What follows belongs to an exercise in optimizing a design on an open flow for small area; a production flow would make more cautious choices.
Function was checked by simulation only, so behaviour that the tests miss may differ from the original.
Not every run is shown, and edits may drop behaviour that the tests do not exercise.
No activity file was given, so power comes from the tool's default toggle rates.

`flow/design.v`:
```
`timescale 1ns / 1ps
module pipe_stage#(
    parameter DATA_WD = 32
)(
    input                   clk,
    input                   rst_n,
    input       [DATA_WD-1:0]   din,
    output reg  [DATA_WD-1:0]   dout,
    input                   pre_valid,
    output                  cur_ready,
    output reg              cur_valid,
    input                   nxt_ready
    );
    assign cur_ready = ~cur_valid | nxt_ready;   
always @(posedge clk) begin
    if(~rst_n)
        dout <= 0;
    else if (pre_valid && cur_ready)     
        dout <= din;
    else
        dout <= dout;
end
always @(posedge clk) begin
    if(~rst_n)
        cur_valid <= 0;
    else if(cur_ready)
        cur_valid <= pre_valid;
    else
        cur_valid <= cur_valid;
end
endmodule
`timescale 1ns / 1ps
module axi_stream_insert_header_pipe #(
    parameter   DATA_WD = 32,
    parameter   DATA_BYTE_WD = DATA_WD/8,
    parameter   BYTE_CNT_WD = $clog2(DATA_BYTE_WD)
)
(
        input                       clk,
        input                       rst_n,
        input                       valid_in,
        input   [DATA_WD-1:0]       data_in,
        input   [DATA_BYTE_WD-1:0]  keep_in,  
        input                       last_in,
        output reg                  ready_in,
        output                      valid_out,
        output  [DATA_WD-1:0]       data_out,
        output  [DATA_BYTE_WD-1:0]  keep_out,                      
        output                      last_out,
        input                       ready_out,
        input                       valid_insert,
        input   [DATA_WD-1:0]       data_insert,
        input   [DATA_BYTE_WD-1:0]  keep_insert,
        input   [BYTE_CNT_WD-1:0]   byte_insert_cnt,
        output reg                  ready_insert
    );
    wire [DATA_WD-1:0] data_s1_s2;
    wire [DATA_BYTE_WD-1:0] keep_s1_s2;
    wire last_s1_s2;
    wire valid_o_s1;
    wire rdy_s1_o;     
    wire [DATA_WD-1:0] data_s2_s3;
    wire [DATA_BYTE_WD-1:0] keep_s2_s3;
    wire last_s2_s3;
    wire valid_o_s2;
    wire rdy_s2_s1;     
    wire [DATA_WD-1:0] data_s3_o;
    wire [DATA_BYTE_WD-1:0] keep_s3_o;
    wire last_s3_o;
    wire valid_o_s3;
    wire rdy_s3_s2;     
    reg rdy_nxt;
pipe_stage #(
    .DATA_WD(DATA_WD + DATA_BYTE_WD + 1)
)data_st1(
    .clk                               (clk                       ),
    .rst_n                             (rst_n                     ),
    .din                               ({data_in, keep_in, last_in}),
    .dout                              ({data_s1_s2,keep_s1_s2,last_s1_s2}   ),
    .pre_valid                         (valid_in                  ),
    .cur_ready                         (rdy_s1_o                  ),
    .cur_valid                         (valid_o_s1                ),
    .nxt_ready                         (rdy_s2_s1                 ) 
);
pipe_stage #(
    .DATA_WD(DATA_WD + DATA_BYTE_WD+1)
)data_st2(
    .clk                               (clk                       ),
    .rst_n                             (rst_n                     ),
    .din                               ({data_s1_s2, keep_s1_s2,last_s1_s2}  ),
    .dout                              ({data_s2_s3, keep_s2_s3,last_s2_s3}  ),
    .pre_valid                         (valid_o_s1                ),
    .cur_ready                         (rdy_s2_s1                 ),
    .cur_valid                         (valid_o_s2                ),
    .nxt_ready                         (rdy_s3_s2                 )
);
pipe_stage #(
    .DATA_WD(DATA_WD + DATA_BYTE_WD+1)
)data_st3(
    .clk                               (clk                       ),
    .rst_n                             (rst_n                     ),
    .din                               ({data_s2_s3, keep_s2_s3,last_s2_s3}  ),
    .dout                              ({data_s3_o, keep_s3_o,last_s3_o}    ),
    .pre_valid                         (valid_o_s2                ),
    .cur_ready                         (rdy_s3_s2                 ),
    .cur_valid                         (valid_o_s3                ),
    .nxt_ready                         (rdy_nxt                 )
);
    wire [DATA_WD-1:0] head_s1_s2;
    wire [DATA_BYTE_WD-1:0] hkeep_s1_s2;
    wire hvalid_o_s1;
    wire hrdy_s1_o;     
    wire [DATA_WD-1:0] head_s2_s3;
    wire [DATA_BYTE_WD-1:0] hkeep_s2_s3;
    wire hvalid_o_s2;
    wire hrdy_s2_s1;     
    reg hrdy_nxt;
    reg [7:0] cnt_insert;
    reg [7:0] cnt_in;
    reg [7:0] cnt_out;
pipe_stage #(
    .DATA_WD(DATA_WD + DATA_BYTE_WD)
)head_st1(
    .clk                               (clk                       ),
    .rst_n                             (rst_n                     ),
    .din                               ({data_insert, keep_insert}),
    .dout                              ({head_s1_s2, hkeep_s1_s2} ),               
    .pre_valid                         (valid_insert              ),
    .cur_ready                         (hrdy_s1_o                 ),
    .cur_valid                         (hvalid_o_s1               ),
    .nxt_ready                         (hrdy_s2_s1                ) 
);
pipe_stage #(
    .DATA_WD(DATA_WD + DATA_BYTE_WD)
) head_st2(
    .clk                               (clk                       ),
    .rst_n                             (rst_n                     ),
    .din                               ({head_s1_s2, hkeep_s1_s2} ),
    .dout                              ({head_s2_s3, hkeep_s2_s3} ),
    .pre_valid                         (hvalid_o_s1               ),
    .cur_ready                         (hrdy_s2_s1                ),
    .cur_valid                         (hvalid_o_s2               ),
    .nxt_ready                         (hrdy_nxt                  )
);
always @(posedge clk) begin
    if(~rst_n)
        cnt_out <= 0;
    else if (valid_out & ready_out)
        cnt_out <= cnt_out + 1;
end
always @(posedge clk ) begin
    if(~rst_n)
        cnt_insert <= 0;
    else if (valid_insert & ready_insert)
        cnt_insert <= cnt_insert + 1;
end
always @(posedge clk ) begin
    if(~rst_n)
        cnt_in <= 0;
    else if (valid_in & ready_in)
        cnt_in <= cnt_in + 1;
end
always @(*) begin
    if (cnt_insert < 2-1)
        hrdy_nxt = 1;
    else if(cnt_out <= byte_insert_cnt)
        hrdy_nxt = ready_out;
    else
        hrdy_nxt = 0;
end
always @(*) begin
    if (cnt_in < 3-1)
        rdy_nxt = 1;
    else if(cnt_out <= byte_insert_cnt)
        rdy_nxt = 0;
    else
        rdy_nxt = ready_out;
end
always @(*) begin
    if(~rst_n) begin
        ready_insert = 0;
    end
    else if (cnt_insert < 2) begin
        ready_insert = 1;
    end
    else if (cnt_out < byte_insert_cnt) begin
        ready_insert = hrdy_s1_o;
    end
    else begin
        ready_insert = 0;
    end
end
always @(*) begin
    if(~rst_n) begin
        ready_in <= 0;
    end
    else if (cnt_in < 3) begin
        ready_in <= 1;
    end
    else if (cnt_out < byte_insert_cnt) begin
        ready_in <= 0;
    end
    else
        ready_in <= rdy_s1_o;
end
assign data_out = (cnt_out <= byte_insert_cnt) ? head_s2_s3 : data_s3_o;
assign keep_out = (cnt_out <= byte_insert_cnt) ? hkeep_s2_s3 : keep_s3_o;
assign last_out = (cnt_out <= byte_insert_cnt) ? 0 : last_s3_o & valid_o_s3;
assign valid_out = (cnt_out <= byte_insert_cnt) ? hvalid_o_s2 : valid_o_s3;
endmodule
```
`flow/run.sh`:
```
#!/bin/bash
# synth_recipe.tcl (not shown) runs the flow's synth.tcl, then flattens the netlist and writes it again
# the make line also repeats each setting of config.mk as NAME=value (left out here)
make -C /OpenROAD-flow-scripts/flow DESIGN_CONFIG=/design/flow/config.mk WORK_HOME=/design/flow/orfs CLKGATE_MAP_FILE= SYNTH_SCRIPT=/design/flow/synth_recipe.tcl finish
```
`flow/config.mk`:
```
export PLATFORM = sky130hd
export DESIGN_NAME = axi_stream_insert_header_pipe
export DESIGN_NICKNAME = axi_stream_insert_header_pipe
export VERILOG_FILES = /design/flow/design.v
export SDC_FILE = /design/flow/constraint.sdc
export NUM_CORES = 4
export LEC_CHECK = 0
export CAP_MARGIN = 20
export CORE_MARGIN = 2
export CORE_UTILIZATION = 40
export SLEW_MARGIN = 20
```
`flow/constraint.sdc`:
```
create_clock -name core_clock -period 6.0 [get_ports {clk}]
set_input_delay 1.2000 -clock core_clock [delete_from_list [all_inputs] [get_ports {clk}]]
set_output_delay 1.2000 -clock core_clock [all_outputs]
set_load 0.01 [all_outputs]
```
### Metal 4, run 1

Scale: 3 px per µm. Supply wires on this layer in grey. Cells faint in the background.
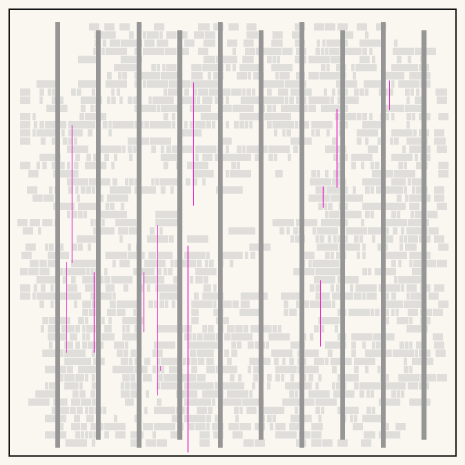
share of all routed wire	1.7%
longest straight run	68.7 µm
wire length on this layer	353 µm
Vias: 6815
WL final: 20.27 mm

### Cells by drive strength, run 1

Scale: 3 px per µm.
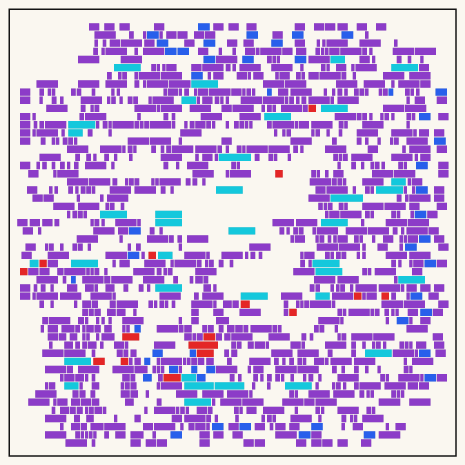
colour	size	cells
red	drive 3 to 4	16
blue	drive 2	48
cyan	drive 6 and up	36
purple	drive 1 or less	997
synth-to-layout area growth: 26.38%
fin worst setup slack: 0.9063 ns

==> out/qor.csv, run 1 <==
metric;value;unit
switching_power;0.7121;mW
fp.dieH;148.4;µm
grt_util_all_layers;0.1865;
crit_buf_inv;4;
htreeDepth;1;
grt-ovfl-total;0;
critPathLaunch;byte_insert_cnt[1];
synth_top_family_by_area;simple AND/OR/NAND/NOR gates;
pin_count;120;
start_kind;input port;
cts_max_path_buffers;3;
cts_root_buffer;clkbuf_16;
antenna_found_initial;0;
cpMostUsedCell;clkdlybuf4s50_1;
synth_seq_cells;212;
hp-class;reg -> reg;
critical_path.max_fanout;35;
cp_slowest_cell;clkdlybuf4s50_1;
hp-start;data_st2.dout[2];
n_antenna_cell;0;
period_share;0.8490;
final_nets;1168;
detail_route.first_pass.iterations;5;
ant_nets;0;
path_clk_slew;0.06;ns
timing.final.hold_violations;0;
drv_slew;0;
holdWs;0.4498;ns
ys_seq_area_frac;0.5088;
ys.flop_type;dfxtp_1;
synth-xor-area-share;0.009450;
max_cap_viol_count;0;
cts_resized;0;
setup-tns-final;0;ns
drive_above_1_share;0.09116;
crit_chain;clkdlybuf4s50_1 > inv_1 > ha_1 > nand2b_1 > a22o_1 > nand2_2 > buf_4 > mux2_2 > clkdlybuf4s50_1;
synthDistinctLibCells;46;
synthSimpleGateAreaFrac;0.2083;
core_area;0.02036;mm²
hpwl;12.75;mm
synthesis.instances;995;
dp.cells;1328;
rr_startpoint;cnt_out[2];
criticalPathCategory;in -> out;
fp.dieW;148.4;µm
cpLargestDelayFamily;buffers and inverters;
slowest_delay;0.48;ns
cts.sinks;212;
pwr-share-comb;0.080;
status;no timing/DRC/antenna violations;
crit_required;4.80;ns
synthAdderAreaFrac;0.009000;
clkPwrFrac;0.452;
grt_setup_unrepaired;false;
fmax;196.3;MHz
cts_made_buffers;22;
worstMarginPinSlew;1.021;ns
ctsHoldBuffers;0;
setup_viol;0;
gp_congestion;0.8119;
relSlewSlack;0.3181;
drc;0;
cellPowerDensity;300.1;mW/mm²
cts_tree;yes;
vdd.ir_drop.worst;179.8;µV
grt_max_degree;92;
die_area;0.02203;mm²
grt_pass1_vias;6418;
crit_arrival;3.89;ns
syn-num-nets;1081;
wl_per_cell;14.83;µm
p_int;2.452;mW
fin_util;0.5177;
p_sw_frac;0.2251;
drtIter0Drc;389;
grt_pass1_wl;33.51;mm
synthMuxAreaShare;0.09780;
clock_skew;0.01048;ns
synth_edf_count;0;
p_leak;4.025;nW
rows;52;
synth_area;0.008342;mm²
start_util;0.4096;
synth.avg_cell_area;8.384;µm²
post-cts-setup-buffers;0;
synth-warning-count;3;
final_cell_mix;nand2_1, dfxtp_1, a21oi_1, clkdlybuf4s50_1, nor2_1;
synth-async-reset-ratio;0;
period_needed;5.094;ns
power_frac_seq;0.468;
clock_latency;0.50;ns
synth-compound-area-share;0.1293;
portBuffers;119;
ff2ff_setup_slack;2.80;ns
viasPerCell;4.985;
end_kind;output pin;
### Gate families picked out, run 1

Scale: 4 px per µm.
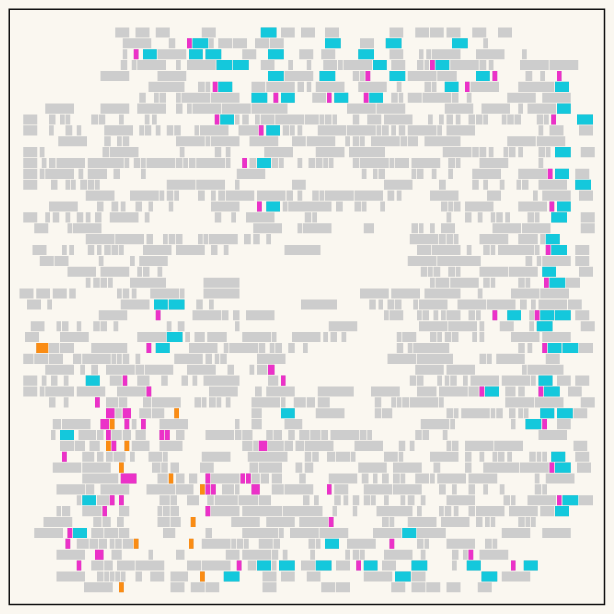
colour	family	cells	most used	where
cyan	multiplexers	77	mux2i_1	all over the die
magenta	NOR gates	68	nor2_1	all over the die
orange	inverters	13	inv_1	lower left
commonest non-fill, non-tap cell in the layout: nand2_1
fin cells: 1367

## run 1: Yosys cell counts, types with 2 or more instances
master,instances,area (µm²)
nand2_1,276,1036
dfxtp_1,212,4244
a21oi_1,121,605.6
nor2_1,60,225.2
nand3_1,43,215.2
clkbuf_1,42,157.7
mux2i_1,41,410.4
o21ai_0,40,200.2
mux2_2,36,405.4
buf_2,15,75.07
inv_1,11,41.29
xnor2_1,9,78.83
buf_1,8,30.03
nand2b_1,7,43.79
ha_1,6,75.07
nand4_1,6,37.54
and3_1,5,31.28
nor4_1,5,31.28
o21a_1,5,37.54
and2_1,4,25.02
o31ai_1,4,30.03
or4_1,4,30.03
a211oi_1,3,22.52
o211ai_1,3,22.52
o21ai_1,3,15.01
or3_1,3,18.77
a31oi_1,2,12.51
nor2_2,2,12.51
o21ai_2,2,17.52
## run 1: power by group through the flow
stage          Sequential (mW)  Combinational [mW]  Clock, mW
3_3_place_gp              1.51               0.251          0
6_report                  1.48               0.254       1.43
3_5_place_dp              1.51               0.257          0
5_1_grt                   1.48               0.285       1.52
4_1_cts                   1.48               0.259       1.47
2_1_floorplan             1.50               0.147          0
## run 1: flip-flops by register name (all words and copies together) (netlist names), 8 cells and up
signal,count
cnt_insert,8
data_st1.dout,37
data_st3.dout,37
cnt_in,8
cnt_out,8
data_st2.dout,37
head_st2.dout,36
head_st1.dout,36
## run 1: per-layer routing
layer	global-route usage	routed length [µm]
met5	0	0
met4	0.04286	352
met3	0.02607	885
met2	0.2984	9005
met1	0.2681	10030
## run 1: cell type report
type	instances	area (µm²)
Fill cell	1941	9822
Inverter	13	53.80
Tap cell	270	337.8
Clock inverter	7	91.34
Multi-Input combinational cell	705	3830
Sequential cell	212	4244
Timing Repair Buffer	128	1296
Clock buffer	32	689.4
## run 1: kinds of logic after synthesis
family,after synthesis
and+or+nand+nor,419
DFF,212
muxes,77
adders and majority gates,6
xor gates and xnor gates,9
buffers and inverters,78
AOI/OAI and AO/OA,194
## run 1: final timing paths
kind / endpoint / cells past startpoint
setup / recovery: data_out[23] / 9
hold / removal: data_st3.dout[2] / 2
setup reg to reg: head_st2.dout[32] / 7
hold reg to reg: data_st3.dout[2] / 2
## run 1: tightest hold or removal path, cell delays in order (launching register included)
cell and delay (ns):
dfxtp_1 0.31, nand2_1 0.05, a21oi_1 0.05
## run 1: metrics by stage
step | power [mW] | area, µm² | setup WS, ns
finish | 3.164 | 10540 | 0.9063
global route | 3.291 | 10540 | 0.7102
CTS | 3.206 | 10540 | 0.8550
detailed placement | 1.768 | 9762 | 0.8651
global placement | 1.760 | 9707 | 0.9709
floorplan | 1.651 | 8342 | 1.931
### Worst path highlighted, run 1

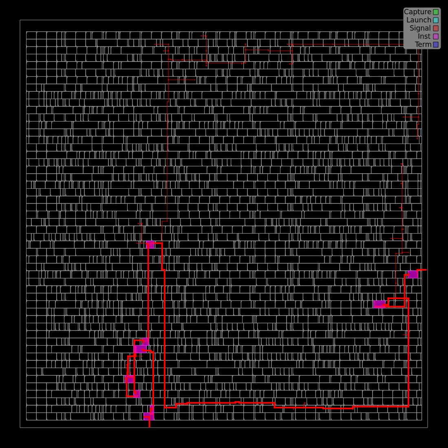

--- run 2 (diff from run 1) ---
==> flow/design.v (replaced) <==
module pipe_stage #(
    parameter DATA_WD = 32
)(
    input                       clk,
    input                       rst_n,
    input       [DATA_WD-1:0]   din,
    output reg  [DATA_WD-1:0]   dout,
    input                       pre_valid,
    output                      cur_ready,
    output reg                  cur_valid,
    input                       nxt_ready
);
    assign cur_ready = ~cur_valid | nxt_ready;
    always @(posedge clk)
        if (cur_ready)
            dout <= din;
    always @(posedge clk)
        if (~rst_n)
            cur_valid <= 1'b0;
        else if (cur_ready)
            cur_valid <= pre_valid;
endmodule
`timescale 1ns / 1ps
module axi_stream_insert_header_pipe #(
    parameter   DATA_WD = 32,
    parameter   DATA_BYTE_WD = DATA_WD/8,
    parameter   BYTE_CNT_WD = $clog2(DATA_BYTE_WD)
)
(
        input                       clk,
        input                       rst_n,
        input                       valid_in,
        input   [DATA_WD-1:0]       data_in,
        input   [DATA_BYTE_WD-1:0]  keep_in,
        input                       last_in,
        output                      ready_in,
        output                      valid_out,
        output  [DATA_WD-1:0]       data_out,
        output  [DATA_BYTE_WD-1:0]  keep_out,
        output                      last_out,
        input                       ready_out,
        input                       valid_insert,
        input   [DATA_WD-1:0]       data_insert,
        input   [DATA_BYTE_WD-1:0]  keep_insert,
        input   [BYTE_CNT_WD-1:0]   byte_insert_cnt,
        output                      ready_insert
    );
    localparam DW = DATA_WD + DATA_BYTE_WD + 1;
    localparam HW = DATA_WD + DATA_BYTE_WD;
    reg [7:0] cnt_in, cnt_insert, cnt_out;
    wire out_hi  = |cnt_out[7:2];
    wire hdr_sel = ~out_hi & (cnt_out[1:0] <= byte_insert_cnt);
    wire hdr_lt  = ~out_hi & (cnt_out[1:0] <  byte_insert_cnt);
    wire in_hi   = |cnt_in[7:2];
    wire ins_hi  = |cnt_insert[7:2];
    wire in_lt2  = ~in_hi & ~cnt_in[1];
    wire in_lt3  = ~in_hi & ~(cnt_in[1] & cnt_in[0]);
    wire ins_lt1 = ~ins_hi & ~cnt_insert[1] & ~cnt_insert[0];
    wire ins_lt2 = ~ins_hi & ~cnt_insert[1];
    wire [DW-1:0] d1, d2, d3;
    wire v1, v2, v3, r1, r2, r3;
    wire rdy_nxt = in_lt2 | (~hdr_sel & ready_out);
    pipe_stage #(.DATA_WD(DW)) data_st1 (.clk(clk), .rst_n(rst_n),
        .din({data_in, keep_in, last_in}), .dout(d1),
        .pre_valid(valid_in), .cur_ready(r1), .cur_valid(v1), .nxt_ready(r2));
    pipe_stage #(.DATA_WD(DW)) data_st2 (.clk(clk), .rst_n(rst_n),
        .din(d1), .dout(d2),
        .pre_valid(v1), .cur_ready(r2), .cur_valid(v2), .nxt_ready(r3));
    pipe_stage #(.DATA_WD(DW)) data_st3 (.clk(clk), .rst_n(rst_n),
        .din(d2), .dout(d3),
        .pre_valid(v2), .cur_ready(r3), .cur_valid(v3), .nxt_ready(rdy_nxt));
    wire [HW-1:0] h1, h2;
    wire hv1, hv2, hr1, hr2;
    wire hrdy_nxt = ins_lt1 | (hdr_sel & ready_out);
    pipe_stage #(.DATA_WD(HW)) head_st1 (.clk(clk), .rst_n(rst_n),
        .din({data_insert, keep_insert}), .dout(h1),
        .pre_valid(valid_insert), .cur_ready(hr1), .cur_valid(hv1), .nxt_ready(hr2));
    pipe_stage #(.DATA_WD(HW)) head_st2 (.clk(clk), .rst_n(rst_n),
        .din(h1), .dout(h2),
        .pre_valid(hv1), .cur_ready(hr2), .cur_valid(hv2), .nxt_ready(hrdy_nxt));
    assign ready_insert = rst_n & (ins_lt2 | (hdr_lt & hr1));
    assign ready_in     = rst_n & (in_lt3 | (~hdr_lt & r1));
    assign data_out  = hdr_sel ? h2[HW-1:DATA_BYTE_WD] : d3[DW-1:DATA_BYTE_WD+1];
    assign keep_out  = hdr_sel ? h2[DATA_BYTE_WD-1:0]  : d3[DATA_BYTE_WD:1];
    assign last_out  = ~hdr_sel & d3[0] & v3;
    assign valid_out = hdr_sel ? hv2 : v3;
    always @(posedge clk)
        if (~rst_n)                  cnt_out <= 8'd0;
        else if (valid_out & ready_out) cnt_out <= cnt_out + 8'd1;
    always @(posedge clk)
        if (~rst_n)                  cnt_insert <= 8'd0;
        else if (valid_insert & ready_insert) cnt_insert <= cnt_insert + 8'd1;
    always @(posedge clk)
        if (~rst_n)                  cnt_in <= 8'd0;
        else if (valid_in & ready_in) cnt_in <= cnt_in + 8'd1;
endmodule
### Worst path highlighted, run 2

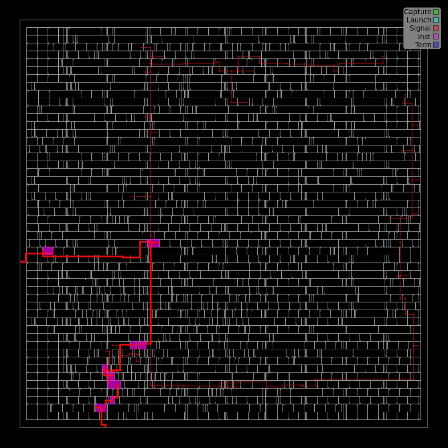
fin worst setup slack: 0.9014 ns
Final Core Density: 0.5215
TNS Setup: 0 ns
fin cells: 803
crit path time final: 5.099 ns

### Metal 4, run 2

Scale: 3 px per µm. Supply wires on this layer in grey. Cells faint in the background.
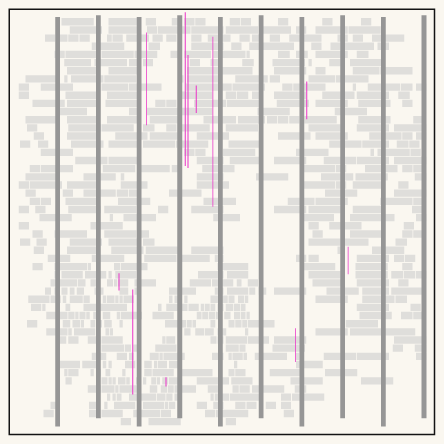
longest straight run	56.4 µm
nets with wire on the layer	7
main direction	vertical
Vias: 3893
WL final: 13.55 mm

### A small window of the routed layout, run 2

Window x 86 to 126, y 86 to 126 µm. Cells in grey, sequential cells in the stronger grey; small squares are vias.
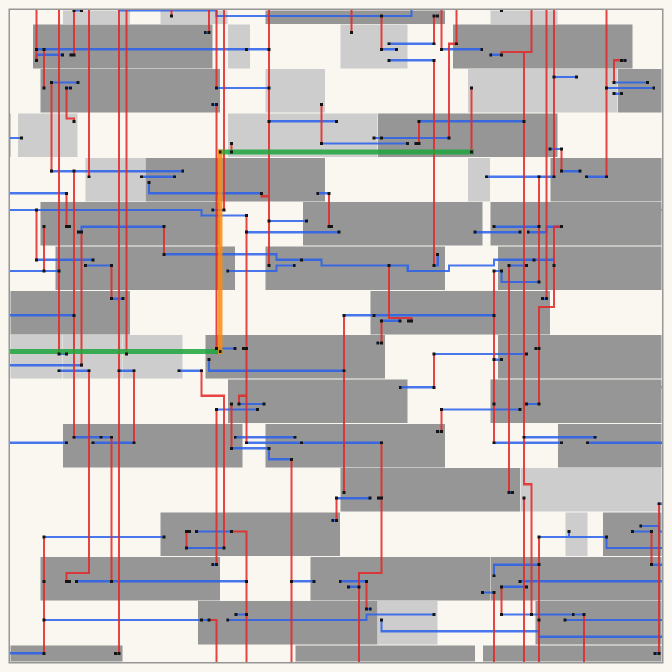
colour	layer
red	met2
blue	met1
green	met3
orange	met4
sequential cells in the window	28
cells with their middle in the window	42
netlist names of flops here include	data_st1.dout (7), data_st2.dout (7), data_st3.dout (7)
most frequent	edfxtp_1 (28), clkdlybuf4s50_1 (7), clkbuf_16 (3)

==> run 2 against run 1 <==
Against the previous run:
- still clean on timing, DRC and antenna
- cell count down 41%
- critical path depth unchanged
- via count down 43%
- clock-buffer cell count down 4
- first-iteration DRC count down 50%
- clock power down 15%
- critical path type unchanged
- largest power group unchanged
==> out/qor.csv, run 2 <==
metric;value;unit;change
ff2ff_setup_slack;2.92;ns;+0.12 ns
ys_seq_area_frac;0.8058;;+0.2971
cts_resized;0;;unchanged
cts_max_path_buffers;3;;unchanged
grt_util_all_layers;0.1362;;-0.05028
synth_top_area_cell;edfxtp_1;;
cpLargestDelayFamily;buffers and inverters;;
cts_tree;yes;;
drtIter0Drc;195;;-50%
clock_latency;0.49;ns;about the same
final_common_cell;edfxtp_1;;
post-cts-setup-buffers;0;;unchanged
synth_area;0.007540;mm²;-9.6%
relSlewSlack;0.3407;;+0.02267
critical_path.max_fanout;37;;+5.7%
criticalPathCategory;in -> out;;
p_leak;3.492;nW;-13%
period_share;0.8498;;about the same
worstMarginPinSlew;0.9889;ns;-0.03159 ns
synth.avg_cell_area;18.21;µm²;+120%
start_util;0.4058;;-0.003830
p_int;2.528;mW;+3.1%
reg2reg_depth;5;;-2
end_kind;output pin;;
p_sw_frac;0.1949;;-0.03013
status;no timing/DRC/antenna violations;;
synth_top_area_share;0.7288;;+0.2201
cp_num_cells;9;;unchanged
viasPerCell;4.848;;-2.8%
holdPathStages;0;;-2
crit_arrival;3.90;ns;about the same
ys.flop_type;edfxtp_1;;
cpMostUsedCell;clkdlybuf4s50_1;;
synth-warning-count;3;;unchanged
crit_buf_inv;4;;unchanged
synth_edf_count;183;;+183
synth_area_leaders;edfxtp_1, dfxtp_1, mux2_2;;
syn2layout_area_growth;28.51;%;
grt_pass1_wl;21.28;mm;-36%
cts.sinks;212;;unchanged
cts_made_buffers;22;;unchanged
setup_viol;0;;unchanged
path_clk_slew;0.06;ns;about the same
grt-ovfl-total;0;;unchanged
multi_input_area;0.001408;mm²;-63%
n_antenna_cell;0;;unchanged
crit_required;4.80;ns;about the same
cp_slowest_cell;clkdlybuf4s50_1;;
filler_cell_count;1504;;-23%
synthesis.instances;414;;-58%
portBuffers;119;;unchanged
fmax;196.1;MHz;about the same
cts_root_buffer;clkbuf_16;;
power_frac_seq;0.546;;+0.078
final_nets;640;;-45%
ctsHoldBuffers;0;;unchanged
yosysMostFrequentCell;edfxtp_1;;
grt_setup_unrepaired;false;;
grt_max_degree;39;;-58%
clock_skew;0.01569;ns;+0.005203 ns
hp-class;reg -> reg;;
crit-reg2reg-capture;data_st2.dout[7];;
die_area;0.01996;mm²;-9.4%
stdcell_area;0.009689;mm²;-8.1%
critPathLaunch;byte_insert_cnt[1];;
register_area;0.006076;mm²;+43%
cellPowerDensity;324.0;mW/mm²;+8.0%
crit_end;data_out[31];;
timing.final.hold_violations;0;;unchanged
synth-async-reset-ratio;0;;unchanged
grt_pass1_vias;4052;;-37%
rr_startpoint;cnt_out[2];;
drc;0;;unchanged
drv_slew;0;;unchanged
rows;50;;-3.8%
synth_seq_cells;212;;unchanged
gp_congestion;0.8570;;+5.6%
post_dp_cell_area;0.009039;mm²;-7.4%
syn-num-nets;499;;-54%
synthDistinctLibCells;46;;unchanged
totalPowerFinal;3.140;mW;-0.77%
largest_registers;data_st1.dout: 37 flops, data_st2.dout: 37 flops, data_st3.dout: 37 flops;;
pin_count;120;;unchanged
vdd.ir_drop.worst;169.7;µV;-5.6%
core_area;0.01858;mm²;-8.8%
antenna_found_initial;0;;unchanged
## run 2: cells by family (layout without fill, tap and decap cells)
| family | count (synthesis) | after routing | synth area share |
|---|---|---|---|
| XOR/XNOR | 8 | 8 | 0.009293 |
| flip-flops | 212 | 212 | 0.8058 |
| multiplexers | 45 | 45 | 0.06572 |
| AO/OA/AOI/OAI | 35 | 35 | 0.03535 |
| buffers and inverters | 17 | 172 | 0.008795 |
| adder cells (fa/ha/maj) | 5 | 5 | 0.008297 |
| AND/OR/NAND/NOR | 92 | 92 | 0.06671 |
## run 2: area by class of cell
| cell class | count | share of cell area |
|---|---|---|
| Tap cell | 234 | 0.03022 |
| Multi-Input combinational cell | 185 | 0.1453 |
| Clock buffer | 28 | 0.05914 |
| Sequential cell | 212 | 0.6271 |
| Inverter | 11 | 0.004261 |
| Timing Repair Buffer | 123 | 0.1260 |
| Clock inverter | 10 | 0.008006 |
## run 2: metrics by stage
step                setup slack [ns]  utilization  std cells  hold WS, ns
finish                        0.9014       0.5215        803       0.4124
global route                  0.7713       0.5215        803       0.4174
CTS                           0.8876       0.5215        803       0.4146
detailed placement            0.8977       0.4865        765       0.4045
global placement              0.9349       0.4865        765       0.4008
floorplan                      1.904            -        414       0.4003
## run 2: worst min path at each step
stage | start | endpoint | slack [ns]
final | data_st1.dout[14] | data_st2.dout[14] | 0.41
after global routing | head_st1.dout[23] | head_st2.dout[23] | 0.42
after CTS | head_st1.dout[23] | head_st2.dout[23] | 0.41
after detailed placement | data_st2.dout[31] | data_st3.dout[31] | 0.40
after global placement | data_st1.dout[10] | data_st2.dout[10] | 0.40
after floorplan | data_st1.dout[0] | data_st2.dout[0] | 0.40
## run 2: per-layer routing
metal / wire length (µm) / share of wire / up-vias / track usage
met1: 5860 / 0.43 / 1883 / 0.1776
met3: 782 / 0.058 / 22 / 0.03139
met2: 6645 / 0.49 / 115 / 0.2261
met4: 259 / 0.019 / 0 / 0.04737
li1: - / - / 1873 / -
met5: 0 / 0 / - / 0
## run 2: power groups by stage
stage	Clock [mW]	Sequential (mW)	Combinational, mW
floorplan	0	1.73	0.0867
global placement	0	1.74	0.207
detailed placement	0	1.75	0.209
CTS	1.26	1.71	0.210
global route	1.32	1.72	0.225
finish	1.22	1.71	0.208
### Gate families picked out, run 2

Scale: 4 px per µm.
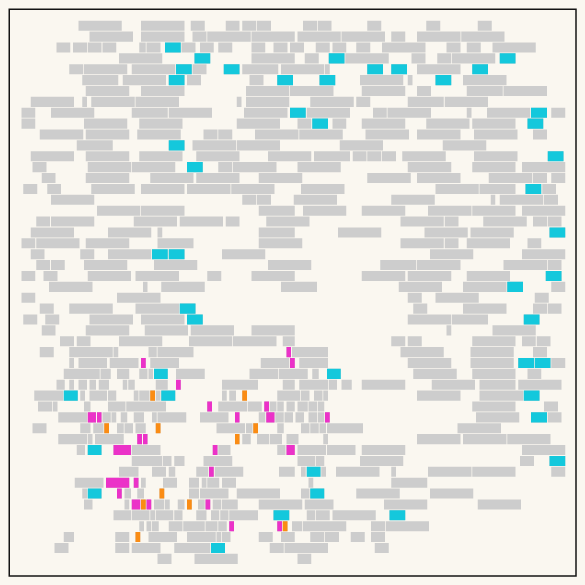

--- run 3 (diff from run 2) ---
==> flow/flow/run.sh (new file) <==
#!/bin/bash
# Standard ORFS layout, except that port buffers use the smallest buffer cell.
set -euo pipefail
export BUFFER_PORTS_ARGS="-buffer_cell sky130_fd_sc_hd__buf_1"
bash standard.sh > standard_flow.log 2>&1
==> flow/standard.sh (new file) <==
#!/bin/bash
# synth_recipe.tcl (not shown) runs the flow's synth.tcl, then flattens the netlist and writes it again
# the make line also repeats each setting of config.mk as NAME=value (left out here)
make -C /OpenROAD-flow-scripts/flow DESIGN_CONFIG=/design/flow/config.mk WORK_HOME=/design/flow/orfs CLKGATE_MAP_FILE= SYNTH_SCRIPT=/design/flow/synth_recipe.tcl "${@:-finish}"
removed: flow/run.sh
### Gate families picked out, run 3

Scale: 4 px per µm.
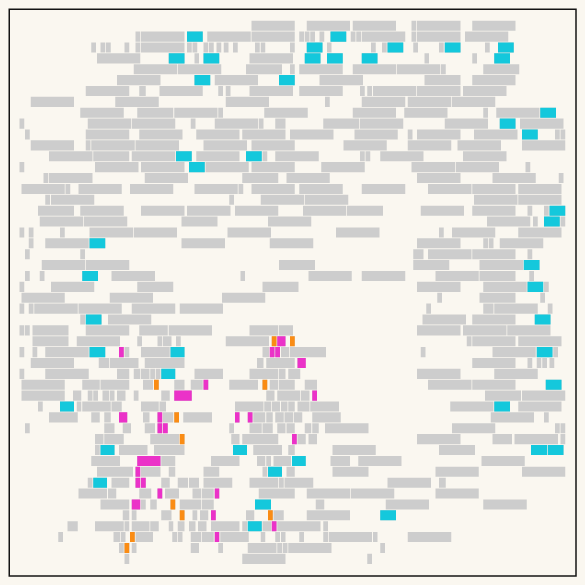
colour	family	cells	most used
magenta	NOR gates	25	nor2_1
orange	inverters	11	inv_1
cyan	multiplexers	45	mux2_2
fin cells: 809
commonest non-fill, non-tap cell in the layout: edfxtp_1
multi-input logic portion of the cell area: 0.1535

### Worst path highlighted, run 3

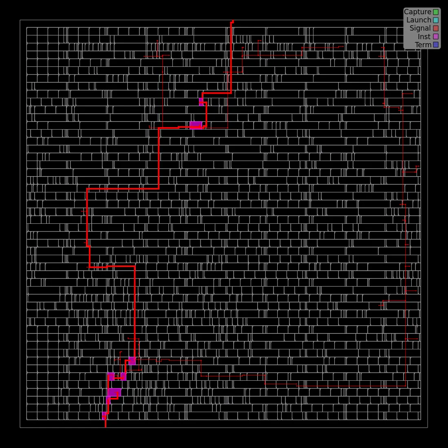
fin worst setup slack: 1.221 ns
Final Core Density: 0.4937
crit path time final: 4.779 ns

### A small window of the routed layout, run 3

Window x 86 to 126, y 86 to 126 µm. Cells in grey, sequential cells in the stronger grey; small squares are vias.
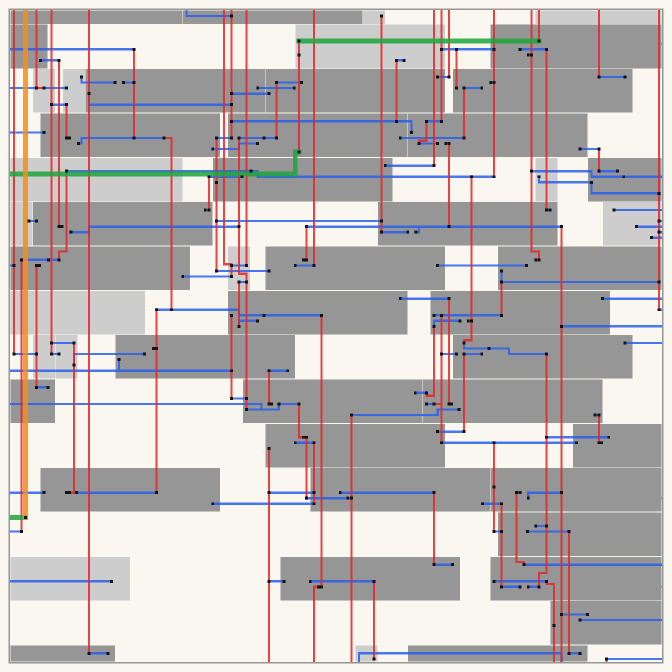
colour	layer
red	met2
blue	met1
green	met3
orange	met4
cells with their middle in the window	38
most frequent	edfxtp_1 (27), buf_1 (5)
sequential cells in the window	27
netlist names of flops here include	data_st2.dout (7), data_st3.dout (7), data_st1.dout (6)

==> run 3 against run 2 <==
Against the previous run:
- critical path depth shrank 1
- hold slack worse by 0.0075 ns
- sequential power barely moved
- maximum frequency rose by 6.7%
- synthesized cell count stayed put
- cell count increased by 0.75%
- clock power up 29%
- critical endpoint is now data_out[3]
==> out/qor.csv, run 3 <==
metric;value;unit;change
status;no timing/DRC/antenna violations;;
synth_edf_count;183;;unchanged
synth_area_leaders;edfxtp_1, dfxtp_1, mux2_2;;
fp.dieH;141.3;µm;
drive_above_1_share;0.1655;;
ys_seq_area_frac;0.8058;;unchanged
path_clk_slew;0.06;ns;about the same
multi_input_area;0.001408;mm²;unchanged
htreeDepth;1;;
p_leak;3.280;nW;-6.1%
yosysMostFrequentCell;edfxtp_1;;
synthTopCellsByCount;edfxtp_1, mux2_2, dfxtp_1, nand2_1, nor2_1;;
ant_nets;0;;
synth_area;0.007540;mm²;unchanged
cts_tree;yes;;
dp.cells;764;;-0.13%
grt_max_degree;39;;unchanged
hpwl;8.704;mm;
worstMarginPinSlew;1.003;ns;+0.01385 ns
viasPerCell;4.827;;-0.44%
grt_pass1_vias;4068;;+0.39%
cts_max_path_buffers;3;;unchanged
vias;3905;;+0.31%
post_dp_cell_area;0.008287;mm²;-8.3%
cts_root_buffer;clkbuf_16;;
setup_viol;0;;unchanged
stdcell_area;0.009173;mm²;-5.3%
synth_seq_cells;212;;unchanged
register_area;0.006076;mm²;unchanged
fmax;209.3;MHz;+6.7%
syn2layout_area_growth;21.66;%;
critical_path.max_fanout;37;;unchanged
die_area;0.01996;mm²;unchanged
synth-async-reset-ratio;0;;unchanged
synthDistinctLibCells;46;;unchanged
grt_setup_unrepaired;false;;
synth.avg_cell_area;18.21;µm²;unchanged
setup-tns-final;0;ns;unchanged
vdd.ir_drop.worst;310.2;µV;+83%
post-place-ws;1.181;ns;+0.2833 ns
crit_required;4.80;ns;about the same
cts_resized;0;;unchanged
fp.dieW;141.3;µm;
relSlewSlack;0.3291;;-0.01160
hp-class;reg -> reg;;
ys.flop_type;edfxtp_1;;
largest_registers;data_st1.dout: 37 flops, data_st2.dout: 37 flops, data_st3.dout: 37 flops;;
drtIter0Drc;181;;-7.2%
detail_route.first_pass.iterations;4;;
totalWireLength;13.80;mm;+1.9%
cts_made_buffers;24;;+9.1%
start_kind;input port;;
synth-warning-count;3;;unchanged
pin_count;120;;unchanged
rows;50;;unchanged
end_kind;output pin;;
cts.sinks;212;;unchanged
antenna_found_initial;1;;+1
grt_util_all_layers;0.1360;;-0.0001574
synth_top_area_cell;edfxtp_1;;
clock_skew;0.01451;ns;-0.001175 ns
post-cts-setup-buffers;0;;unchanged
drc;0;;unchanged
period_share;0.7964;;-0.05334
criticalPathCategory;in -> out;;
timing.final.hold_violations;0;;unchanged
clock_latency;0.51;ns;+0.02 ns
gp_congestion;0.7855;;-8.3%
grt_pass1_wl;21.31;mm;+0.13%
core_area;0.01858;mm²;unchanged
final_cell_mix;edfxtp_1, buf_1, mux2_2, dfxtp_1, clkbuf_16;;
synthesis.instances;414;;unchanged
filler_cell_count;1558;;+3.6%
synth_top_area_share;0.7288;;unchanged
wl_per_cell;17.06;µm;
portBuffers;119;;unchanged
grt-ovfl-total;0;;unchanged
drv_slew;0;;unchanged
cellPowerDensity;373.5;mW/mm²;+15%
ctsHoldBuffers;0;;unchanged
max_cap_viol_count;0;;
crit_arrival;3.58;ns;-0.32 ns
start_util;0.4058;;unchanged
syn-num-nets;499;;unchanged
final_nets;641;;+0.16%
==> run 3: cell count changes in the layout (fill, tap and decap cells not counted), sizes merged <==
cell	before	now
buf	4	122
bufinv	1	5
clkbuf	28	30
clkdlybuf4s50	119	0
clkinv	10	8
clkinvlp	0	1
diode	0	1
inv	10	11
==> run 3: worst max-delay path, stage by stage <==
cell and delay, ns:
buf_1 0.07, inv_1 0.04, ha_1 0.29, nor2b_1 0.16
o21ai_1 0.43, nand2_2 0.69, mux2_2 0.52, buf_1 0.15
==> run 3: power by group <==
group | switching (mW) | internal [mW] | total, mW
registers | 0.0292 | 1.68 | 1.71
clock network | 0.557 | 1.02 | 1.57
logic | 0.0785 | 0.0617 | 0.140
==> run 3: logic make-up after synthesis <==
group / Yosys count / synth area share
AND/OR/NAND/NOR: 92 / 0.06671
multiplexers: 45 / 0.06572
XOR/XNOR: 8 / 0.009293
flip-flops: 212 / 0.8058
buffers and inverters: 17 / 0.008795
adder cells (fa/ha/maj): 5 / 0.008297
AO/OA/AOI/OAI: 35 / 0.03535
==> run 3: routing by layer <==
metal  up-vias  routed length, µm  GRT usage
met5         -                  0          0
met4         0                346    0.04526
met3        32                882    0.03307
met2       116               6826     0.2325
met1      1882               5745     0.1712
li1       1875                  -          -
==> run 3: cell type report <==
cell class                      count  area share
Antenna cell                        1   0.0002728
Clock buffer                       30     0.07393
Clock inverter                     14     0.02237
Inverter                           11    0.004501
Multi-Input combinational cell    185      0.1535
Sequential cell                   212      0.6624
Tap cell                          234     0.03192
Timing Repair Buffer              122     0.05115
==> run 3: worst paths after layout <==
check                     start          endpoint  cells past startpoint  slack (ns)
min reg2reg    head_st1.dout[4]  head_st2.dout[4]                      0        0.40
min            head_st1.dout[4]  head_st2.dout[4]                      0        0.40
max          byte_insert_cnt[1]       data_out[3]                      8        1.22
max reg2reg          cnt_out[2]  data_st2.dout[0]                      5        2.96
==> run 3: through the flow <==
step	total power [mW]	hold WS, ns
2_1_floorplan	1.819	0.4003
3_3_place_gp	1.880	0.4001
3_5_place_dp	1.888	0.4045
4_1_cts	3.470	0.4047
5_1_grt	3.550	0.4096
6_report	3.426	0.4049
### Cells by drive strength, run 3

Scale: 3 px per µm.
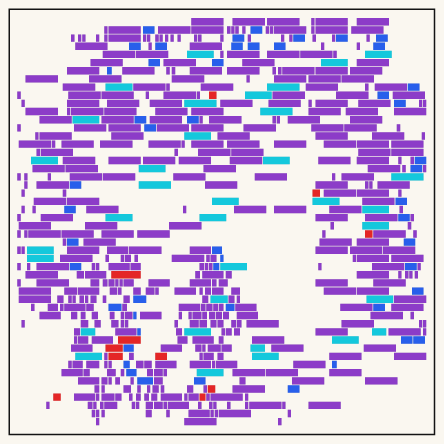

--- run 4 (diff from run 3) ---
==> flow/flow/run.sh (replaced) <==
#!/bin/bash
# Standard ORFS layout with two changes: port buffers use the smallest buffer
# cell, and clock tree synthesis uses the arguments in flow/cts_args (no dummy
# loads, smaller clock buffers).
set -euo pipefail
export BUFFER_PORTS_ARGS="-buffer_cell sky130_fd_sc_hd__buf_1"
export CTS_ARGS="$(cat flow/cts_args)"
bash standard.sh > standard_flow.log 2>&1
==> flow/flow/cts_args (new file) <==
-sink_clustering_enable -repair_clock_nets -dont_use_dummy_load -buf_list sky130_fd_sc_hd__clkbuf_4 -sink_clustering_size 12 -sink_clustering_max_diameter 50
### Cells by drive strength, run 4

Scale: 3 px per µm.
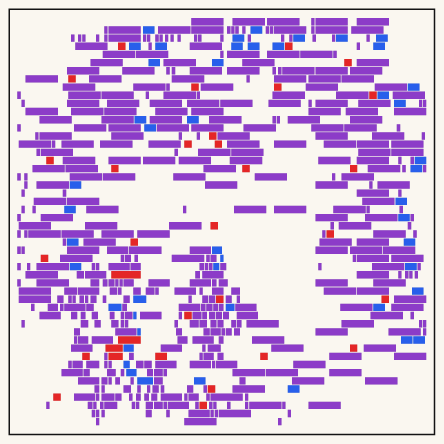
colour	size	cells
blue	drive 2	48
purple	drive 1 or less	474
red	drive 3 to 4	32
non-clock buffer count in the final layout: 122
synth-to-layout area growth: 12.36%

### Metal 4, run 4

Scale: 3 px per µm. Supply wires on this layer in grey. Cells faint in the background.
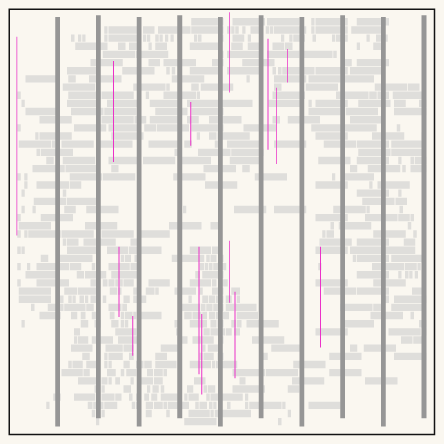
share of all routed wire	2.9%
main direction	vertical
longest straight run	66.0 µm
wire length on this layer	400 µm
Vias: 3912
WL final: 13.66 mm

### A small window of the routed layout, run 4

Window x 86 to 126, y 86 to 126 µm. Cells in grey, sequential cells in the stronger grey; small squares are vias.
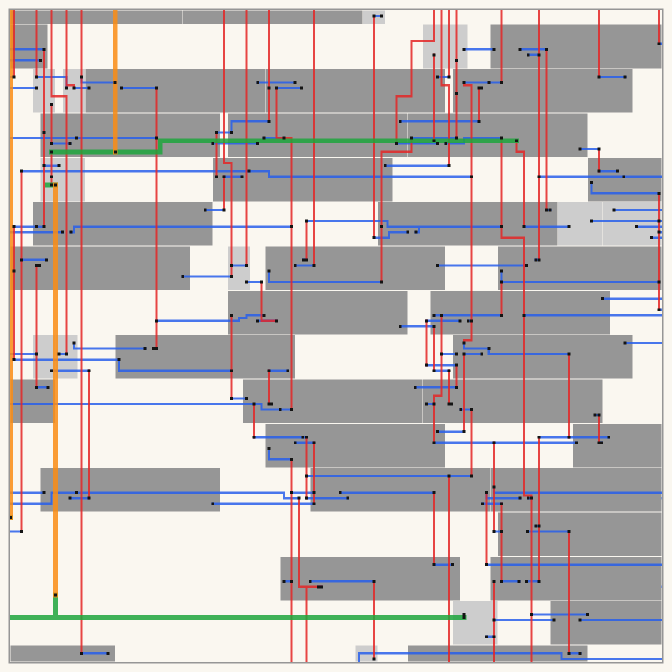
colour	layer
green	met3
red	met2
blue	met1
orange	met4
sequential cells in the window	27
cells with their middle in the window	37
most frequent	edfxtp_1 (27), buf_1 (5), clkbuf_4 (4)
netlist names of flops here include	data_st2.dout (7), data_st3.dout (7), data_st1.dout (6)

==> run 4 against run 3 <==
Against the previous run:
- still clean on timing, DRC and antenna
- setup slack got worse by 0.0032 ns
- clock skew rose by 0.028 ns
- combinational power barely moved
- sequential share of layout area rose by 5.5 points
- synthesized area did not move
- critical path depth did not move
- critical path type unchanged
- final area fell by 7.6%
- utilization fell by 3.8 points
- sequential cell count did not move
- largest power group unchanged
==> out/qor.csv, run 4 <==
metric;value;unit;change
status;no timing/DRC/antenna violations;;
cts_made_buffers;24;;unchanged
core_area;0.01858;mm²;unchanged
synth_top_area_cell;edfxtp_1;;
grt_max_degree;39;;unchanged
grt-ovfl-total;0;;unchanged
die_area;0.01996;mm²;unchanged
drtIter0Drc;182;;+0.55%
start_kind;input port;;
synthTopCellsByCount;edfxtp_1, mux2_2, dfxtp_1, nand2_1, nor2_1;;
end_kind;output pin;;
relSlewSlack;0.3139;;-0.01522
crit_end;data_out[3];;
path_clk_slew;0.11;ns;+0.05 ns
viasPerCell;4.952;;+2.6%
finalNonFillerCells;790;;-2.3%
setup_slack;1.218;ns;-0.003190 ns
grt_util_all_layers;0.1358;;-0.0002011
timing.final.hold_violations;0;;unchanged
cellPowerDensity;288.8;mW/mm²;-23%
post-place-ws;1.181;ns;unchanged
ff2ff_setup_slack;2.90;ns;-0.06 ns
grt_pass1_vias;4068;;unchanged
final_nets;641;;unchanged
synth.avg_cell_area;18.21;µm²;unchanged
setup_viol;0;;unchanged
fin_util;0.4560;;-0.03771
setup-tns-final;0;ns;unchanged
synthSimpleGateAreaFrac;0.06671;;unchanged
drv_slew;0;;unchanged
criticalPathCategory;in -> out;;
synthMuxAreaShare;0.06572;;unchanged
dp.cells;764;;unchanged
cts_root_buffer;clkbuf_4;;
htreeDepth;1;;unchanged
syn-num-nets;499;;unchanged
p_leak;2.959;nW;-9.8%
crit_arrival;3.58;ns;about the same
synthAdderAreaFrac;0.008297;;unchanged
fmax;209.1;MHz;about the same
synth_area;0.007540;mm²;unchanged
cts_resized;0;;unchanged
fp.dieW;141.3;µm;unchanged
cts_max_path_buffers;3;;unchanged
crit-reg2reg-capture;data_st2.dout[0];;
portBuffers;119;;unchanged
max_cap_viol_count;0;;unchanged
detail_route.first_pass.iterations;4;;unchanged
ctsHoldBuffers;0;;unchanged
synth-async-reset-ratio;0;;unchanged
ys.flop_type;edfxtp_1;;
power_frac_seq;0.699;;+0.199
synth_area_leaders;edfxtp_1, dfxtp_1, mux2_2;;
stdcell_area;0.008472;mm²;-7.6%
drc;0;;unchanged
p_sw_frac;0.2122;;+0.01835
ant_nets;0;;unchanged
synthDistinctLibCells;46;;unchanged
ys_seq_area_frac;0.8058;;unchanged
totalPowerFinal;2.447;mW;-29%
switching_power;0.5193;mW;-22%
grt_most_used_layer;met2;;
synth-xor-area-share;0.009293;;unchanged
final_cell_mix;edfxtp_1, buf_1, mux2_2, dfxtp_1;;
gp_congestion;0.7855;;unchanged
synthesis.instances;414;;unchanged
antenna_found_initial;2;;+1
period_needed;4.782;ns;+0.003190 ns
yosysMostFrequentCell;edfxtp_1;;
rows;50;;unchanged
drive_above_1_share;0.1444;;-0.02110
post-cts-setup-buffers;0;;unchanged
hpwl;8.704;mm;unchanged
cts.sinks;212;;unchanged
grt_pass1_wl;21.13;mm;-0.81%
cts_tree;yes;;
crit_required;4.80;ns;about the same
clock_skew;0.04209;ns;+0.02758 ns
grtUsageMet2;0.2251;;-0.007409
use_met3;0.03476;;+0.001687
pin_count;120;;unchanged
grt_setup_unrepaired;false;;
final_common_cell;edfxtp_1;;
synth-compound-area-share;0.03535;;unchanged
worstMarginPinSlew;1.026;ns;+0.02275 ns
p_int;1.928;mW;-30%
synth-warning-count;3;;unchanged
critical_path.max_fanout;37;;unchanged
met1_usage;0.1719;;+0.0007612
post_dp_cell_area;0.008287;mm²;unchanged
rr_startpoint;cnt_out[2];;
filler_cell_count;1630;;+4.6%
pwr-share-comb;0.057;;+0.016
synth_top_area_share;0.7288;;unchanged
synth_seq_cells;212;;unchanged
fp.dieH;141.3;µm;unchanged
largest_registers;data_st1.dout: 37 flops, data_st2.dout: 37 flops, data_st3.dout: 37 flops;;
start_util;0.4058;;unchanged
wl_per_cell;17.30;µm;+1.4%
hp-class;reg -> reg;;
clock_latency;0.62;ns;+0.11 ns
synth_edf_count;183;;unchanged
clkPwrFrac;0.244;;-0.215
synth_top_family_by_area;simple AND/OR/NAND/NOR gates;;
critPathLaunch;byte_insert_cnt[1];;
reg2reg_depth;5;;unchanged
vdd.ir_drop.worst;147.8;µV;-52%
period_share;0.7970;;about the same
holdWs;0.3900;ns;-0.01491 ns
==> run 4: cell counts after synthesis <==
No cell type changed its count.
==> run 4: worst min path at each step <==
stage	startpoint	endpoint	cells past startpoint
after floorplan	data_st1.dout[0]	data_st2.dout[0]	0
after global placement	data_st2.dout[26]	data_st3.dout[26]	0
after detailed placement	data_st1.dout[18]	data_st2.dout[18]	0
after CTS	data_st2.dout[0]	data_st3.dout[0]	0
after global routing	data_st2.dout[0]	data_st3.dout[0]	0
final	data_st2.dout[0]	data_st3.dout[0]	0
==> run 4: power groups by stage <==
stage / Clock, mW / Combinational, mW / Sequential (mW)
after floorplan: 0 / 0.0867 / 1.73
after global placement: 0 / 0.138 / 1.74
after detailed placement: 0 / 0.142 / 1.75
after CTS: 0.635 / 0.143 / 1.71
after global routing: 0.692 / 0.156 / 1.72
final: 0.596 / 0.140 / 1.71
==> run 4: area by class of cell <==
| class | instances | area [µm²] | area share |
|---|---|---|---|
| Tap cell | 234 | 292.8 | 0.03456 |
| Sequential cell | 212 | 6076 | 0.7172 |
| Antenna cell | 2 | 5.005 | 0.0005908 |
| Clock buffer | 24 | 180.2 | 0.02127 |
| Timing Repair Buffer | 122 | 469.2 | 0.05538 |
| Inverter | 11 | 41.29 | 0.004874 |
| Multi-Input combinational cell | 185 | 1408 | 0.1661 |
==> run 4: critical path, cell delays in order <==
cell and delay [ns]:
buf_1 0.07, inv_1 0.04, ha_1 0.29, nor2b_1 0.16
o21ai_1 0.43, nand2_2 0.70, mux2_2 0.52, buf_1 0.15
==> run 4: kinds of logic after synthesis <==
family | Yosys count
AND/OR/NAND/NOR | 92
adder cells (fa/ha/maj) | 5
flip-flops | 212
multiplexers | 45
AO/OA/AOI/OAI | 35
buffers and inverters | 17
XOR/XNOR | 8
==> run 4: metal layers <==
layer | share of wire | vias up
li1 | - | 1866
met1 | 0.43 | 1899
met2 | 0.48 | 117
met3 | 0.057 | 30
met4 | 0.029 | 0
met5 | 0 | -
### Worst path highlighted, run 4

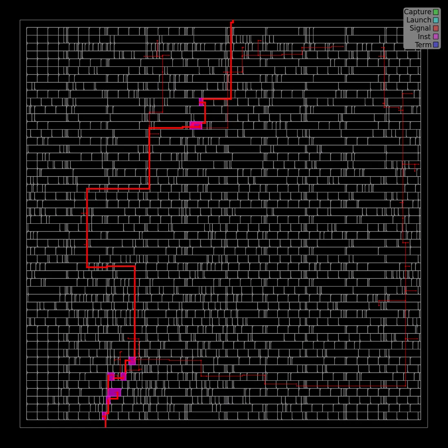

--- run 5 (diff from run 4) ---
==> flow/flow/cts_args (replaced) <==
-sink_clustering_enable -repair_clock_nets -dont_use_dummy_load -buf_list sky130_fd_sc_hd__clkbuf_8 -sink_clustering_size 20 -sink_clustering_max_diameter 60
### Worst path highlighted, run 5

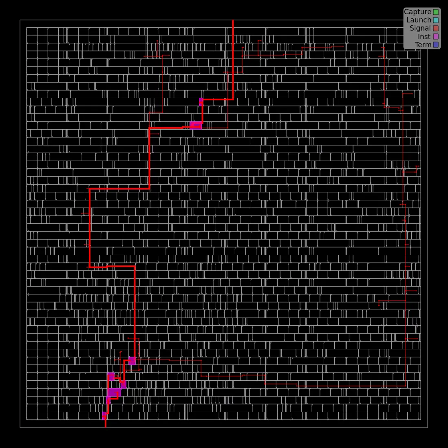
fin cells: 782
fin worst setup slack: 1.210 ns

### Full-chip view from the flow's report step, run 5

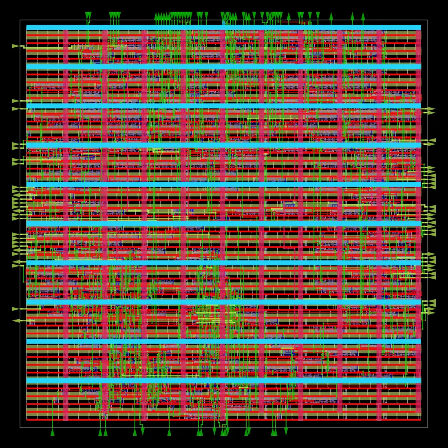
Final Core Density: 0.4587
die area: 0.01996 mm²

==> run 5 against run 4 <==
Against the previous run:
- critical path type unchanged
- non-clock buffer count is the same
- setup slack lost 0.0081 ns
- synthesized cell count is the same
- critical path depth is the same
- utilization grew 0.28 points
- synthesized area is the same
- largest power group unchanged
- power grew 3.1%
- register-to-register slack is essentially flat
- largest cell class unchanged
- global-route usage shrank 0.16 points
==> out/qor.csv, run 5 <==
metric;value;unit;change
post-cts-setup-buffers;0;;unchanged
core_area;0.01858;mm²;unchanged
grt_setup_unrepaired;false;;
pin_count;120;;unchanged
hp-class;reg -> reg;;
synthAdderAreaFrac;0.008297;;unchanged
cts_made_buffers;17;;-29%
ys.flop_type;edfxtp_1;;
grt_pass1_wl;20.88;mm;-1.2%
max_cap_viol_count;0;;unchanged
grt-ovfl-total;0;;unchanged
drtIter0Drc;216;;+19%
synth-warning-count;3;;unchanged
detail_route.first_pass.iterations;4;;unchanged
holdWs;0.3824;ns;-0.007640 ns
final_common_cell;edfxtp_1;;
synth_area;0.007540;mm²;unchanged
start_util;0.4058;;unchanged
crit_buf_inv;3;;unchanged
clkPwrFrac;0.266;;+0.022
end_kind;output pin;;
synth-compound-area-share;0.03535;;unchanged
cts_resized;0;;unchanged
vdd.ir_drop.worst;176.4;µV;+19%
viasPerCell;4.879;;-1.5%
ant_nets;0;;unchanged
syn-num-nets;499;;unchanged
cpLargestDelayFamily;simple AND/OR/NAND/NOR gates;;
synth-xor-area-share;0.009293;;unchanged
synthSimpleGateAreaFrac;0.06671;;unchanged
cts_max_path_buffers;3;;unchanged
worstMarginPinSlew;1.012;ns;-0.01317 ns
cellPowerDensity;296.0;mW/mm²;+2.5%
p_leak;2.971;nW;+0.40%
criticalPathCategory;in -> out;;
critical_path.max_fanout;37;;unchanged
path_clk_slew;0.10;ns;about the same
syn2layout_area_growth;13.04;%;
synth_area_leaders;edfxtp_1, dfxtp_1, mux2_2;;
fp.dieW;141.3;µm;unchanged
p_int;1.999;mW;+3.7%
fp.dieH;141.3;µm;unchanged
clock_skew;0.05766;ns;+0.01557 ns
timing.final.hold_violations;0;;unchanged
switching_power;0.5242;mW;+0.94%
crit_chain;buf_1 > inv_1 > ha_1 > nor2b_1 > o21ai_1 > nand2_2 > mux2_2 > buf_1;;
ctsHoldBuffers;0;;unchanged
ys_seq_area_frac;0.8058;;unchanged
clock_latency;0.52;ns;-0.10 ns
cts_tree;yes;;
crit_required;4.80;ns;about the same
synth_seq_cells;212;;unchanged
drive_above_1_share;0.1335;;-0.01095
period_needed;4.790;ns;+0.008050 ns
yosysMostFrequentCell;edfxtp_1;;
synthDistinctLibCells;46;;unchanged
synthTopCellsByCount;edfxtp_1, mux2_2, dfxtp_1, nand2_1, nor2_1;;
drv_slew;0;;unchanged
totalPowerFinal;2.523;mW;+3.1%
synth.avg_cell_area;18.21;µm²;unchanged
wl_per_cell;17.37;µm;+0.43%
start_kind;input port;;
synth_top_area_cell;edfxtp_1;;
fmax;208.8;MHz;-0.17%
crit_arrival;3.59;ns;about the same
final_nets;634;;-1.1%
setup-tns-final;0;ns;unchanged
synth_top_family_by_area;simple AND/OR/NAND/NOR gates;;
grt_max_degree;39;;unchanged
synthesis.instances;414;;unchanged
final_cell_mix;edfxtp_1, buf_1, mux2_2, dfxtp_1, nand2_1;;
status;no timing/DRC/antenna violations;;
gp_congestion;0.7855;;unchanged
slowest_delay;0.70;ns;about the same
cpMostUsedCell;buf_1;;
period_share;0.7983;;+0.001342
rows;50;;unchanged
hpwl;8.704;mm;unchanged
antenna_found_initial;1;;-1
grt_pass1_vias;3972;;-2.4%
htreeDepth;1;;unchanged
post-place-ws;1.181;ns;unchanged
drc;0;;unchanged
pwr-share-comb;0.056;;about the same
synth_top_area_share;0.7288;;unchanged
grt_util_all_layers;0.1343;;-0.001558
synth-async-reset-ratio;0;;unchanged
synthMuxAreaShare;0.06572;;unchanged
setup_viol;0;;unchanged
cts.sinks;212;;unchanged
relSlewSlack;0.3227;;+0.008813
largest_registers;data_st1.dout: 37 flops, data_st2.dout: 37 flops, data_st3.dout: 37 flops;;
power_frac_seq;0.678;;-0.021
cts_root_buffer;clkbuf_8;;
synth_edf_count;183;;unchanged
cp_slowest_cell;nand2_2;;
portBuffers;119;;unchanged
p_sw_frac;0.2078;;-0.004465
### Metal 4, run 5

Scale: 3 px per µm. Supply wires on this layer in grey. Cells faint in the background.
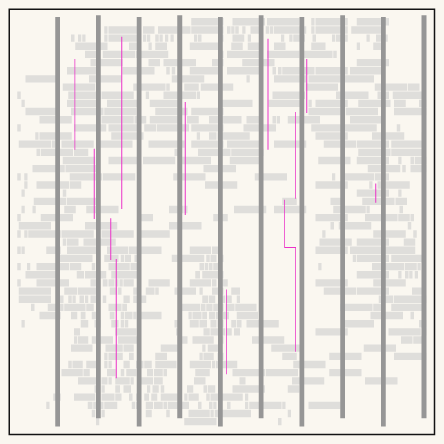
wire length on this layer	372 µm
nets with wire on the layer	5
longest straight run	57.1 µm
share of all routed wire	2.7%
main direction	vertical
Vias: 3815
WL final: 13.58 mm

==> run 5: layer usage <==
metal | vias to the layer above | track usage | wire length [µm]
li1 | 1837 | - | -
met1 | 1847 | 0.1724 | 5849
met2 | 106 | 0.2284 | 6702
met3 | 25 | 0.02936 | 660
met4 | 0 | 0.04421 | 371
met5 | - | 0 | 0
==> run 5: cell families (layout without fill, tap and decap cells) <==
family                   after synthesis  count (layout)
AND/OR/NAND/NOR                       92              92
flip-flops                           212             212
buffers and inverters                 17             150
XOR/XNOR                               8               8
AO/OA/AOI/OAI                         35              35
other                                  0               1
multiplexers                          45              45
adder cells (fa/ha/maj)                5               5
==> run 5: area by class of cell <==
class                      count  area [µm²]
timing repair buffer         122       469.2
multi-input combinational    185        1408
inverter                      11       41.29
tap                          234       292.8
sequential                   212        6076
antenna                        1       2.502
fill                        1612       10060
clock buffer                  17       234.0
==> run 5: per-stage QoR <==
step	utilization	cell area [µm²]	std cells
2_1_floorplan	-	7540	414
3_3_place_gp	0.4460	8287	764
3_5_place_dp	0.4460	8287	764
4_1_cts	0.4586	8521	781
5_1_grt	0.4586	8521	781
6_report	0.4587	8523	782
==> run 5: power groups by stage <==
stage / clock, mW / combinational (mW) / sequential, mW
after floorplan: 0 / 0.0867 / 1.73
after global placement: 0 / 0.138 / 1.74
after detailed placement: 0 / 0.142 / 1.75
after CTS: 0.712 / 0.143 / 1.71
after global routing: 0.756 / 0.156 / 1.72
final: 0.672 / 0.140 / 1.71
==> run 5: worst reg2reg max path: cells and delay by family (launching register included) <==
| family | cells | cell delay, ns |
|---|---|---|
| compound gates | 1 | 0.26 |
| simple gates | 4 | 1.94 |
| flops | 1 | 0.38 |
==> run 5: path summary, 6_finish.rpt <==
path                                          end  slack, ns  cells past startpoint          startpoint
worst max-delay path                  data_out[3]       1.21                      8  byte_insert_cnt[1]
worst min-delay path             data_st2.dout[0]       0.38                      0    data_st1.dout[0]
worst max register to register  data_st2.dout[30]       2.89                      5          cnt_out[2]
worst min register to register   data_st2.dout[0]       0.38                      0    data_st1.dout[0]
### Gate families picked out, run 5

Scale: 4 px per µm.
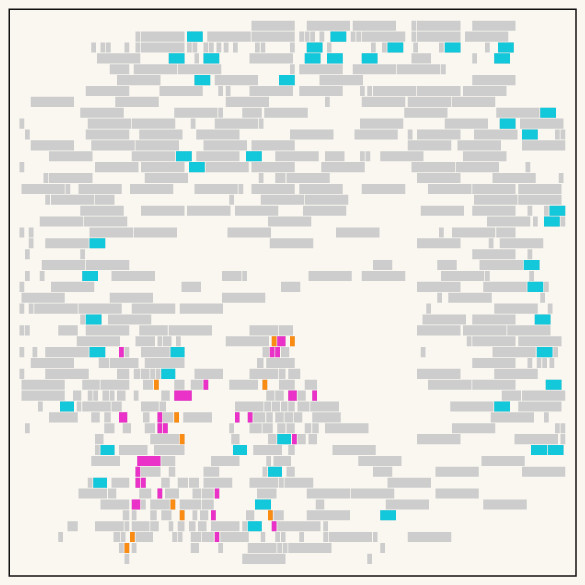

--- run 6 (diff from run 5) ---
--- a/flow/design.v
+++ b/flow/design.v
@@ -85,12 +85,21 @@
     assign last_out  = ~hdr_sel & d3[0] & v3;
     assign valid_out = hdr_sel ? hv2 : v3;
-    always @(posedge clk)
-        if (~rst_n)                  cnt_out <= 8'd0;
-        else if (valid_out & ready_out) cnt_out <= cnt_out + 8'd1;
-    always @(posedge clk)
-        if (~rst_n)                  cnt_insert <= 8'd0;
-        else if (valid_insert & ready_insert) cnt_insert <= cnt_insert + 8'd1;
-    always @(posedge clk)
-        if (~rst_n)                  cnt_in <= 8'd0;
-        else if (valid_in & ready_in) cnt_in <= cnt_in + 8'd1;
+    wire fire_out = valid_out & ready_out;
+    wire fire_ins = valid_insert & ready_insert;
+    wire fire_in  = valid_in & ready_in;
+    wire [8:0] t_out, t_ins, t_in;
+    assign t_out[0] = fire_out;
+    assign t_ins[0] = fire_ins;
+    assign t_in[0]  = fire_in;
+    genvar i;
+    generate for (i = 0; i < 8; i = i + 1) begin : g_cnt
+        assign t_out[i+1] = t_out[i] & cnt_out[i];
+        assign t_ins[i+1] = t_ins[i] & cnt_insert[i];
+        assign t_in[i+1]  = t_in[i]  & cnt_in[i];
+        always @(posedge clk) begin
+            cnt_out[i]    <= rst_n & (cnt_out[i]    ^ t_out[i]);
+            cnt_insert[i] <= rst_n & (cnt_insert[i] ^ t_ins[i]);
+            cnt_in[i]     <= rst_n & (cnt_in[i]     ^ t_in[i]);
+        end
+    end endgenerate
 endmodule
==> flow/flow/cts_args (replaced) <==
-sink_clustering_enable -repair_clock_nets -dont_use_dummy_load -buf_list sky130_fd_sc_hd__clkbuf_4 -sink_clustering_size 12 -sink_clustering_max_diameter 50
### Gate families picked out, run 6

Scale: 4 px per µm.
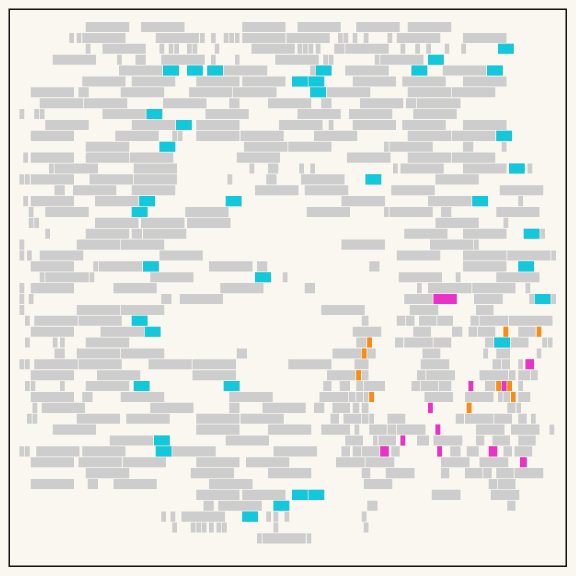
colour	family	cells	most used
magenta	NOR gates	11	nor2_1
cyan	multiplexers	37	mux2_2
orange	inverters	10	inv_1
fin cells: 724
multi-input logic portion of the cell area: 0.1378

### Metal 4, run 6

Scale: 3 px per µm. Supply wires on this layer in grey. Cells faint in the background.
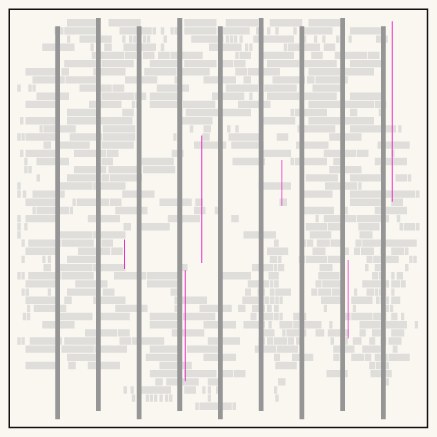
share of all routed wire	1.6%
wire length on this layer	189 µm
longest straight run	59.8 µm
nets with wire on the layer	4
main direction	vertical
WL final: 12.02 mm
Vias: 3354

==> run 6 against run 5 <==
Against the previous run:
- setup slack better by 0.10 ns
- non-clock buffer count is 1 lower
- maximum frequency is 2.2% higher
- final area is 4.1% lower
- combinational power is 23% lower
- synthesized cell count is 14% lower
- routed wire length is 11% lower
- die area is 3.4% lower
- sequential power hardly changed
- clock power is 11% lower
- synthesized area is 3.5% lower
- critical endpoint is now ready_in
==> out/qor.csv, run 6 <==
metric;value;unit;change
status;no timing/DRC/antenna violations;;
gp_congestion;0.7218;;-8.1%
crit_arrival;3.49;ns;-0.10 ns
pin_count;120;;unchanged
drive_above_1_share;0.1478;;+0.01432
cts_max_path_buffers;3;;unchanged
wl_met2;5.998;mm;-11%
ant_nets;0;;unchanged
detail_route.first_pass.iterations;4;;unchanged
relSlewSlack;0.3700;;+0.04732
core_area;0.01790;mm²;-3.6%
grt_max_degree;39;;unchanged
fp.dieH;138.9;µm;-1.7%
setup_viol;0;;unchanged
grt-ovfl-total;0;;unchanged
cts.sinks;212;;unchanged
crit_required;4.80;ns;about the same
cts_root_buffer;clkbuf_4;;
htreeDepth;1;;unchanged
vdd.ir_drop.worst;160.6;µV;-8.9%
synth_edf_count;183;;unchanged
dp.cells;699;;-8.5%
synth-async-reset-ratio;0;;unchanged
final_nets;599;;-5.5%
power_frac_seq;0.706;;+0.028
ys_seq_area_frac;0.8347;;+0.02881
final_common_cell;edfxtp_1;;
synth_top_area_share;0.7549;;+0.02606
timing.final.hold_violations;0;;unchanged
max_cap_viol_count;0;;unchanged
stdcell_area;0.008170;mm²;-4.1%
cp_slowest_cell;a2111oi_2;;
clock_skew;0.05633;ns;-0.001337 ns
crit_chain;buf_1 > inv_1 > ha_1 > nor2b_1 > o21ai_0 > nand2_2 > a2111oi_2 > o21ai_0 > buf_1;;
hp-class;reg -> reg;;
ys.flop_type;edfxtp_1;;
start_kind;input port;;
period_share;0.7808;;-0.01746
synth_area_leaders;edfxtp_1, dfxtp_1, mux2_2;;
syn2layout_area_growth;12.24;%;
p_sw_frac;0.2040;;-0.003808
drv_slew;0;;unchanged
highest_layer;met4;;
synth_area;0.007279;mm²;-3.5%
fp.dieW;138.9;µm;-1.7%
criticalPathCategory;in -> out;;
cellPowerDensity;292.7;mW/mm²;-1.1%
cts_tree;yes;;
path_clk_slew;0.11;ns;about the same
syn-num-nets;459;;-8.0%
switching_power;0.4878;mW;-7.0%
synth_top_area_cell;edfxtp_1;;
p_leak;3.033;nW;+2.1%
synthDistinctLibCells;30;;-35%
wl_met1;5.179;mm;-11%
post_dp_cell_area;0.007988;mm²;-3.6%
ff2ff_setup_slack;2.10;ns;-0.79 ns
crit_buf_inv;3;;unchanged
grt_util_all_layers;0.1260;;-0.008254
setup-tns-final;0;ns;unchanged
rows;49;;-2.0%
grt_pass1_vias;3569;;-10%
ctsHoldBuffers;0;;unchanged
antenna_found_initial;1;;unchanged
drtIter0Drc;102;;-53%
slowest_delay;0.65;ns;-0.05 ns
grt_pass1_wl;18.99;mm;-9.1%
viasPerCell;4.633;;-5.0%
synth-warning-count;3;;unchanged
cpLargestDelayFamily;compound AO/OA/AOI/OAI gates;;
grt_setup_unrepaired;false;;
wl_met3;654;µm;-0.91%
clkPwrFrac;0.249;;-0.017
post-cts-setup-buffers;0;;unchanged
fmax;213.4;MHz;+2.2%
end_kind;output pin;;
clock_latency;0.59;ns;+0.07 ns
die_area;0.01929;mm²;-3.4%
synth_seq_cells;212;;unchanged
wl_per_cell;16.60;µm;-4.4%
cts_resized;0;;unchanged
pwr-share-comb;0.045;;-0.011
synthTopCellsByCount;edfxtp_1, mux2_2, dfxtp_1, and2_1, ha_1;;
hpwl;7.502;mm;-14%
synth.avg_cell_area;20.45;µm²;+12%
yosysMostFrequentCell;edfxtp_1;;
worstMarginPinSlew;0.9436;ns;-0.06878 ns
synthesis.instances;356;;-14%
portBuffers;119;;unchanged
critical_path.max_fanout;18;;-51%
largest_registers;data_st1.dout: 37 flops, data_st2.dout: 37 flops, data_st3.dout: 37 flops;;
cts_made_buffers;24;;+7
p_int;1.904;mW;-4.8%
drc;0;;unchanged
final_cell_mix;edfxtp_1, buf_1, mux2_2, dfxtp_1, clkbuf_4;;
start_util;0.4066;;+0.0008344
### Worst path highlighted, run 6

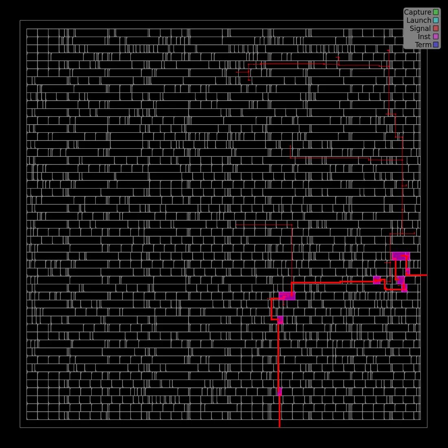
fin worst setup slack: 1.315 ns
crit path time final: 4.685 ns
Final Core Density: 0.4564

==> run 6: cell count changes in the layout (fill, tap and decap cells not counted), sizes merged, moves of 4 or more <==
cell,change
nand4,-8
ha,+18
nand2b,-8
and3,-6
clkbuf,+7
mux2i,-9
a21oi,-8
nand2,-19
nor2,-13
a211oi,-4
and2,+21
==> run 6: final timing paths <==
kind	start	to	depth (start not counted)
setup reg to reg	cnt_out[1]	cnt_in[6]	14
setup / recovery	byte_insert_cnt[1]	ready_in	9
hold reg to reg	data_st2.dout[5]	data_st3.dout[5]	0
hold / removal	data_st2.dout[5]	data_st3.dout[5]	0
==> run 6: area by class of cell <==
type                    instances  area (µm²)
flip-flops and latches        212        6076
clock buffers                  24       180.2
multi-input cells             127        1126
repair buffers                121       461.7
diodes                          1       2.502
fillers                      1586        9732
well taps                     229       286.5
inverters                      10       37.54
==> run 6: cell families (layout without fill, tap and decap cells) <==
| logic type | count (synthesis) | after routing | share of synthesized area |
|---|---|---|---|
| AND/OR/NAND/NOR | 48 | 48 | 0.03884 |
| buffers and inverters | 17 | 155 | 0.01083 |
| flip-flops | 212 | 212 | 0.8347 |
| other | 0 | 1 | 0 |
| multiplexers | 37 | 37 | 0.05724 |
| AO/OA/AOI/OAI | 16 | 16 | 0.01530 |
| XOR/XNOR | 3 | 3 | 0.003610 |
| adder cells (fa/ha/maj) | 23 | 23 | 0.03953 |
==> run 6: power groups by stage <==
stage	logic (mW)	registers, mW	clock network (mW)
final	0.108	1.69	0.595
after global routing	0.120	1.70	0.691
after CTS	0.111	1.69	0.638
after detailed placement	0.110	1.72	0
after global placement	0.108	1.72	0
after floorplan	0.0623	1.71	0
==> run 6: worst reg2reg max path: stages (launching register included) <==
cell,delay (ns)
dfxtp_1,0.34
ha_1,0.28
nor2b_1,0.14
o21ai_0,0.33
nand2_2,0.40
a2111oi_2,0.65
o21ai_0,0.18
ha_1,0.20
ha_1,0.18
ha_1,0.18
ha_1,0.18
ha_1,0.17
ha_1,0.18
ha_1,0.26
and2_1,0.15
==> run 6: metrics by stage <==
stage	setup slack, ns	power, mW	util	hold slack, ns
floorplan	1.775	1.777	-	0.4003
global placement	1.212	1.828	0.4462	0.4008
detailed placement	1.059	1.834	0.4462	0.4045
CTS	1.265	2.439	0.4562	0.3789
global route	1.053	2.508	0.4564	0.3757
finish	1.315	2.391	0.4564	0.3784
==> run 6: layer usage <==
| layer | GRT usage | up-vias |
|---|---|---|
| met5 | 0 | - |
| met4 | 0.03828 | 0 |
| met3 | 0.03142 | 16 |
| met2 | 0.2157 | 94 |
| met1 | 0.1595 | 1616 |
| li1 | - | 1628 |
### A small window of the routed layout, run 6

Window x 84 to 124, y 84 to 124 µm. Cells in grey, sequential cells in the stronger grey; small squares are vias.
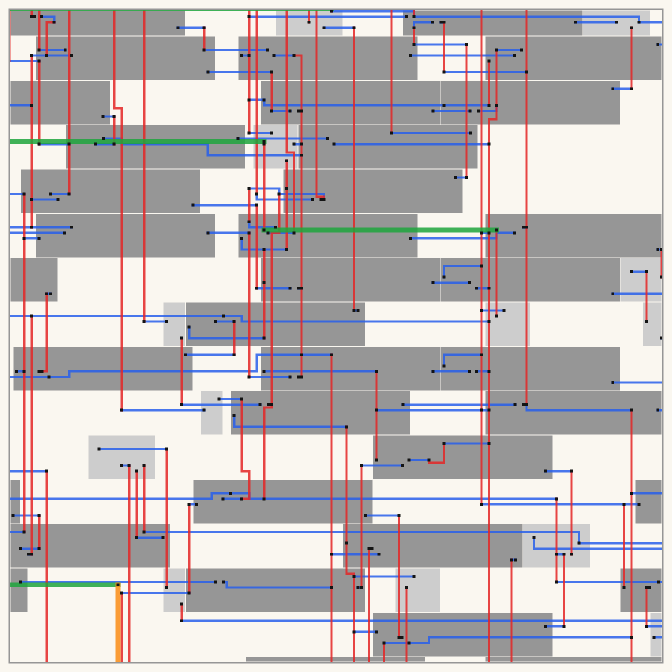

--- run 7 (diff from run 6) ---
==> flow/flow/run.sh (replaced) <==
#!/bin/bash
# Standard ORFS layout with three changes:
#  - after the standard synthesis, the combinational logic (everything but the
#    flip-flops, which keep their names and cells) is re-mapped by ABC for area
#    (flow/area.abc);
#  - port buffers use the smallest buffer cell;
#  - clock tree synthesis uses the arguments in flow/cts_args.
set -euo pipefail
export BUFFER_PORTS_ARGS="-buffer_cell sky130_fd_sc_hd__buf_1"
export CTS_ARGS="$(cat flow/cts_args)"
R=orfs/results/${FLOW_PLATFORM}/axi_stream_insert_header_pipe/base
LIB=${FLOW_HOME}/platforms/${FLOW_PLATFORM}/lib/sky130_fd_sc_hd__tt_025C_1v80.lib
YOSYS=${FLOW_HOME}/../tools/install/yosys/bin/yosys

bash standard.sh synth > standard_synth.log 2>&1
cp $R/1_2_yosys.v std_synth.v

DONT_USE=""
for c in $(sed -n '/^export DONT_USE_CELLS/,/^#/p' ${FLOW_HOME}/platforms/${FLOW_PLATFORM}/config.mk | grep -o 'sky130_fd_sc_hd__[a-z0-9_]*'); do
  DONT_USE="$DONT_USE -dont_use $c"
done
FLOPS=$(grep -oE '^ *sky130_fd_sc_hd__[a-z0-9_]+' std_synth.v | sort -u | grep -E '__(e|s|se)?df' | tr '\n' ' ')

cat > resyn.ys <<EOY
read_liberty -ignore_miss_func $LIB
blackbox $FLOPS
read_verilog std_synth.v
hierarchy -top ${FLOW_TOP}
flatten
opt_clean -purge
stat -liberty $LIB
abc -liberty $LIB -script flow/area.abc $DONT_USE
opt_clean -purge
setundef -zero
hilomap -singleton -hicell sky130_fd_sc_hd__conb_1 HI -locell sky130_fd_sc_hd__conb_1 LO
splitnets
opt_clean -purge
insbuf -buf sky130_fd_sc_hd__buf_1 A X
opt_clean -purge
rename -hide w:*.*
stat -liberty $LIB
write_verilog -noattr -noexpr -nohex -nodec resyn.v
EOY
$YOSYS -l resyn.log -q resyn.ys > /dev/null 2>&1

cp resyn.v $R/1_2_yosys.v
rm -f $R/1_synth.odb $R/1_synth.sdc
bash standard.sh > standard_flow.log 2>&1
==> flow/flow/area.abc (new file) <==
strash
dch -f
amap
topo
### A small window of the routed layout, run 7

Window x 82 to 122, y 82 to 122 µm. Cells in grey, sequential cells in the stronger grey; small squares are vias.
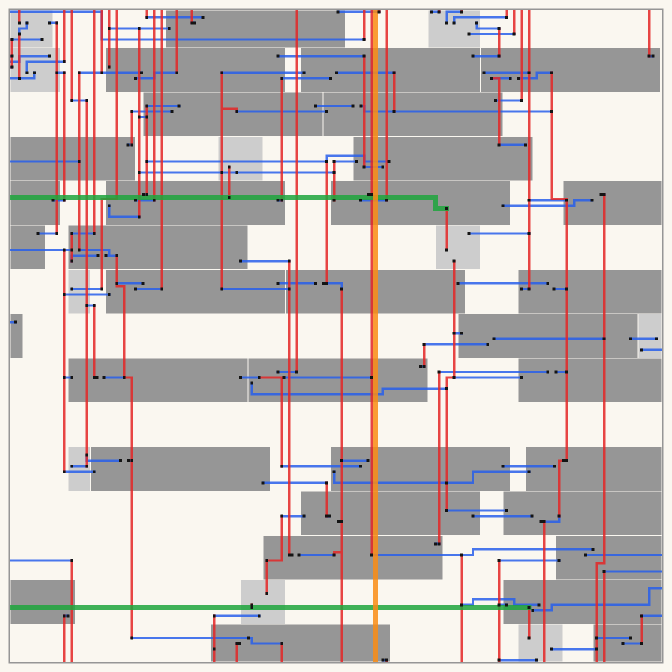
colour	layer
blue	met1
red	met2
orange	met4
green	met3
netlist names of flops here include	data_st1.dout (7), data_st2.dout (7), data_st3.dout (7)
sequential cells in the window	28
most frequent	edfxtp_1 (28), clkbuf_4 (4), o22a_1 (3)
cells with their middle in the window	37

### Full-chip view from the flow's report step, run 7

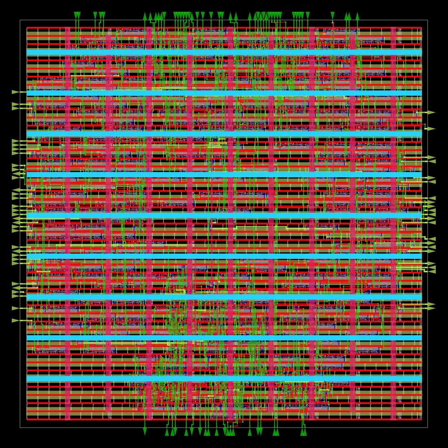
IO Count: 120
Final Core Density: 0.4631
Chip Height: 135.9 µm
WL final: 12.06 mm

==> run 7 against run 6 <==
Against the previous run:
- die area shrank 4.3%
- global-route usage increased by 0.41 points
- via count up 5.3%
- hold slack got worse by 0.027 ns
- still clean
- sequential power hardly changed
==> out/qor.csv, run 7 <==
metric;value;unit;change
portBuffers;119;;unchanged
reg2reg_depth;18;;+4
filler_cell_count;1544;;-2.6%
grt_pass1_wl;18.25;mm;-3.9%
pwr-share-comb;0.035;;-0.010
final_nets;591;;-1.3%
cp_slowest_cell;or2_2;;
period_needed;4.814;ns;+0.1294 ns
cts.sinks;212;;unchanged
start_util;0.4050;;-0.001614
drive_above_1_share;0.06876;;-0.07901
slowest_delay;0.65;ns;about the same
core_area;0.01718;mm²;-4.1%
switching_power;0.4661;mW;-4.5%
detail_route.first_pass.iterations;4;;unchanged
grt-ovfl-total;0;;unchanged
start_kind;input port;;
worstMarginPinSlew;0.9825;ns;+0.03894 ns
vias;3532;;+5.3%
die_area;0.01846;mm²;-4.3%
fmax;207.7;MHz;-2.7%
criticalPathCategory;in -> out;;
drtIter0Drc;186;;+82%
cellPowerDensity;295.0;mW/mm²;+0.79%
setup_viol;0;;unchanged
p_sw_frac;0.1986;;-0.005383
post_dp_cell_area;0.007780;mm²;-2.6%
hpwl;7.541;mm;+0.51%
drv_slew;0;;unchanged
synth_area;0.006957;mm²;-4.4%
max_cap_viol_count;0;;unchanged
clock_skew;0.05750;ns;+0.001175 ns
viasPerCell;4.805;;+3.7%
p_leak;2.694;nW;-11%
post-cts-setup-buffers;0;;unchanged
antenna_found_initial;1;;unchanged
power_frac_seq;0.720;;+0.014
timing.final.hold_violations;0;;unchanged
synth-warning-count;3;;unchanged
relSlewSlack;0.3450;;-0.02504
dp.cells;711;;+1.7%
crit_arrival;3.61;ns;+0.12 ns
syn-num-nets;442;;-3.7%
fp.dieW;135.9;µm;-2.2%
register_area;0.006076;mm²;unchanged
ctsHoldBuffers;0;;unchanged
synthesis.instances;362;;+1.7%
grt_setup_unrepaired;false;;
rows;48;;-2.0%
clkPwrFrac;0.246;;-0.003
vdd.ir_drop.worst;181.6;µV;+13%
cts_made_buffers;23;;-4.2%
period_share;0.8024;;+0.02157
holdWs;0.3515;ns;-0.02691 ns
holdPathStages;0;;unchanged
crit_chain;buf_1 > nand2_1 > a311oi_4 > buf_4 > o221ai_4 > or2_2 > nor2_1 > o22a_1 > nor2_1 > buf_1;;
grt_max_degree;40;;+2.6%
totalPowerFinal;2.347;mW;-1.9%
wl_per_cell;16.41;µm;-1.2%
final_common_cell;edfxtp_1;;
status;no timing/DRC/antenna violations;;
gp_congestion;0.7334;;+1.6%
hp-class;reg -> reg;;
htreeDepth;1;;unchanged
p_int;1.881;mW;-1.2%
drc;0;;unchanged
multi_input_area;869.6;µm²;-23%
grt_pass1_vias;3513;;-1.6%
post-place-ws;1.146;ns;+0.08756 ns
cts_max_path_buffers;3;;unchanged
end_kind;output pin;;
largest_registers;data_st1.dout: 37 flops, data_st2.dout: 37 flops, data_st3.dout: 37 flops;;
path_clk_slew;0.12;ns;about the same
cts_root_buffer;clkbuf_4;;
crit_required;4.80;ns;about the same
finalNonFillerCells;735;;+1.5%
clock_latency;0.61;ns;+0.02 ns
ant_nets;0;;unchanged
synth.avg_cell_area;19.22;µm²;-6.0%
critical_path.max_fanout;39;;+21
final_cell_mix;edfxtp_1, buf_1, o22a_1, dfxtp_1, nor2_1;;
grt_util_all_layers;0.1301;;+0.004052
cts_tree;yes;;
cts_resized;0;;unchanged
### Cells by drive strength, run 7

Scale: 3 px per µm.
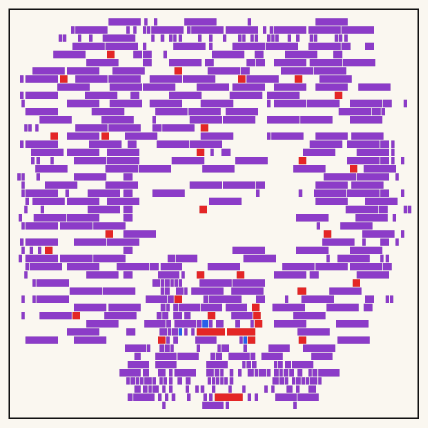
colour	size	cells
blue	drive 2	3
red	drive 3 to 4	32
purple	drive 1 or less	474
synth-to-layout area growth: 14.35%
design area: 0.007955 mm²
fin worst setup slack: 1.186 ns

-- run 7: layout make-up --
| cell class | instances | share of cell area |
|---|---|---|
| Clock buffer | 23 | 0.02170 |
| Timing Repair Buffer | 124 | 0.06087 |
| Antenna cell | 1 | 0.0003146 |
| Multi-Input combinational cell | 133 | 0.1093 |
| Sequential cell | 212 | 0.7638 |
| Inverter | 17 | 0.008651 |
| Tap cell | 225 | 0.03539 |
-- run 7: per-stage QoR --
stage	utilization	TNS [ns]
floorplan	-	-0.05976
global placement	0.4529	0
detailed placement	0.4529	0
CTS	0.4630	0
global route	0.4631	0
finish	0.4631	0
-- run 7: power by group through the flow --
| stage | Sequential, mW | Combinational [mW] | Clock, mW |
|---|---|---|---|
| final | 1.69 | 0.0819 | 0.576 |
| after global routing | 1.70 | 0.0910 | 0.661 |
| after CTS | 1.69 | 0.0840 | 0.608 |
| after detailed placement | 1.72 | 0.0834 | 0 |
| after global placement | 1.72 | 0.0823 | 0 |
| after floorplan | 1.72 | 0.0398 | 0 |
-- run 7: worst paths after layout --
check / from / endpoint / slack [ns]
max: byte_insert_cnt[1] / ready_in / 1.19
min: data_st2.dout[1] / data_st3.dout[1] / 0.35
max reg2reg: cnt_out[1] / cnt_in[7] / 2.02
min reg2reg: data_st2.dout[1] / data_st3.dout[1] / 0.35
-- run 7: layer usage --
metal  track usage  vias to the layer above  share of wire
li1              -                     1721              -
met1        0.1604                     1681           0.40
met2        0.2312                      113           0.52
met3       0.02386                       17          0.066
met4       0.04398                        0          0.019
met5             0                        -              0
-- run 7: worst max-delay path, delay by kind of cell --
| kind | cells | cell delay, ns |
|---|---|---|
| AO/OA/AOI/OAI | 3 | 0.66 |
| buffers and inverters | 3 | 0.61 |
| AND/OR/NAND/NOR | 4 | 1.13 |
### Worst path highlighted, run 7

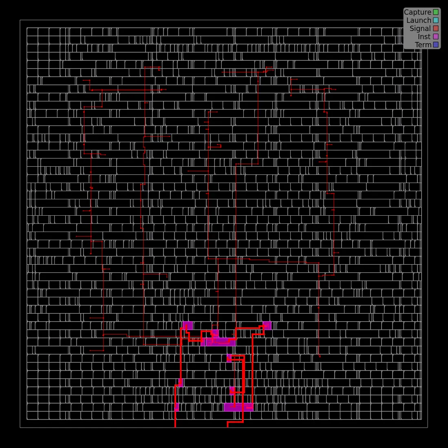

--- run 8 (diff from run 7) ---
--- a/flow/config.mk
+++ b/flow/config.mk
@@ -8,4 +8,5 @@
 export CAP_MARGIN = 20
 export CORE_MARGIN = 2
-export CORE_UTILIZATION = 40
+export CORE_UTILIZATION = 65
+export GPL_TIMING_DRIVEN = 0
 export SLEW_MARGIN = 20
### Worst path highlighted, run 8

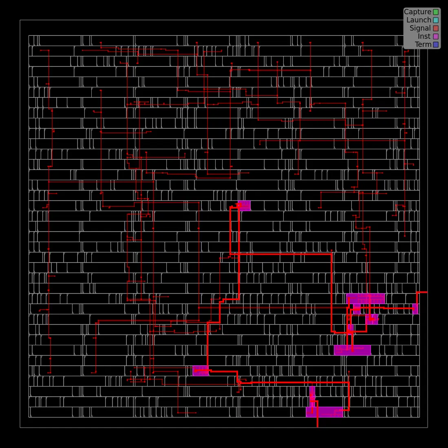
crit path time final: 5.537 ns
Final Core Density: 0.7651

### Metal 4, run 8

Scale: 4 px per µm. Supply wires on this layer in grey. Cells faint in the background.
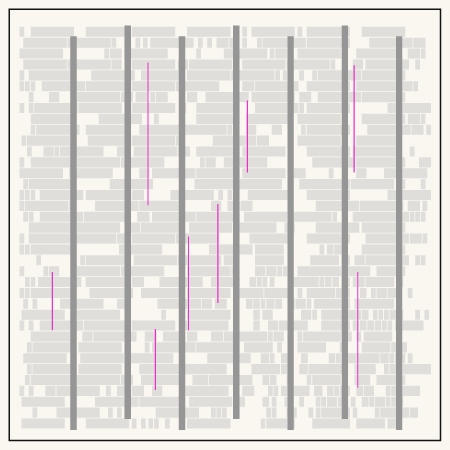
main direction	vertical
nets with wire on the layer	4
share of all routed wire	1.6%
Vias: 3580
WL final: 11.42 mm

### A small window of the routed layout, run 8

Window x 61 to 101, y 61 to 101 µm. Cells in grey, sequential cells in the stronger grey; small squares are vias.
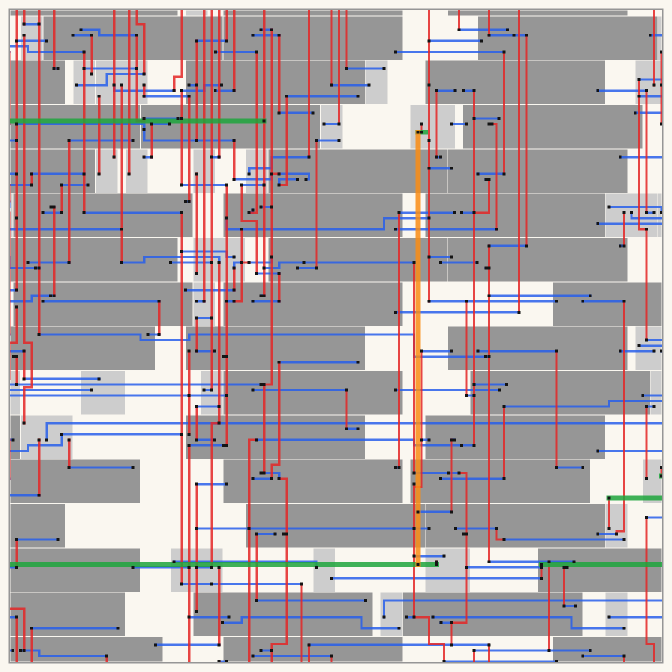
colour	layer
green	met3
blue	met1
orange	met4
red	met2
cells with their middle in the window	64
netlist names of flops here include	data_st3.dout (10), data_st2.dout (9), head_st2.dout (8)
most frequent	edfxtp_1 (39), buf_1 (15), o22a_1 (7)
sequential cells in the window	39

==> run 8 against run 7 <==
Against the previous run:
- setup slack lost 0.72 ns
- first-iteration DRC count grew 27%
- clock power shrank 3.8%
- sequential power is essentially flat
- sequential cell count is the same
- clock skew grew 0.0051 ns
- final area shrank 0.27%
- power shrank 0.90%
- critical path depth grew 2
==> out/qor.csv, run 8 <==
metric;value;unit;change
cts_max_path_buffers;3;;unchanged
pin_count;120;;unchanged
period_share;0.9229;;+0.1205
critPathLaunch;byte_insert_cnt[0];;
holdWs;0.3437;ns;-0.007739 ns
rows;37;;-23%
core_area;0.01037;mm²;-40%
p_leak;2.730;nW;+1.4%
grt_setup_unrepaired;false;;
detail_route.first_pass.iterations;4;;unchanged
cts_root_buffer;clkbuf_4;;
final_cell_mix;edfxtp_1, buf_1, o22a_1, dfxtp_1, nor2_1;;
critical_path.max_fanout;40;;+2.6%
relSlewSlack;0.4354;;+0.09043
ctsHoldBuffers;0;;unchanged
path_clk_slew;0.12;ns;about the same
largest_registers;data_st1.dout: 37 flops, data_st2.dout: 37 flops, data_st3.dout: 37 flops;;
viasPerCell;5.542;;+15%
synth-warning-count;3;;unchanged
rr_startpoint;cnt_out[3];;
portBuffers;119;;unchanged
htreeDepth;1;;unchanged
antenna_found_initial;0;;-1
max_cap_viol_count;0;;unchanged
die_area;0.01155;mm²;-37%
clock_latency;0.59;ns;-0.02 ns
final_common_cell;edfxtp_1;;
syn2layout_area_growth;14.05;%;
grt_pass1_vias;3447;;-1.9%
status;no timing/DRC/antenna violations;;
end_kind;output pin;;
cts.sinks;212;;unchanged
gp_congestion;0.7743;;+5.6%
synthesis.instances;362;;unchanged
ant_nets;0;;unchanged
cts_resized;0;;unchanged
hp-start;data_st2.dout[13];;
worstMarginPinSlew;0.8469;ns;-0.1357 ns
clock_skew;0.06262;ns;+0.005116 ns
final_nets;592;;+0.17%
cellPowerDensity;293.1;mW/mm²;-0.64%
grt-ovfl-total;0;;unchanged
hpwl;7.255;mm;-3.8%
timing.final.hold_violations;0;;unchanged
criticalPathCategory;in -> out;;
synth.avg_cell_area;19.22;µm²;unchanged
fp.dieH;107.5;µm;-21%
totalPowerFinal;2.326;mW;-0.90%
cts_made_buffers;22;;-4.3%
cts_tree;yes;;
vdd.ir_drop.worst;217.2;µV;+20%
grt_util_all_layers;0.1958;;+0.06568
drc;0;;unchanged
fmax;180.6;MHz;-13%
wl_per_cell;17.68;µm;+7.7%
start_util;0.6708;;+0.2658
filler_cell_count;635;;-59%
grt_max_degree;40;;unchanged
start_kind;input port;;
synth_area;0.006957;mm²;unchanged
fp.dieW;107.5;µm;-21%
setup_viol;0;;unchanged
post-cts-setup-buffers;0;;unchanged
crit_required;4.80;ns;about the same
drtIter0Drc;236;;+27%
crit_arrival;4.34;ns;+0.73 ns
grt_pass1_wl;16.93;mm;-7.3%
drive_above_1_share;0.07059;;+0.001826
drv_slew;0;;unchanged
hp-class;reg -> reg;;
n_antenna_cell;0;;-1
syn-num-nets;442;;unchanged
==> run 8: changes by cell type in the layout (fill, tap and decap cells not counted), sizes merged <==
| cell | previous run | this run |
|---|---|---|
| inv | 2 | 0 |
| diode | 1 | 0 |
| buf | 124 | 125 |
| clkbuf | 23 | 22 |
| o221ai | 2 | 3 |
| clkinv | 15 | 17 |
==> run 8: routing by layer <==
layer	global-route usage	share of wire	vias to the layer above
met1	0.2570	0.41	1717
met5	0	0	-
li1	-	-	1716
met3	0.03571	0.070	19
met4	0.05495	0.016	0
met2	0.3413	0.50	128
==> run 8: power by group <==
group,leakage (nW),switching [mW],total [mW],internal (mW)
Clock,0.101,0.384,0.554,0.170
Sequential,2.17,0.0215,1.69,1.67
Combinational,0.457,0.0457,0.0815,0.0358
Total,2.73,0.451,2.33,1.87
==> run 8: final cells by class <==
type / count / area, µm² / area share
Timing Repair Buffer: 125 / 566.8 / 0.07144
Clock buffer: 22 / 165.2 / 0.02082
Sequential cell: 212 / 6076 / 0.7658
Inverter: 17 / 71.32 / 0.008989
Multi-Input combinational cell: 134 / 884.6 / 0.1115
Tap cell: 136 / 170.2 / 0.02145
==> run 8: critical path: stages <==
cell and delay, ns:
buf_1 0.07, clkinv_1 0.10, a311oi_4 0.53, buf_6 0.26, clkinv_4 0.29, o221ai_4 0.57, buf_16 0.24, nor2_1 0.08
clkinv_2 0.46, nand2_1 0.12, a21oi_1 0.21, buf_1 0.18
==> run 8: metrics by stage <==
stage	cells	TNS (ns)	cell area, µm²	setup slack [ns]	utilization
6_report	646	0	7934	0.4628	0.7651
4_1_cts	645	0	7919	0.1125	0.7636
3_5_place_dp	623	0	7754	0.009246	0.7477
2_1_floorplan	362	-0.05976	7003	-0.05976	-
3_3_place_gp	617	-129.34	7620	-2.031	0.7348
5_1_grt	646	0	7934	0.08837	0.7651
==> run 8: final timing paths <==
path / endpoint / depth (start not counted) / slack, ns
max: ready_insert / 12 / 0.46
min: data_st3.dout[13] / 0 / 0.34
max reg2reg: cnt_insert[7] / 20 / 1.02
min reg2reg: data_st3.dout[13] / 0 / 0.34
### Gate families picked out, run 8

Scale: 6 px per µm.
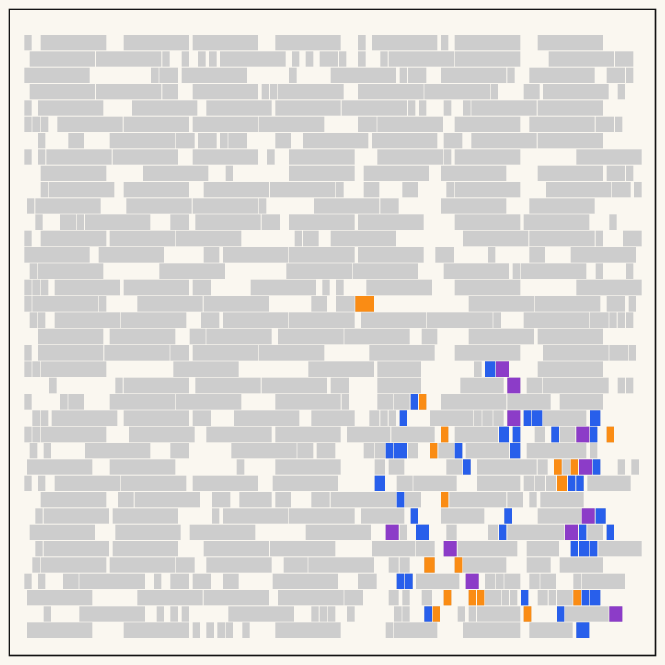

--- run 9 (diff from run 8) ---
--- a/flow/flow/run.sh
+++ b/flow/flow/run.sh
@@ -9,4 +9,5 @@
 export BUFFER_PORTS_ARGS="-buffer_cell sky130_fd_sc_hd__buf_1"
 export CTS_ARGS="$(cat flow/cts_args)"
+export RECOVER_POWER=100
 R=orfs/results/${FLOW_PLATFORM}/axi_stream_insert_header_pipe/base
 LIB=${FLOW_HOME}/platforms/${FLOW_PLATFORM}/lib/sky130_fd_sc_hd__tt_025C_1v80.lib
--- a/flow/config.mk
+++ b/flow/config.mk
@@ -9,4 +9,3 @@
 export CORE_MARGIN = 2
 export CORE_UTILIZATION = 65
-export GPL_TIMING_DRIVEN = 0
 export SLEW_MARGIN = 20
### Gate families picked out, run 9

Scale: 6 px per µm.
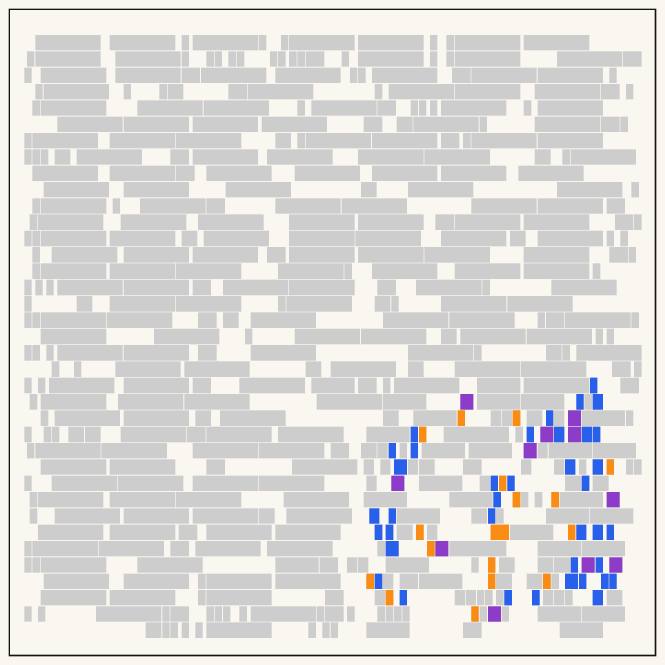
colour	family	cells	most used	where
blue	NOR gates	38	nor2_1	lower right
purple	AND and OR gates	11	and2_0	lower right
orange	inverters	17	clkinv_1	lower right
fin cells: 643
multi-input logic portion of the cell area: 0.1073

### Cells by drive strength, run 9

Scale: 4 px per µm.
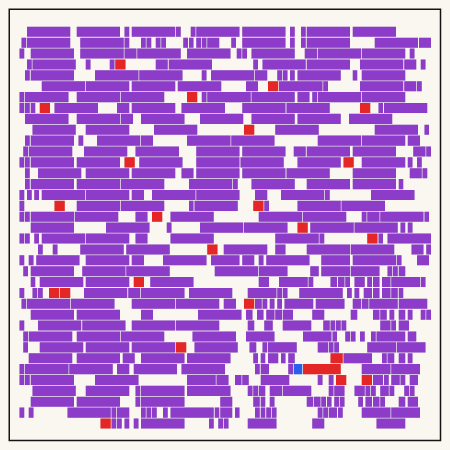
colour	size	cells
purple	drive 1 or less	482
blue	drive 2	1
red	drive 3 to 4	24
synth-to-layout area growth: 11.78%
fin worst setup slack: 1.120 ns

### Metal 4, run 9

Scale: 4 px per µm. Supply wires on this layer in grey. Cells faint in the background.
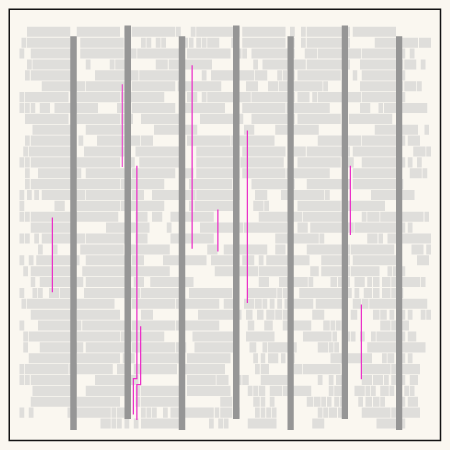
wire length on this layer	260 µm
share of all routed wire	2.3%
WL final: 11.07 mm
Vias: 3553

==> run 9 against run 8 <==
Against the previous run:
- the layout now fails its checks (capacitance limit, slew limit)
- clock skew fell by 0.017 ns
- combinational power fell by 3.4%
- clock power fell by 3%
- clock-buffer cell count fell by 1
- critical path type unchanged
- critical endpoint unchanged
- largest cell class unchanged
==> out/qor.csv, run 9 <==
metric;value;unit;change
end_kind;output pin;;
crit-reg2reg-capture;head_st1.dout[2];;
clock_latency;0.59;ns;about the same
core_area;0.01037;mm²;unchanged
period_share;0.8134;;-0.1095
gp_congestion;0.7376;;-4.7%
holdPathStages;0;;unchanged
synth.avg_cell_area;19.22;µm²;unchanged
rows;37;;unchanged
cts_tree;yes;;
grt-ovfl-total;0;;unchanged
ant_nets;0;;unchanged
p_leak;2.662;nW;-2.5%
status;failed layout checks;;
fin_util;0.7499;;-0.01520
p_sw_frac;0.1918;;-0.002254
final_cell_mix;edfxtp_1, buf_1, o22a_1, dfxtp_1, nor2_1;;
crit_arrival;3.68;ns;-0.66 ns
wl_per_cell;17.21;µm;-2.6%
period_needed;4.880;ns;-0.6571 ns
min_to;head_st2.dout[30];;
criticalPathCategory;in -> out;;
hp-start;head_st1.dout[30];;
relSlewSlack;-0.5064;;-0.9418
drv_slew;114;;+114
cellPowerDensity;296.9;mW/mm²;+1.3%
die_area;0.01155;mm²;unchanged
start_kind;input port;;
grt_util_all_layers;0.1962;;+0.0004606
vdd.ir_drop.worst;280.4;µV;+29%
fp.dieH;107.5;µm;unchanged
timing.final.hold_violations;0;;unchanged
post-cts-setup-buffers;0;;unchanged
setup_viol;0;;unchanged
synth_area;0.006957;mm²;unchanged
clkPwrFrac;0.234;;-0.004
n_antenna_cell;0;;unchanged
hpwl;6.915;mm;-4.7%
grt_pass1_wl;16.97;mm;+0.25%
htreeDepth;1;;unchanged
p_int;1.866;mW;-0.45%
cts.sinks;212;;unchanged
cts_max_path_buffers;3;;unchanged
critical_path.max_fanout;39;;-2.5%
clock_skew;0.04576;ns;-0.01686 ns
power_frac_seq;0.732;;+0.005
max_cap_viol_count;3;;+3
grt_pass1_vias;3479;;+0.93%
pin_count;120;;unchanged
slowest_delay;0.79;ns;+0.22 ns
syn-num-nets;442;;unchanged
path_clk_slew;0.11;ns;about the same
totalPowerFinal;2.309;mW;-0.73%
crit_required;4.80;ns;about the same
violations;capacitance limit, slew limit;;
largest_registers;data_st1.dout: 37 flops, data_st2.dout: 37 flops, data_st3.dout: 37 flops;;
final_nets;589;;-0.51%
synthesis.instances;362;;unchanged
cpLargestDelayFamily;compound AO/OA/AOI/OAI gates;;
synth-warning-count;3;;unchanged
detail_route.first_pass.iterations;5;;+1
fmax;204.9;MHz;+13%
worstMarginPinSlew;2.260;ns;+1.413 ns
cts_root_buffer;clkbuf_4;;
cts_made_buffers;21;;-4.5%
crit_buf_inv;4;;-3
final_common_cell;edfxtp_1;;
portBuffers;119;;unchanged
start_util;0.6708;;unchanged
grt_setup_unrepaired;false;;
fp.dieW;107.5;µm;unchanged
rr_startpoint;cnt_out[4];;
viasPerCell;5.526;;-0.29%
crit_chain;buf_1 > nand2_1 > a311oi_1 > clkinv_4 > o221ai_1 > nor2_1 > clkinv_1 > nand2_1 > a21oi_1 > buf_1;;
reg2reg_depth;8;;-60%
ff2ff_setup_slack;1.57;ns;+0.55 ns
cp_slowest_cell;a311oi_1;;
cts_resized;0;;unchanged
switching_power;0.4428;mW;-1.9%
drtIter0Drc;194;;-18%
drc;0;;unchanged
antenna_found_initial;0;;unchanged
pwr-share-comb;0.034;;about the same
hp-class;reg -> reg;;
post-place-ws;1.377;ns;+1.367 ns
ctsHoldBuffers;0;;unchanged
drive_above_1_share;0.04931;;-0.02128
grt_max_degree;40;;unchanged
run 9: worst max path at each step:
stage | startpoint | to | slack (ns) | depth (start not counted)
final | byte_insert_cnt[1] | ready_insert | 1.12 | 10
after global placement | byte_insert_cnt[0] | ready_in | 1.55 | 9
after global routing | byte_insert_cnt[1] | ready_insert | 0.95 | 10
after CTS | byte_insert_cnt[0] | ready_in | 1.48 | 9
after detailed placement | byte_insert_cnt[1] | cnt_in[7] | 1.38 | 17
after floorplan | byte_insert_cnt[0] | cnt_insert[7] | -0.06 | 17
run 9: routing by layer:
metal / GRT usage / share of wire
met5: 0 / 0
met4: 0.05678 / 0.023
met3: 0.03632 / 0.065
met2: 0.3467 / 0.50
met1: 0.2518 / 0.41
run 9: worst reg2reg max path, stage by stage, from the launching register on:
cell,delay [ns]
dfxtp_1,0.34
nor4_1,0.25
nand2_1,0.12
a311oi_1,0.72
clkinv_4,0.50
o221ai_1,0.37
nor2_1,0.10
clkinv_1,0.06
clkbuf_1,1.54
run 9: cell type report:
type,count,area (µm²)
clock buffer,21,157.7
fill,649,2594
inverter,17,68.82
multi-input combinational,133,834.6
sequential,212,6076
tap,136,170.2
timing repair buffer,124,469.2
run 9: through the flow:
stage               hold WS (ns)  area, µm²  cells  setup TNS [ns]
floorplan                 0.4003       7003    362        -0.05976
global placement          0.4002       7669    622               0
detailed placement        0.4045       7669    622               0
CTS                       0.4237       7826    643               0
global route              0.4282       7776    643               0
finish                    0.4223       7776    643               0
run 9: power by group through the flow:
| stage | Sequential [mW] | Combinational, mW | Clock [mW] |
|---|---|---|---|
| floorplan | 1.72 | 0.0398 | 0 |
| global placement | 1.72 | 0.0793 | 0 |
| detailed placement | 1.72 | 0.0803 | 0 |
| CTS | 1.69 | 0.0810 | 0.563 |
| global route | 1.70 | 0.0871 | 0.610 |
| finish | 1.69 | 0.0787 | 0.540 |
### Worst path highlighted, run 9

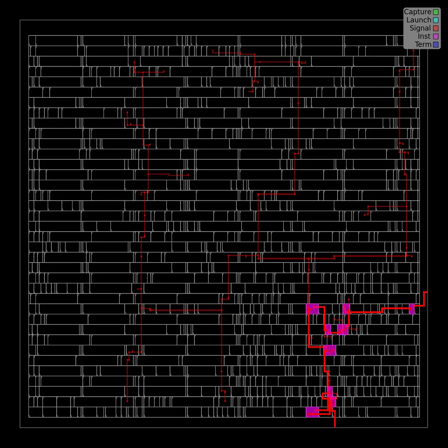

--- run 10 (diff from run 9) ---
--- a/flow/flow/run.sh
+++ b/flow/flow/run.sh
@@ -9,5 +9,4 @@
 export BUFFER_PORTS_ARGS="-buffer_cell sky130_fd_sc_hd__buf_1"
 export CTS_ARGS="$(cat flow/cts_args)"
-export RECOVER_POWER=100
 R=orfs/results/${FLOW_PLATFORM}/axi_stream_insert_header_pipe/base
 LIB=${FLOW_HOME}/platforms/${FLOW_PLATFORM}/lib/sky130_fd_sc_hd__tt_025C_1v80.lib
### Worst path highlighted, run 10

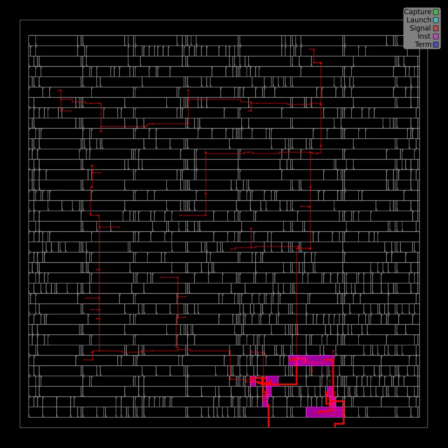
Final Core Density: 0.7547
fin worst setup slack: 1.515 ns
crit path time final: 4.485 ns

### Gate families picked out, run 10

Scale: 6 px per µm.
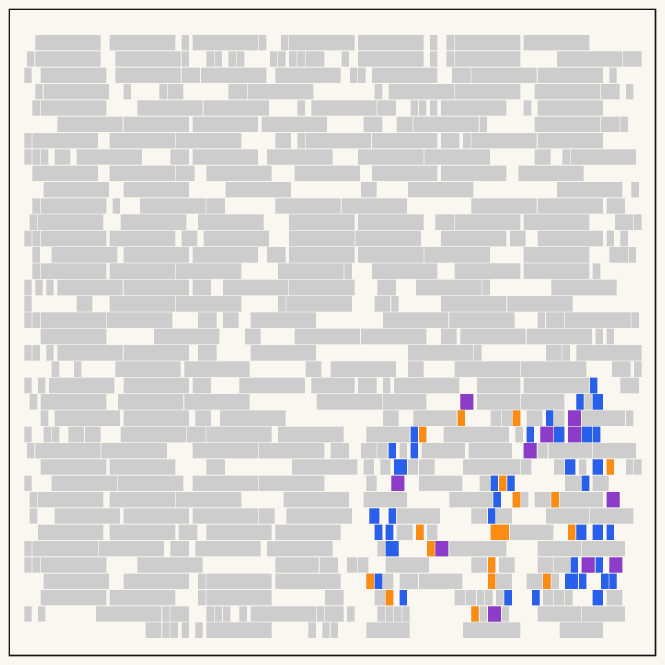
colour	family	cells	most used	where
blue	NOR gates	38	nor2_1	lower right
orange	inverters	17	clkinv_1	lower right
purple	AND and OR gates	11	and2_0	lower right
multi-input logic portion of the cell area: 0.1111

### Cells by drive strength, run 10

Scale: 4 px per µm.
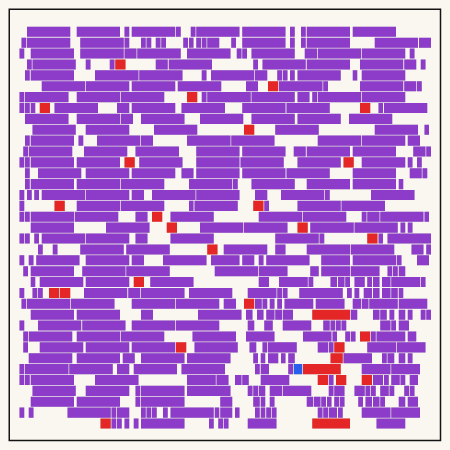
colour	size	cells
purple	drive 1 or less	476
red	drive 3 to 4	30
blue	drive 2	1
non-clock buffer count in the final layout: 124
synth-to-layout area growth: 12.50%

==> run 10 against run 9 <==
Against the previous run:
- the run now finishes clean
- clock skew is 0.0024 ns lower
- setup slack better by 0.39 ns
- synthesized cell count stayed put
- largest cell class unchanged
- sequential power hardly changed
- register-to-register slack better by 0.70 ns
- sequential cell count stayed put
- global-route usage stayed put
- utilization is 0.48 points higher
==> out/qor.csv, run 10 <==
metric;value;unit;change
critical_path.max_fanout;39;;unchanged
pin_count;120;;unchanged
synth.avg_cell_area;19.22;µm²;unchanged
dp.cells;622;;unchanged
rows;37;;unchanged
post-place-ws;1.377;ns;unchanged
clock_latency;0.59;ns;about the same
vias;3557;;+0.11%
grt_setup_unrepaired;false;;
cts_max_path_buffers;3;;unchanged
wl_met1;4.623;mm;+2.5%
drtIter0Drc;187;;-3.6%
portBuffers;119;;unchanged
hp-class;reg -> reg;;
cts_tree;yes;;
final_common_cell;edfxtp_1;;
final_cell_mix;edfxtp_1, buf_1, o22a_1, dfxtp_1, nor2_1;;
highest_layer;met4;;
cellPowerDensity;295.5;mW/mm²;-0.48%
period_share;0.7476;;-0.06580
criticalPathCategory;in -> out;;
switching_power;0.4464;mW;+0.80%
timing.final.hold_violations;0;;unchanged
end_kind;output pin;;
drv_slew;0;;-100%
setup_viol;0;;unchanged
grt_util_all_layers;0.1962;;unchanged
p_int;1.866;mW;about the same
post-cts-setup-buffers;0;;unchanged
path_clk_slew;0.11;ns;about the same
power_frac_seq;0.731;;about the same
detail_route.first_pass.iterations;4;;-1
p_sw_frac;0.1930;;+0.001218
grt-ovfl-total;0;;unchanged
vdd.ir_drop.worst;280.6;µV;about the same
synthesis.instances;362;;unchanged
relSlewSlack;0.3520;;+0.8583
start_kind;input port;;
clkPwrFrac;0.235;;about the same
syn-num-nets;442;;unchanged
fp.dieH;107.5;µm;unchanged
totalWireLength;11.06;mm;about the same
register_area;0.006076;mm²;unchanged
cts.sinks;212;;unchanged
die_area;0.01155;mm²;unchanged
synth_area;0.006957;mm²;unchanged
crit_required;4.80;ns;about the same
n_antenna_cell;0;;unchanged
multi_input_area;869.6;µm²;+4.2%
worstMarginPinSlew;0.9721;ns;-1.287 ns
viasPerCell;5.532;;+0.11%
wl_per_cell;17.20;µm;about the same
filler_cell_count;637;;-1.8%
ant_nets;0;;unchanged
grt_pass1_wl;16.97;mm;unchanged
htreeDepth;1;;unchanged
wl_met2;5.593;mm;+0.34%
max_cap_viol_count;0;;-3
p_leak;2.684;nW;+0.83%
hpwl;6.915;mm;unchanged
drive_above_1_share;0.06114;;+0.01183
finalNonFillerCells;643;;unchanged
core_area;0.01037;mm²;unchanged
ctsHoldBuffers;0;;unchanged
largest_registers;data_st1.dout: 37 flops, data_st2.dout: 37 flops, data_st3.dout: 37 flops;;
fp.dieW;107.5;µm;unchanged
gp_congestion;0.7376;;unchanged
grt_pass1_vias;3479;;unchanged
crit_arrival;3.29;ns;-0.39 ns
drc;0;;unchanged
pwr-share-comb;0.035;;about the same
clock_skew;0.04339;ns;-0.002372 ns
synth-warning-count;3;;unchanged
cts_root_buffer;clkbuf_4;;
cts_made_buffers;21;;unchanged
fmax;222.9;MHz;+8.8%
start_util;0.6708;;unchanged
wl_met3;579;µm;-20%
grt_max_degree;40;;unchanged
cts_resized;0;;unchanged
status;no timing/DRC/antenna violations;;
antenna_found_initial;0;;unchanged
## run 10: critical path, cell delays in order
cell and delay, ns:
buf_1 0.10, nand2_1 0.11, a311oi_4 0.42, o221ai_4 0.14, or2_2 0.65, nor2_1 0.28, o22a_1 0.20, nor2_1 0.04
buf_1 0.14
## run 10: final cells by class
type,count,area share
multi-input cells,133,0.1111
inverters,17,0.008793
flip-flops and latches,212,0.7763
repair buffers,124,0.06187
clock buffers,21,0.02014
well taps,136,0.02174
## run 10: worst paths after layout
| check | from | endpoint | slack, ns | cells past startpoint |
|---|---|---|---|---|
| setup reg to reg | cnt_out[4] | cnt_insert[7] | 2.27 | 18 |
| hold reg to reg | head_st1.dout[20] | head_st2.dout[20] | 0.42 | 0 |
| hold / removal | head_st1.dout[20] | head_st2.dout[20] | 0.42 | 0 |
| setup / recovery | byte_insert_cnt[1] | ready_in | 1.51 | 9 |
## run 10: power by group through the flow
| stage | Combinational [mW] | Clock [mW] | Sequential [mW] |
|---|---|---|---|
| after floorplan | 0.0398 | 0 | 1.72 |
| after global placement | 0.0793 | 0 | 1.72 |
| after detailed placement | 0.0803 | 0 | 1.72 |
| after CTS | 0.0810 | 0.563 | 1.69 |
| after global routing | 0.0883 | 0.610 | 1.70 |
| final | 0.0799 | 0.542 | 1.69 |
## run 10: per-stage QoR
step	hold WS [ns]	TNS, ns	area (µm²)	power (mW)
after floorplan	0.4003	-0.05976	7003	1.755
after global placement	0.4002	0	7669	1.799
after detailed placement	0.4045	0	7669	1.805
after CTS	0.4237	0	7826	2.335
after global routing	0.4282	0	7826	2.396
final	0.4222	0	7826	2.312
## run 10: routing by layer
layer | vias up | global-route usage
li1 | 1709 | -
met1 | 1714 | 0.2518
met2 | 110 | 0.3467
met3 | 24 | 0.03632
met4 | 0 | 0.05678
met5 | - | 0
--- run 11 (diff from run 10) ---
--- a/flow/config.mk
+++ b/flow/config.mk
@@ -6,6 +6,6 @@
 export NUM_CORES = 4
 export LEC_CHECK = 0
-export CAP_MARGIN = 20
+export CAP_MARGIN = 0
 export CORE_MARGIN = 2
 export CORE_UTILIZATION = 65
-export SLEW_MARGIN = 20
+export SLEW_MARGIN = 0
### A small window of the routed layout, run 11

Window x 61 to 101, y 61 to 101 µm. Cells in grey, sequential cells in the stronger grey; small squares are vias.
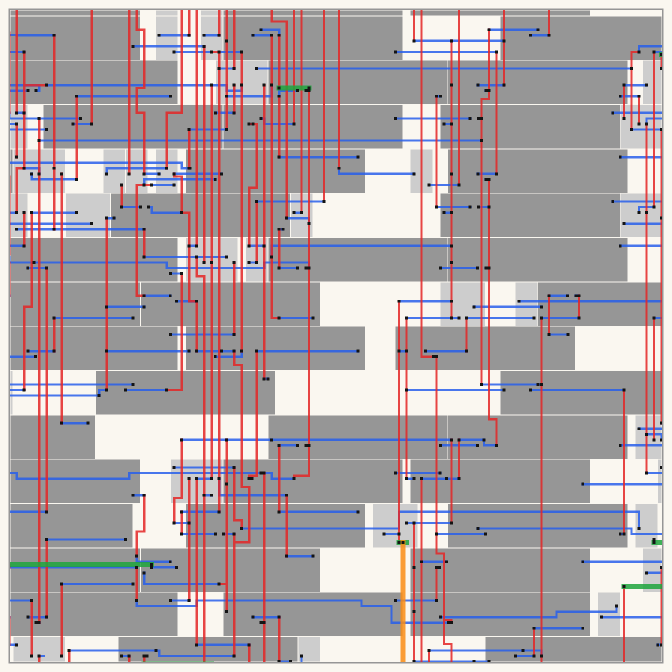
colour	layer
green	met3
red	met2
blue	met1
orange	met4
netlist names of flops here include	data_st3.dout (10), head_st2.dout (10), data_st2.dout (9)
cells with their middle in the window	65
most frequent	edfxtp_1 (40), buf_1 (14), o22a_1 (8)
sequential cells in the window	40

### Full-chip view from the flow's report step, run 11

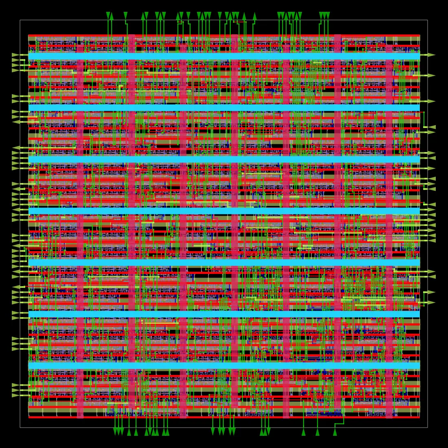
design area: 0.007826 mm²
die area: 0.01155 mm²
Chip Height: 107.5 µm
Site Rows: 37
Die Width: 107.5 µm

==> run 11 against run 10 <==
Against the previous run:
- still clean on timing, DRC and antenna
- clock skew stayed put
- final area did not move
- maximum frequency is the same
- critical path depth unchanged
- sequential cell count stayed put
- synthesized cell count unchanged
- sequential power about the same
- non-clock buffer count unchanged
- first-iteration DRC count stayed put
- sequential share of layout area unchanged
- clock power about the same
- synthesized area stayed put
- critical path type unchanged
- critical endpoint unchanged
- largest cell class unchanged
- highest routed layer unchanged
==> out/qor.csv, run 11 <==
metric;value;unit;change
setup_viol;0;;unchanged
hpwl;6.915;mm;unchanged
grt_pass1_wl;16.97;mm;unchanged
syn2layout_area_growth;12.50;%;unchanged
drv_slew;0;;unchanged
synth_area;0.006957;mm²;unchanged
setup_slack;1.515;ns;unchanged
n_antenna_cell;0;;unchanged
clkPwrFrac;0.235;;about the same
clock_skew;0.04339;ns;unchanged
vdd.ir_drop.worst;280.6;µV;unchanged
end_kind;output pin;;
post_dp_cell_area;0.007669;mm²;unchanged
path_clk_slew;0.11;ns;about the same
start_kind;input port;;
cts_resized;0;;unchanged
htreeDepth;1;;unchanged
synth.avg_cell_area;19.22;µm²;unchanged
crit_required;4.80;ns;about the same
crit_arrival;3.29;ns;about the same
criticalPathCategory;in -> out;;
viasPerCell;5.532;;unchanged
holdPathStages;0;;unchanged
totalPowerFinal;2.312;mW;unchanged
drive_above_1_share;0.06114;;unchanged
ant_nets;0;;unchanged
post-place-ws;1.377;ns;unchanged
cts.sinks;212;;unchanged
gp_congestion;0.7376;;unchanged
cts_tree;yes;;
power_frac_seq;0.731;;about the same
hp-class;reg -> reg;;
final_nets;589;;
core_area;0.01037;mm²;unchanged
p_leak;2.684;nW;unchanged
ctsHoldBuffers;0;;unchanged
synth-warning-count;3;;unchanged
reg2reg_depth;18;;unchanged
finalNonFillerCells;643;;unchanged
rr_startpoint;cnt_out[4];;
grt_max_degree;40;;unchanged
p_sw_frac;0.1930;;unchanged
grt_util_all_layers;0.1962;;unchanged
max_cap_viol_count;0;;unchanged
grt_pass1_vias;3479;;unchanged
final_cell_mix;edfxtp_1, buf_1, o22a_1, dfxtp_1, nor2_1;;
cts_root_buffer;clkbuf_4;;
final_common_cell;edfxtp_1;;
clock_latency;0.59;ns;about the same
worstMarginPinSlew;0.9721;ns;unchanged
status;no timing/DRC/antenna violations;;
grt-ovfl-total;0;;unchanged
switching_power;0.4464;mW;unchanged
portBuffers;119;;unchanged
start_util;0.6708;;unchanged
cellPowerDensity;295.5;mW/mm²;unchanged
critPathLaunch;byte_insert_cnt[1];;
relSlewSlack;0.3520;;unchanged
critical_path.max_fanout;39;;unchanged
fmax;222.9;MHz;unchanged
timing.final.hold_violations;0;;unchanged
largest_registers;data_st1.dout: 37 flops, data_st2.dout: 37 flops, data_st3.dout: 37 flops;;
p_int;1.866;mW;unchanged
syn-num-nets;442;;unchanged
pwr-share-comb;0.035;;about the same
period_share;0.7476;;unchanged
wl_per_cell;17.20;µm;unchanged
drtIter0Drc;187;;unchanged
dp.cells;622;;unchanged
antenna_found_initial;0;;unchanged
cts_max_path_buffers;3;;unchanged
hp-start;head_st1.dout[20];;
grt_setup_unrepaired;false;;
period_needed;4.485;ns;unchanged
cts_made_buffers;21;;unchanged
drc;0;;unchanged
synthesis.instances;362;;unchanged
detail_route.first_pass.iterations;4;;unchanged
pin_count;120;;unchanged
post-cts-setup-buffers;0;;unchanged
### Metal 4, run 11

Scale: 4 px per µm. Supply wires on this layer in grey. Cells faint in the background.
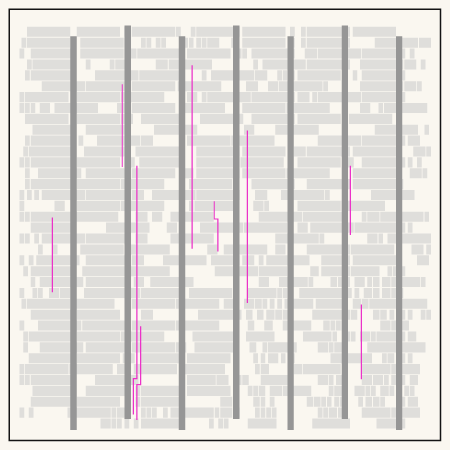
share of all routed wire	2.4%
main direction	vertical
Vias: 3557
WL final: 11.06 mm

run 11: layout make-up:
class                   count  area, µm²
flip-flops and latches    212       6076
clock buffers              21      157.7
well taps                 136      170.2
repair buffers            124      484.2
fillers                   637       2544
multi-input cells         133      869.6
inverters                  17      68.82
run 11: metrics by stage:
stage	utilization	hold WS, ns	setup TNS [ns]
final	0.7547	0.4222	0
after global routing	0.7547	0.4282	0
after CTS	0.7547	0.4237	0
after detailed placement	0.7395	0.4045	0
after global placement	0.7395	0.4002	0
after floorplan	-	0.4003	-0.05976
run 11: critical path: stages:
cell and delay, ns:
buf_1 0.10, nand2_1 0.11, a311oi_4 0.42, o221ai_4 0.14
or2_2 0.65, nor2_1 0.28, o22a_1 0.20, nor2_1 0.04
buf_1 0.14
run 11: path summary, 6_finish.rpt:
check	slack (ns)	endpoint
max	1.51	ready_in
min	0.42	head_st2.dout[20]
max reg2reg	2.27	cnt_insert[7]
min reg2reg	0.42	head_st2.dout[20]
run 11: metal layers:
| metal | vias up | share of wire | GRT usage |
|---|---|---|---|
| li1 | 1709 | - | - |
| met1 | 1714 | 0.42 | 0.2518 |
| met2 | 110 | 0.51 | 0.3467 |
| met3 | 24 | 0.052 | 0.03632 |
| met4 | 0 | 0.024 | 0.05678 |
| met5 | - | 0 | 0 |
run 11: power groups by stage:
stage               registers (mW)  logic [mW]  clock network [mW]
floorplan                     1.72      0.0398                   0
global placement              1.72      0.0793                   0
detailed placement            1.72      0.0803                   0
CTS                           1.69      0.0810               0.563
global route                  1.70      0.0883               0.610
finish                        1.69      0.0799               0.542

==> gallery <==
Full-chip view from the flow's report step.
panel A
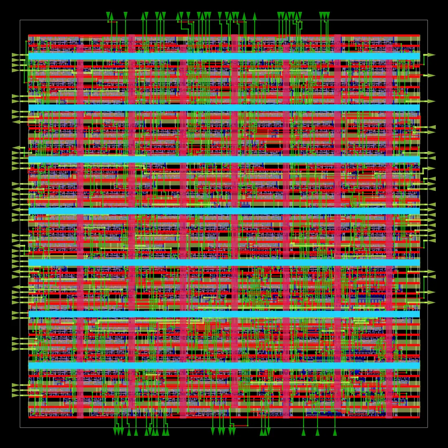
panel B
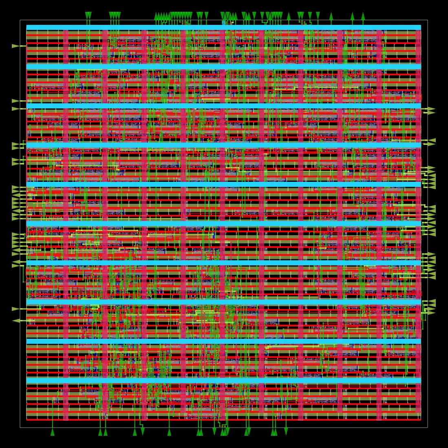
panel C
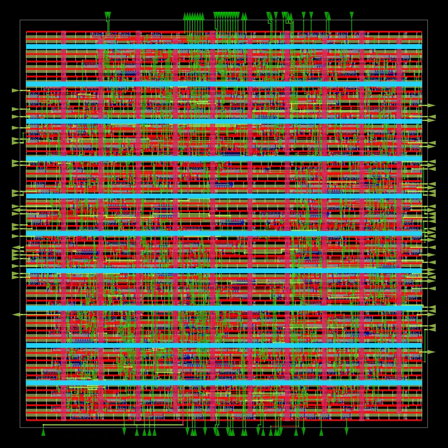
panel D
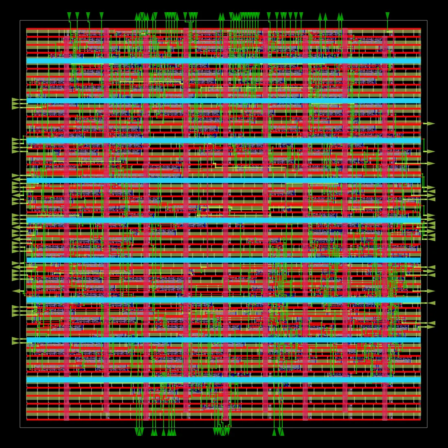
- smallest die: panel A
- most wire: panel C
Panel B comes from run 4.
Panel A comes from run 8.
Panel D comes from run 6.
Panel C comes from run 1.


==> notes/layouts.md <==
Pictures saved along the way, in no particular order.

Full-chip view from the flow's report step.
picture 1
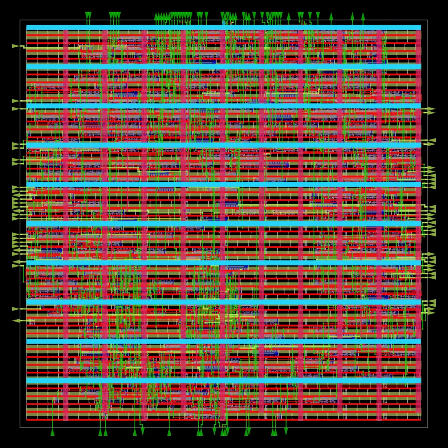
picture 2
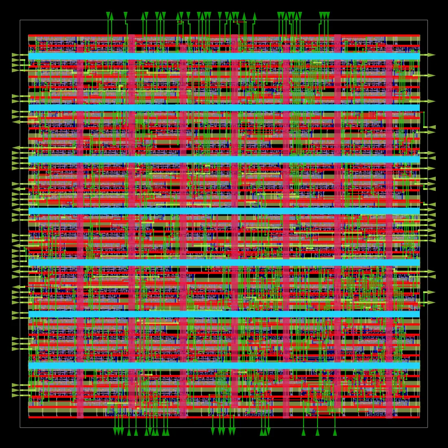
- run 3 = picture 1
- run 9 = picture 2

## what the ideal ports hide
No port has a modelled driver above. Below, the same layouts with a new extraction and two added sets of constraints.
Step 1 assumes that a clkbuf_16 drives the clock port and a buf_2 every other input.
Step 2 times the ports against the registers' clock, not the clock port: input delays grow and output delays shrink by t, the midpoint of the rising clock arrivals with the driver on.
a / b / c = ideal ports / drivers / drivers and shift; a / b = the first two.
| run | t (ns) | setup slack, ns | worst register clock-pin slew, ns | worst data-port slew with drivers (ns) |
|---|---|---|---|---|
| run 1 | 0.537 | 0.906 / 0.884 / 0.884 | 0.06 / 0.06 | 0.07 |
| run 2 | 0.528 | 0.901 / 0.875 / 0.875 | 0.06 / 0.06 | 0.08 |
| run 3 | 0.538 | 1.221 / 1.200 / 1.200 | 0.06 / 0.06 | 0.06 |
| run 4 | 0.641 | 1.218 / 1.196 / 1.196 | 0.12 / 0.12 | 0.06 |
| run 5 | 0.527 | 1.210 / 1.188 / 1.188 | 0.11 / 0.11 | 0.07 |
| run 6 | 0.617 | 1.315 / 1.290 / 1.113 | 0.12 / 0.12 | 0.06 |
| run 7 | 0.614 | 1.186 / 1.141 / 1.136 | 0.12 / 0.12 | 0.06 |
| run 8 | 0.588 | 0.463 / 0.437 / 0.327 | 0.12 / 0.12 | 0.05 |
| run 9 | 0.598 | 1.120 / 1.095 / 0.794 | 0.12 / 0.12 | 0.06 |
| run 10 | 0.601 | 1.515 / 1.487 / 1.421 | 0.12 / 0.12 | 0.06 |
| run 11 | 0.601 | 1.515 / 1.487 / 1.421 | 0.12 / 0.12 | 0.06 |
The setup slack of run 9, which loses most, moves by -0.025 ns with the drivers and by -0.326 ns with both steps.
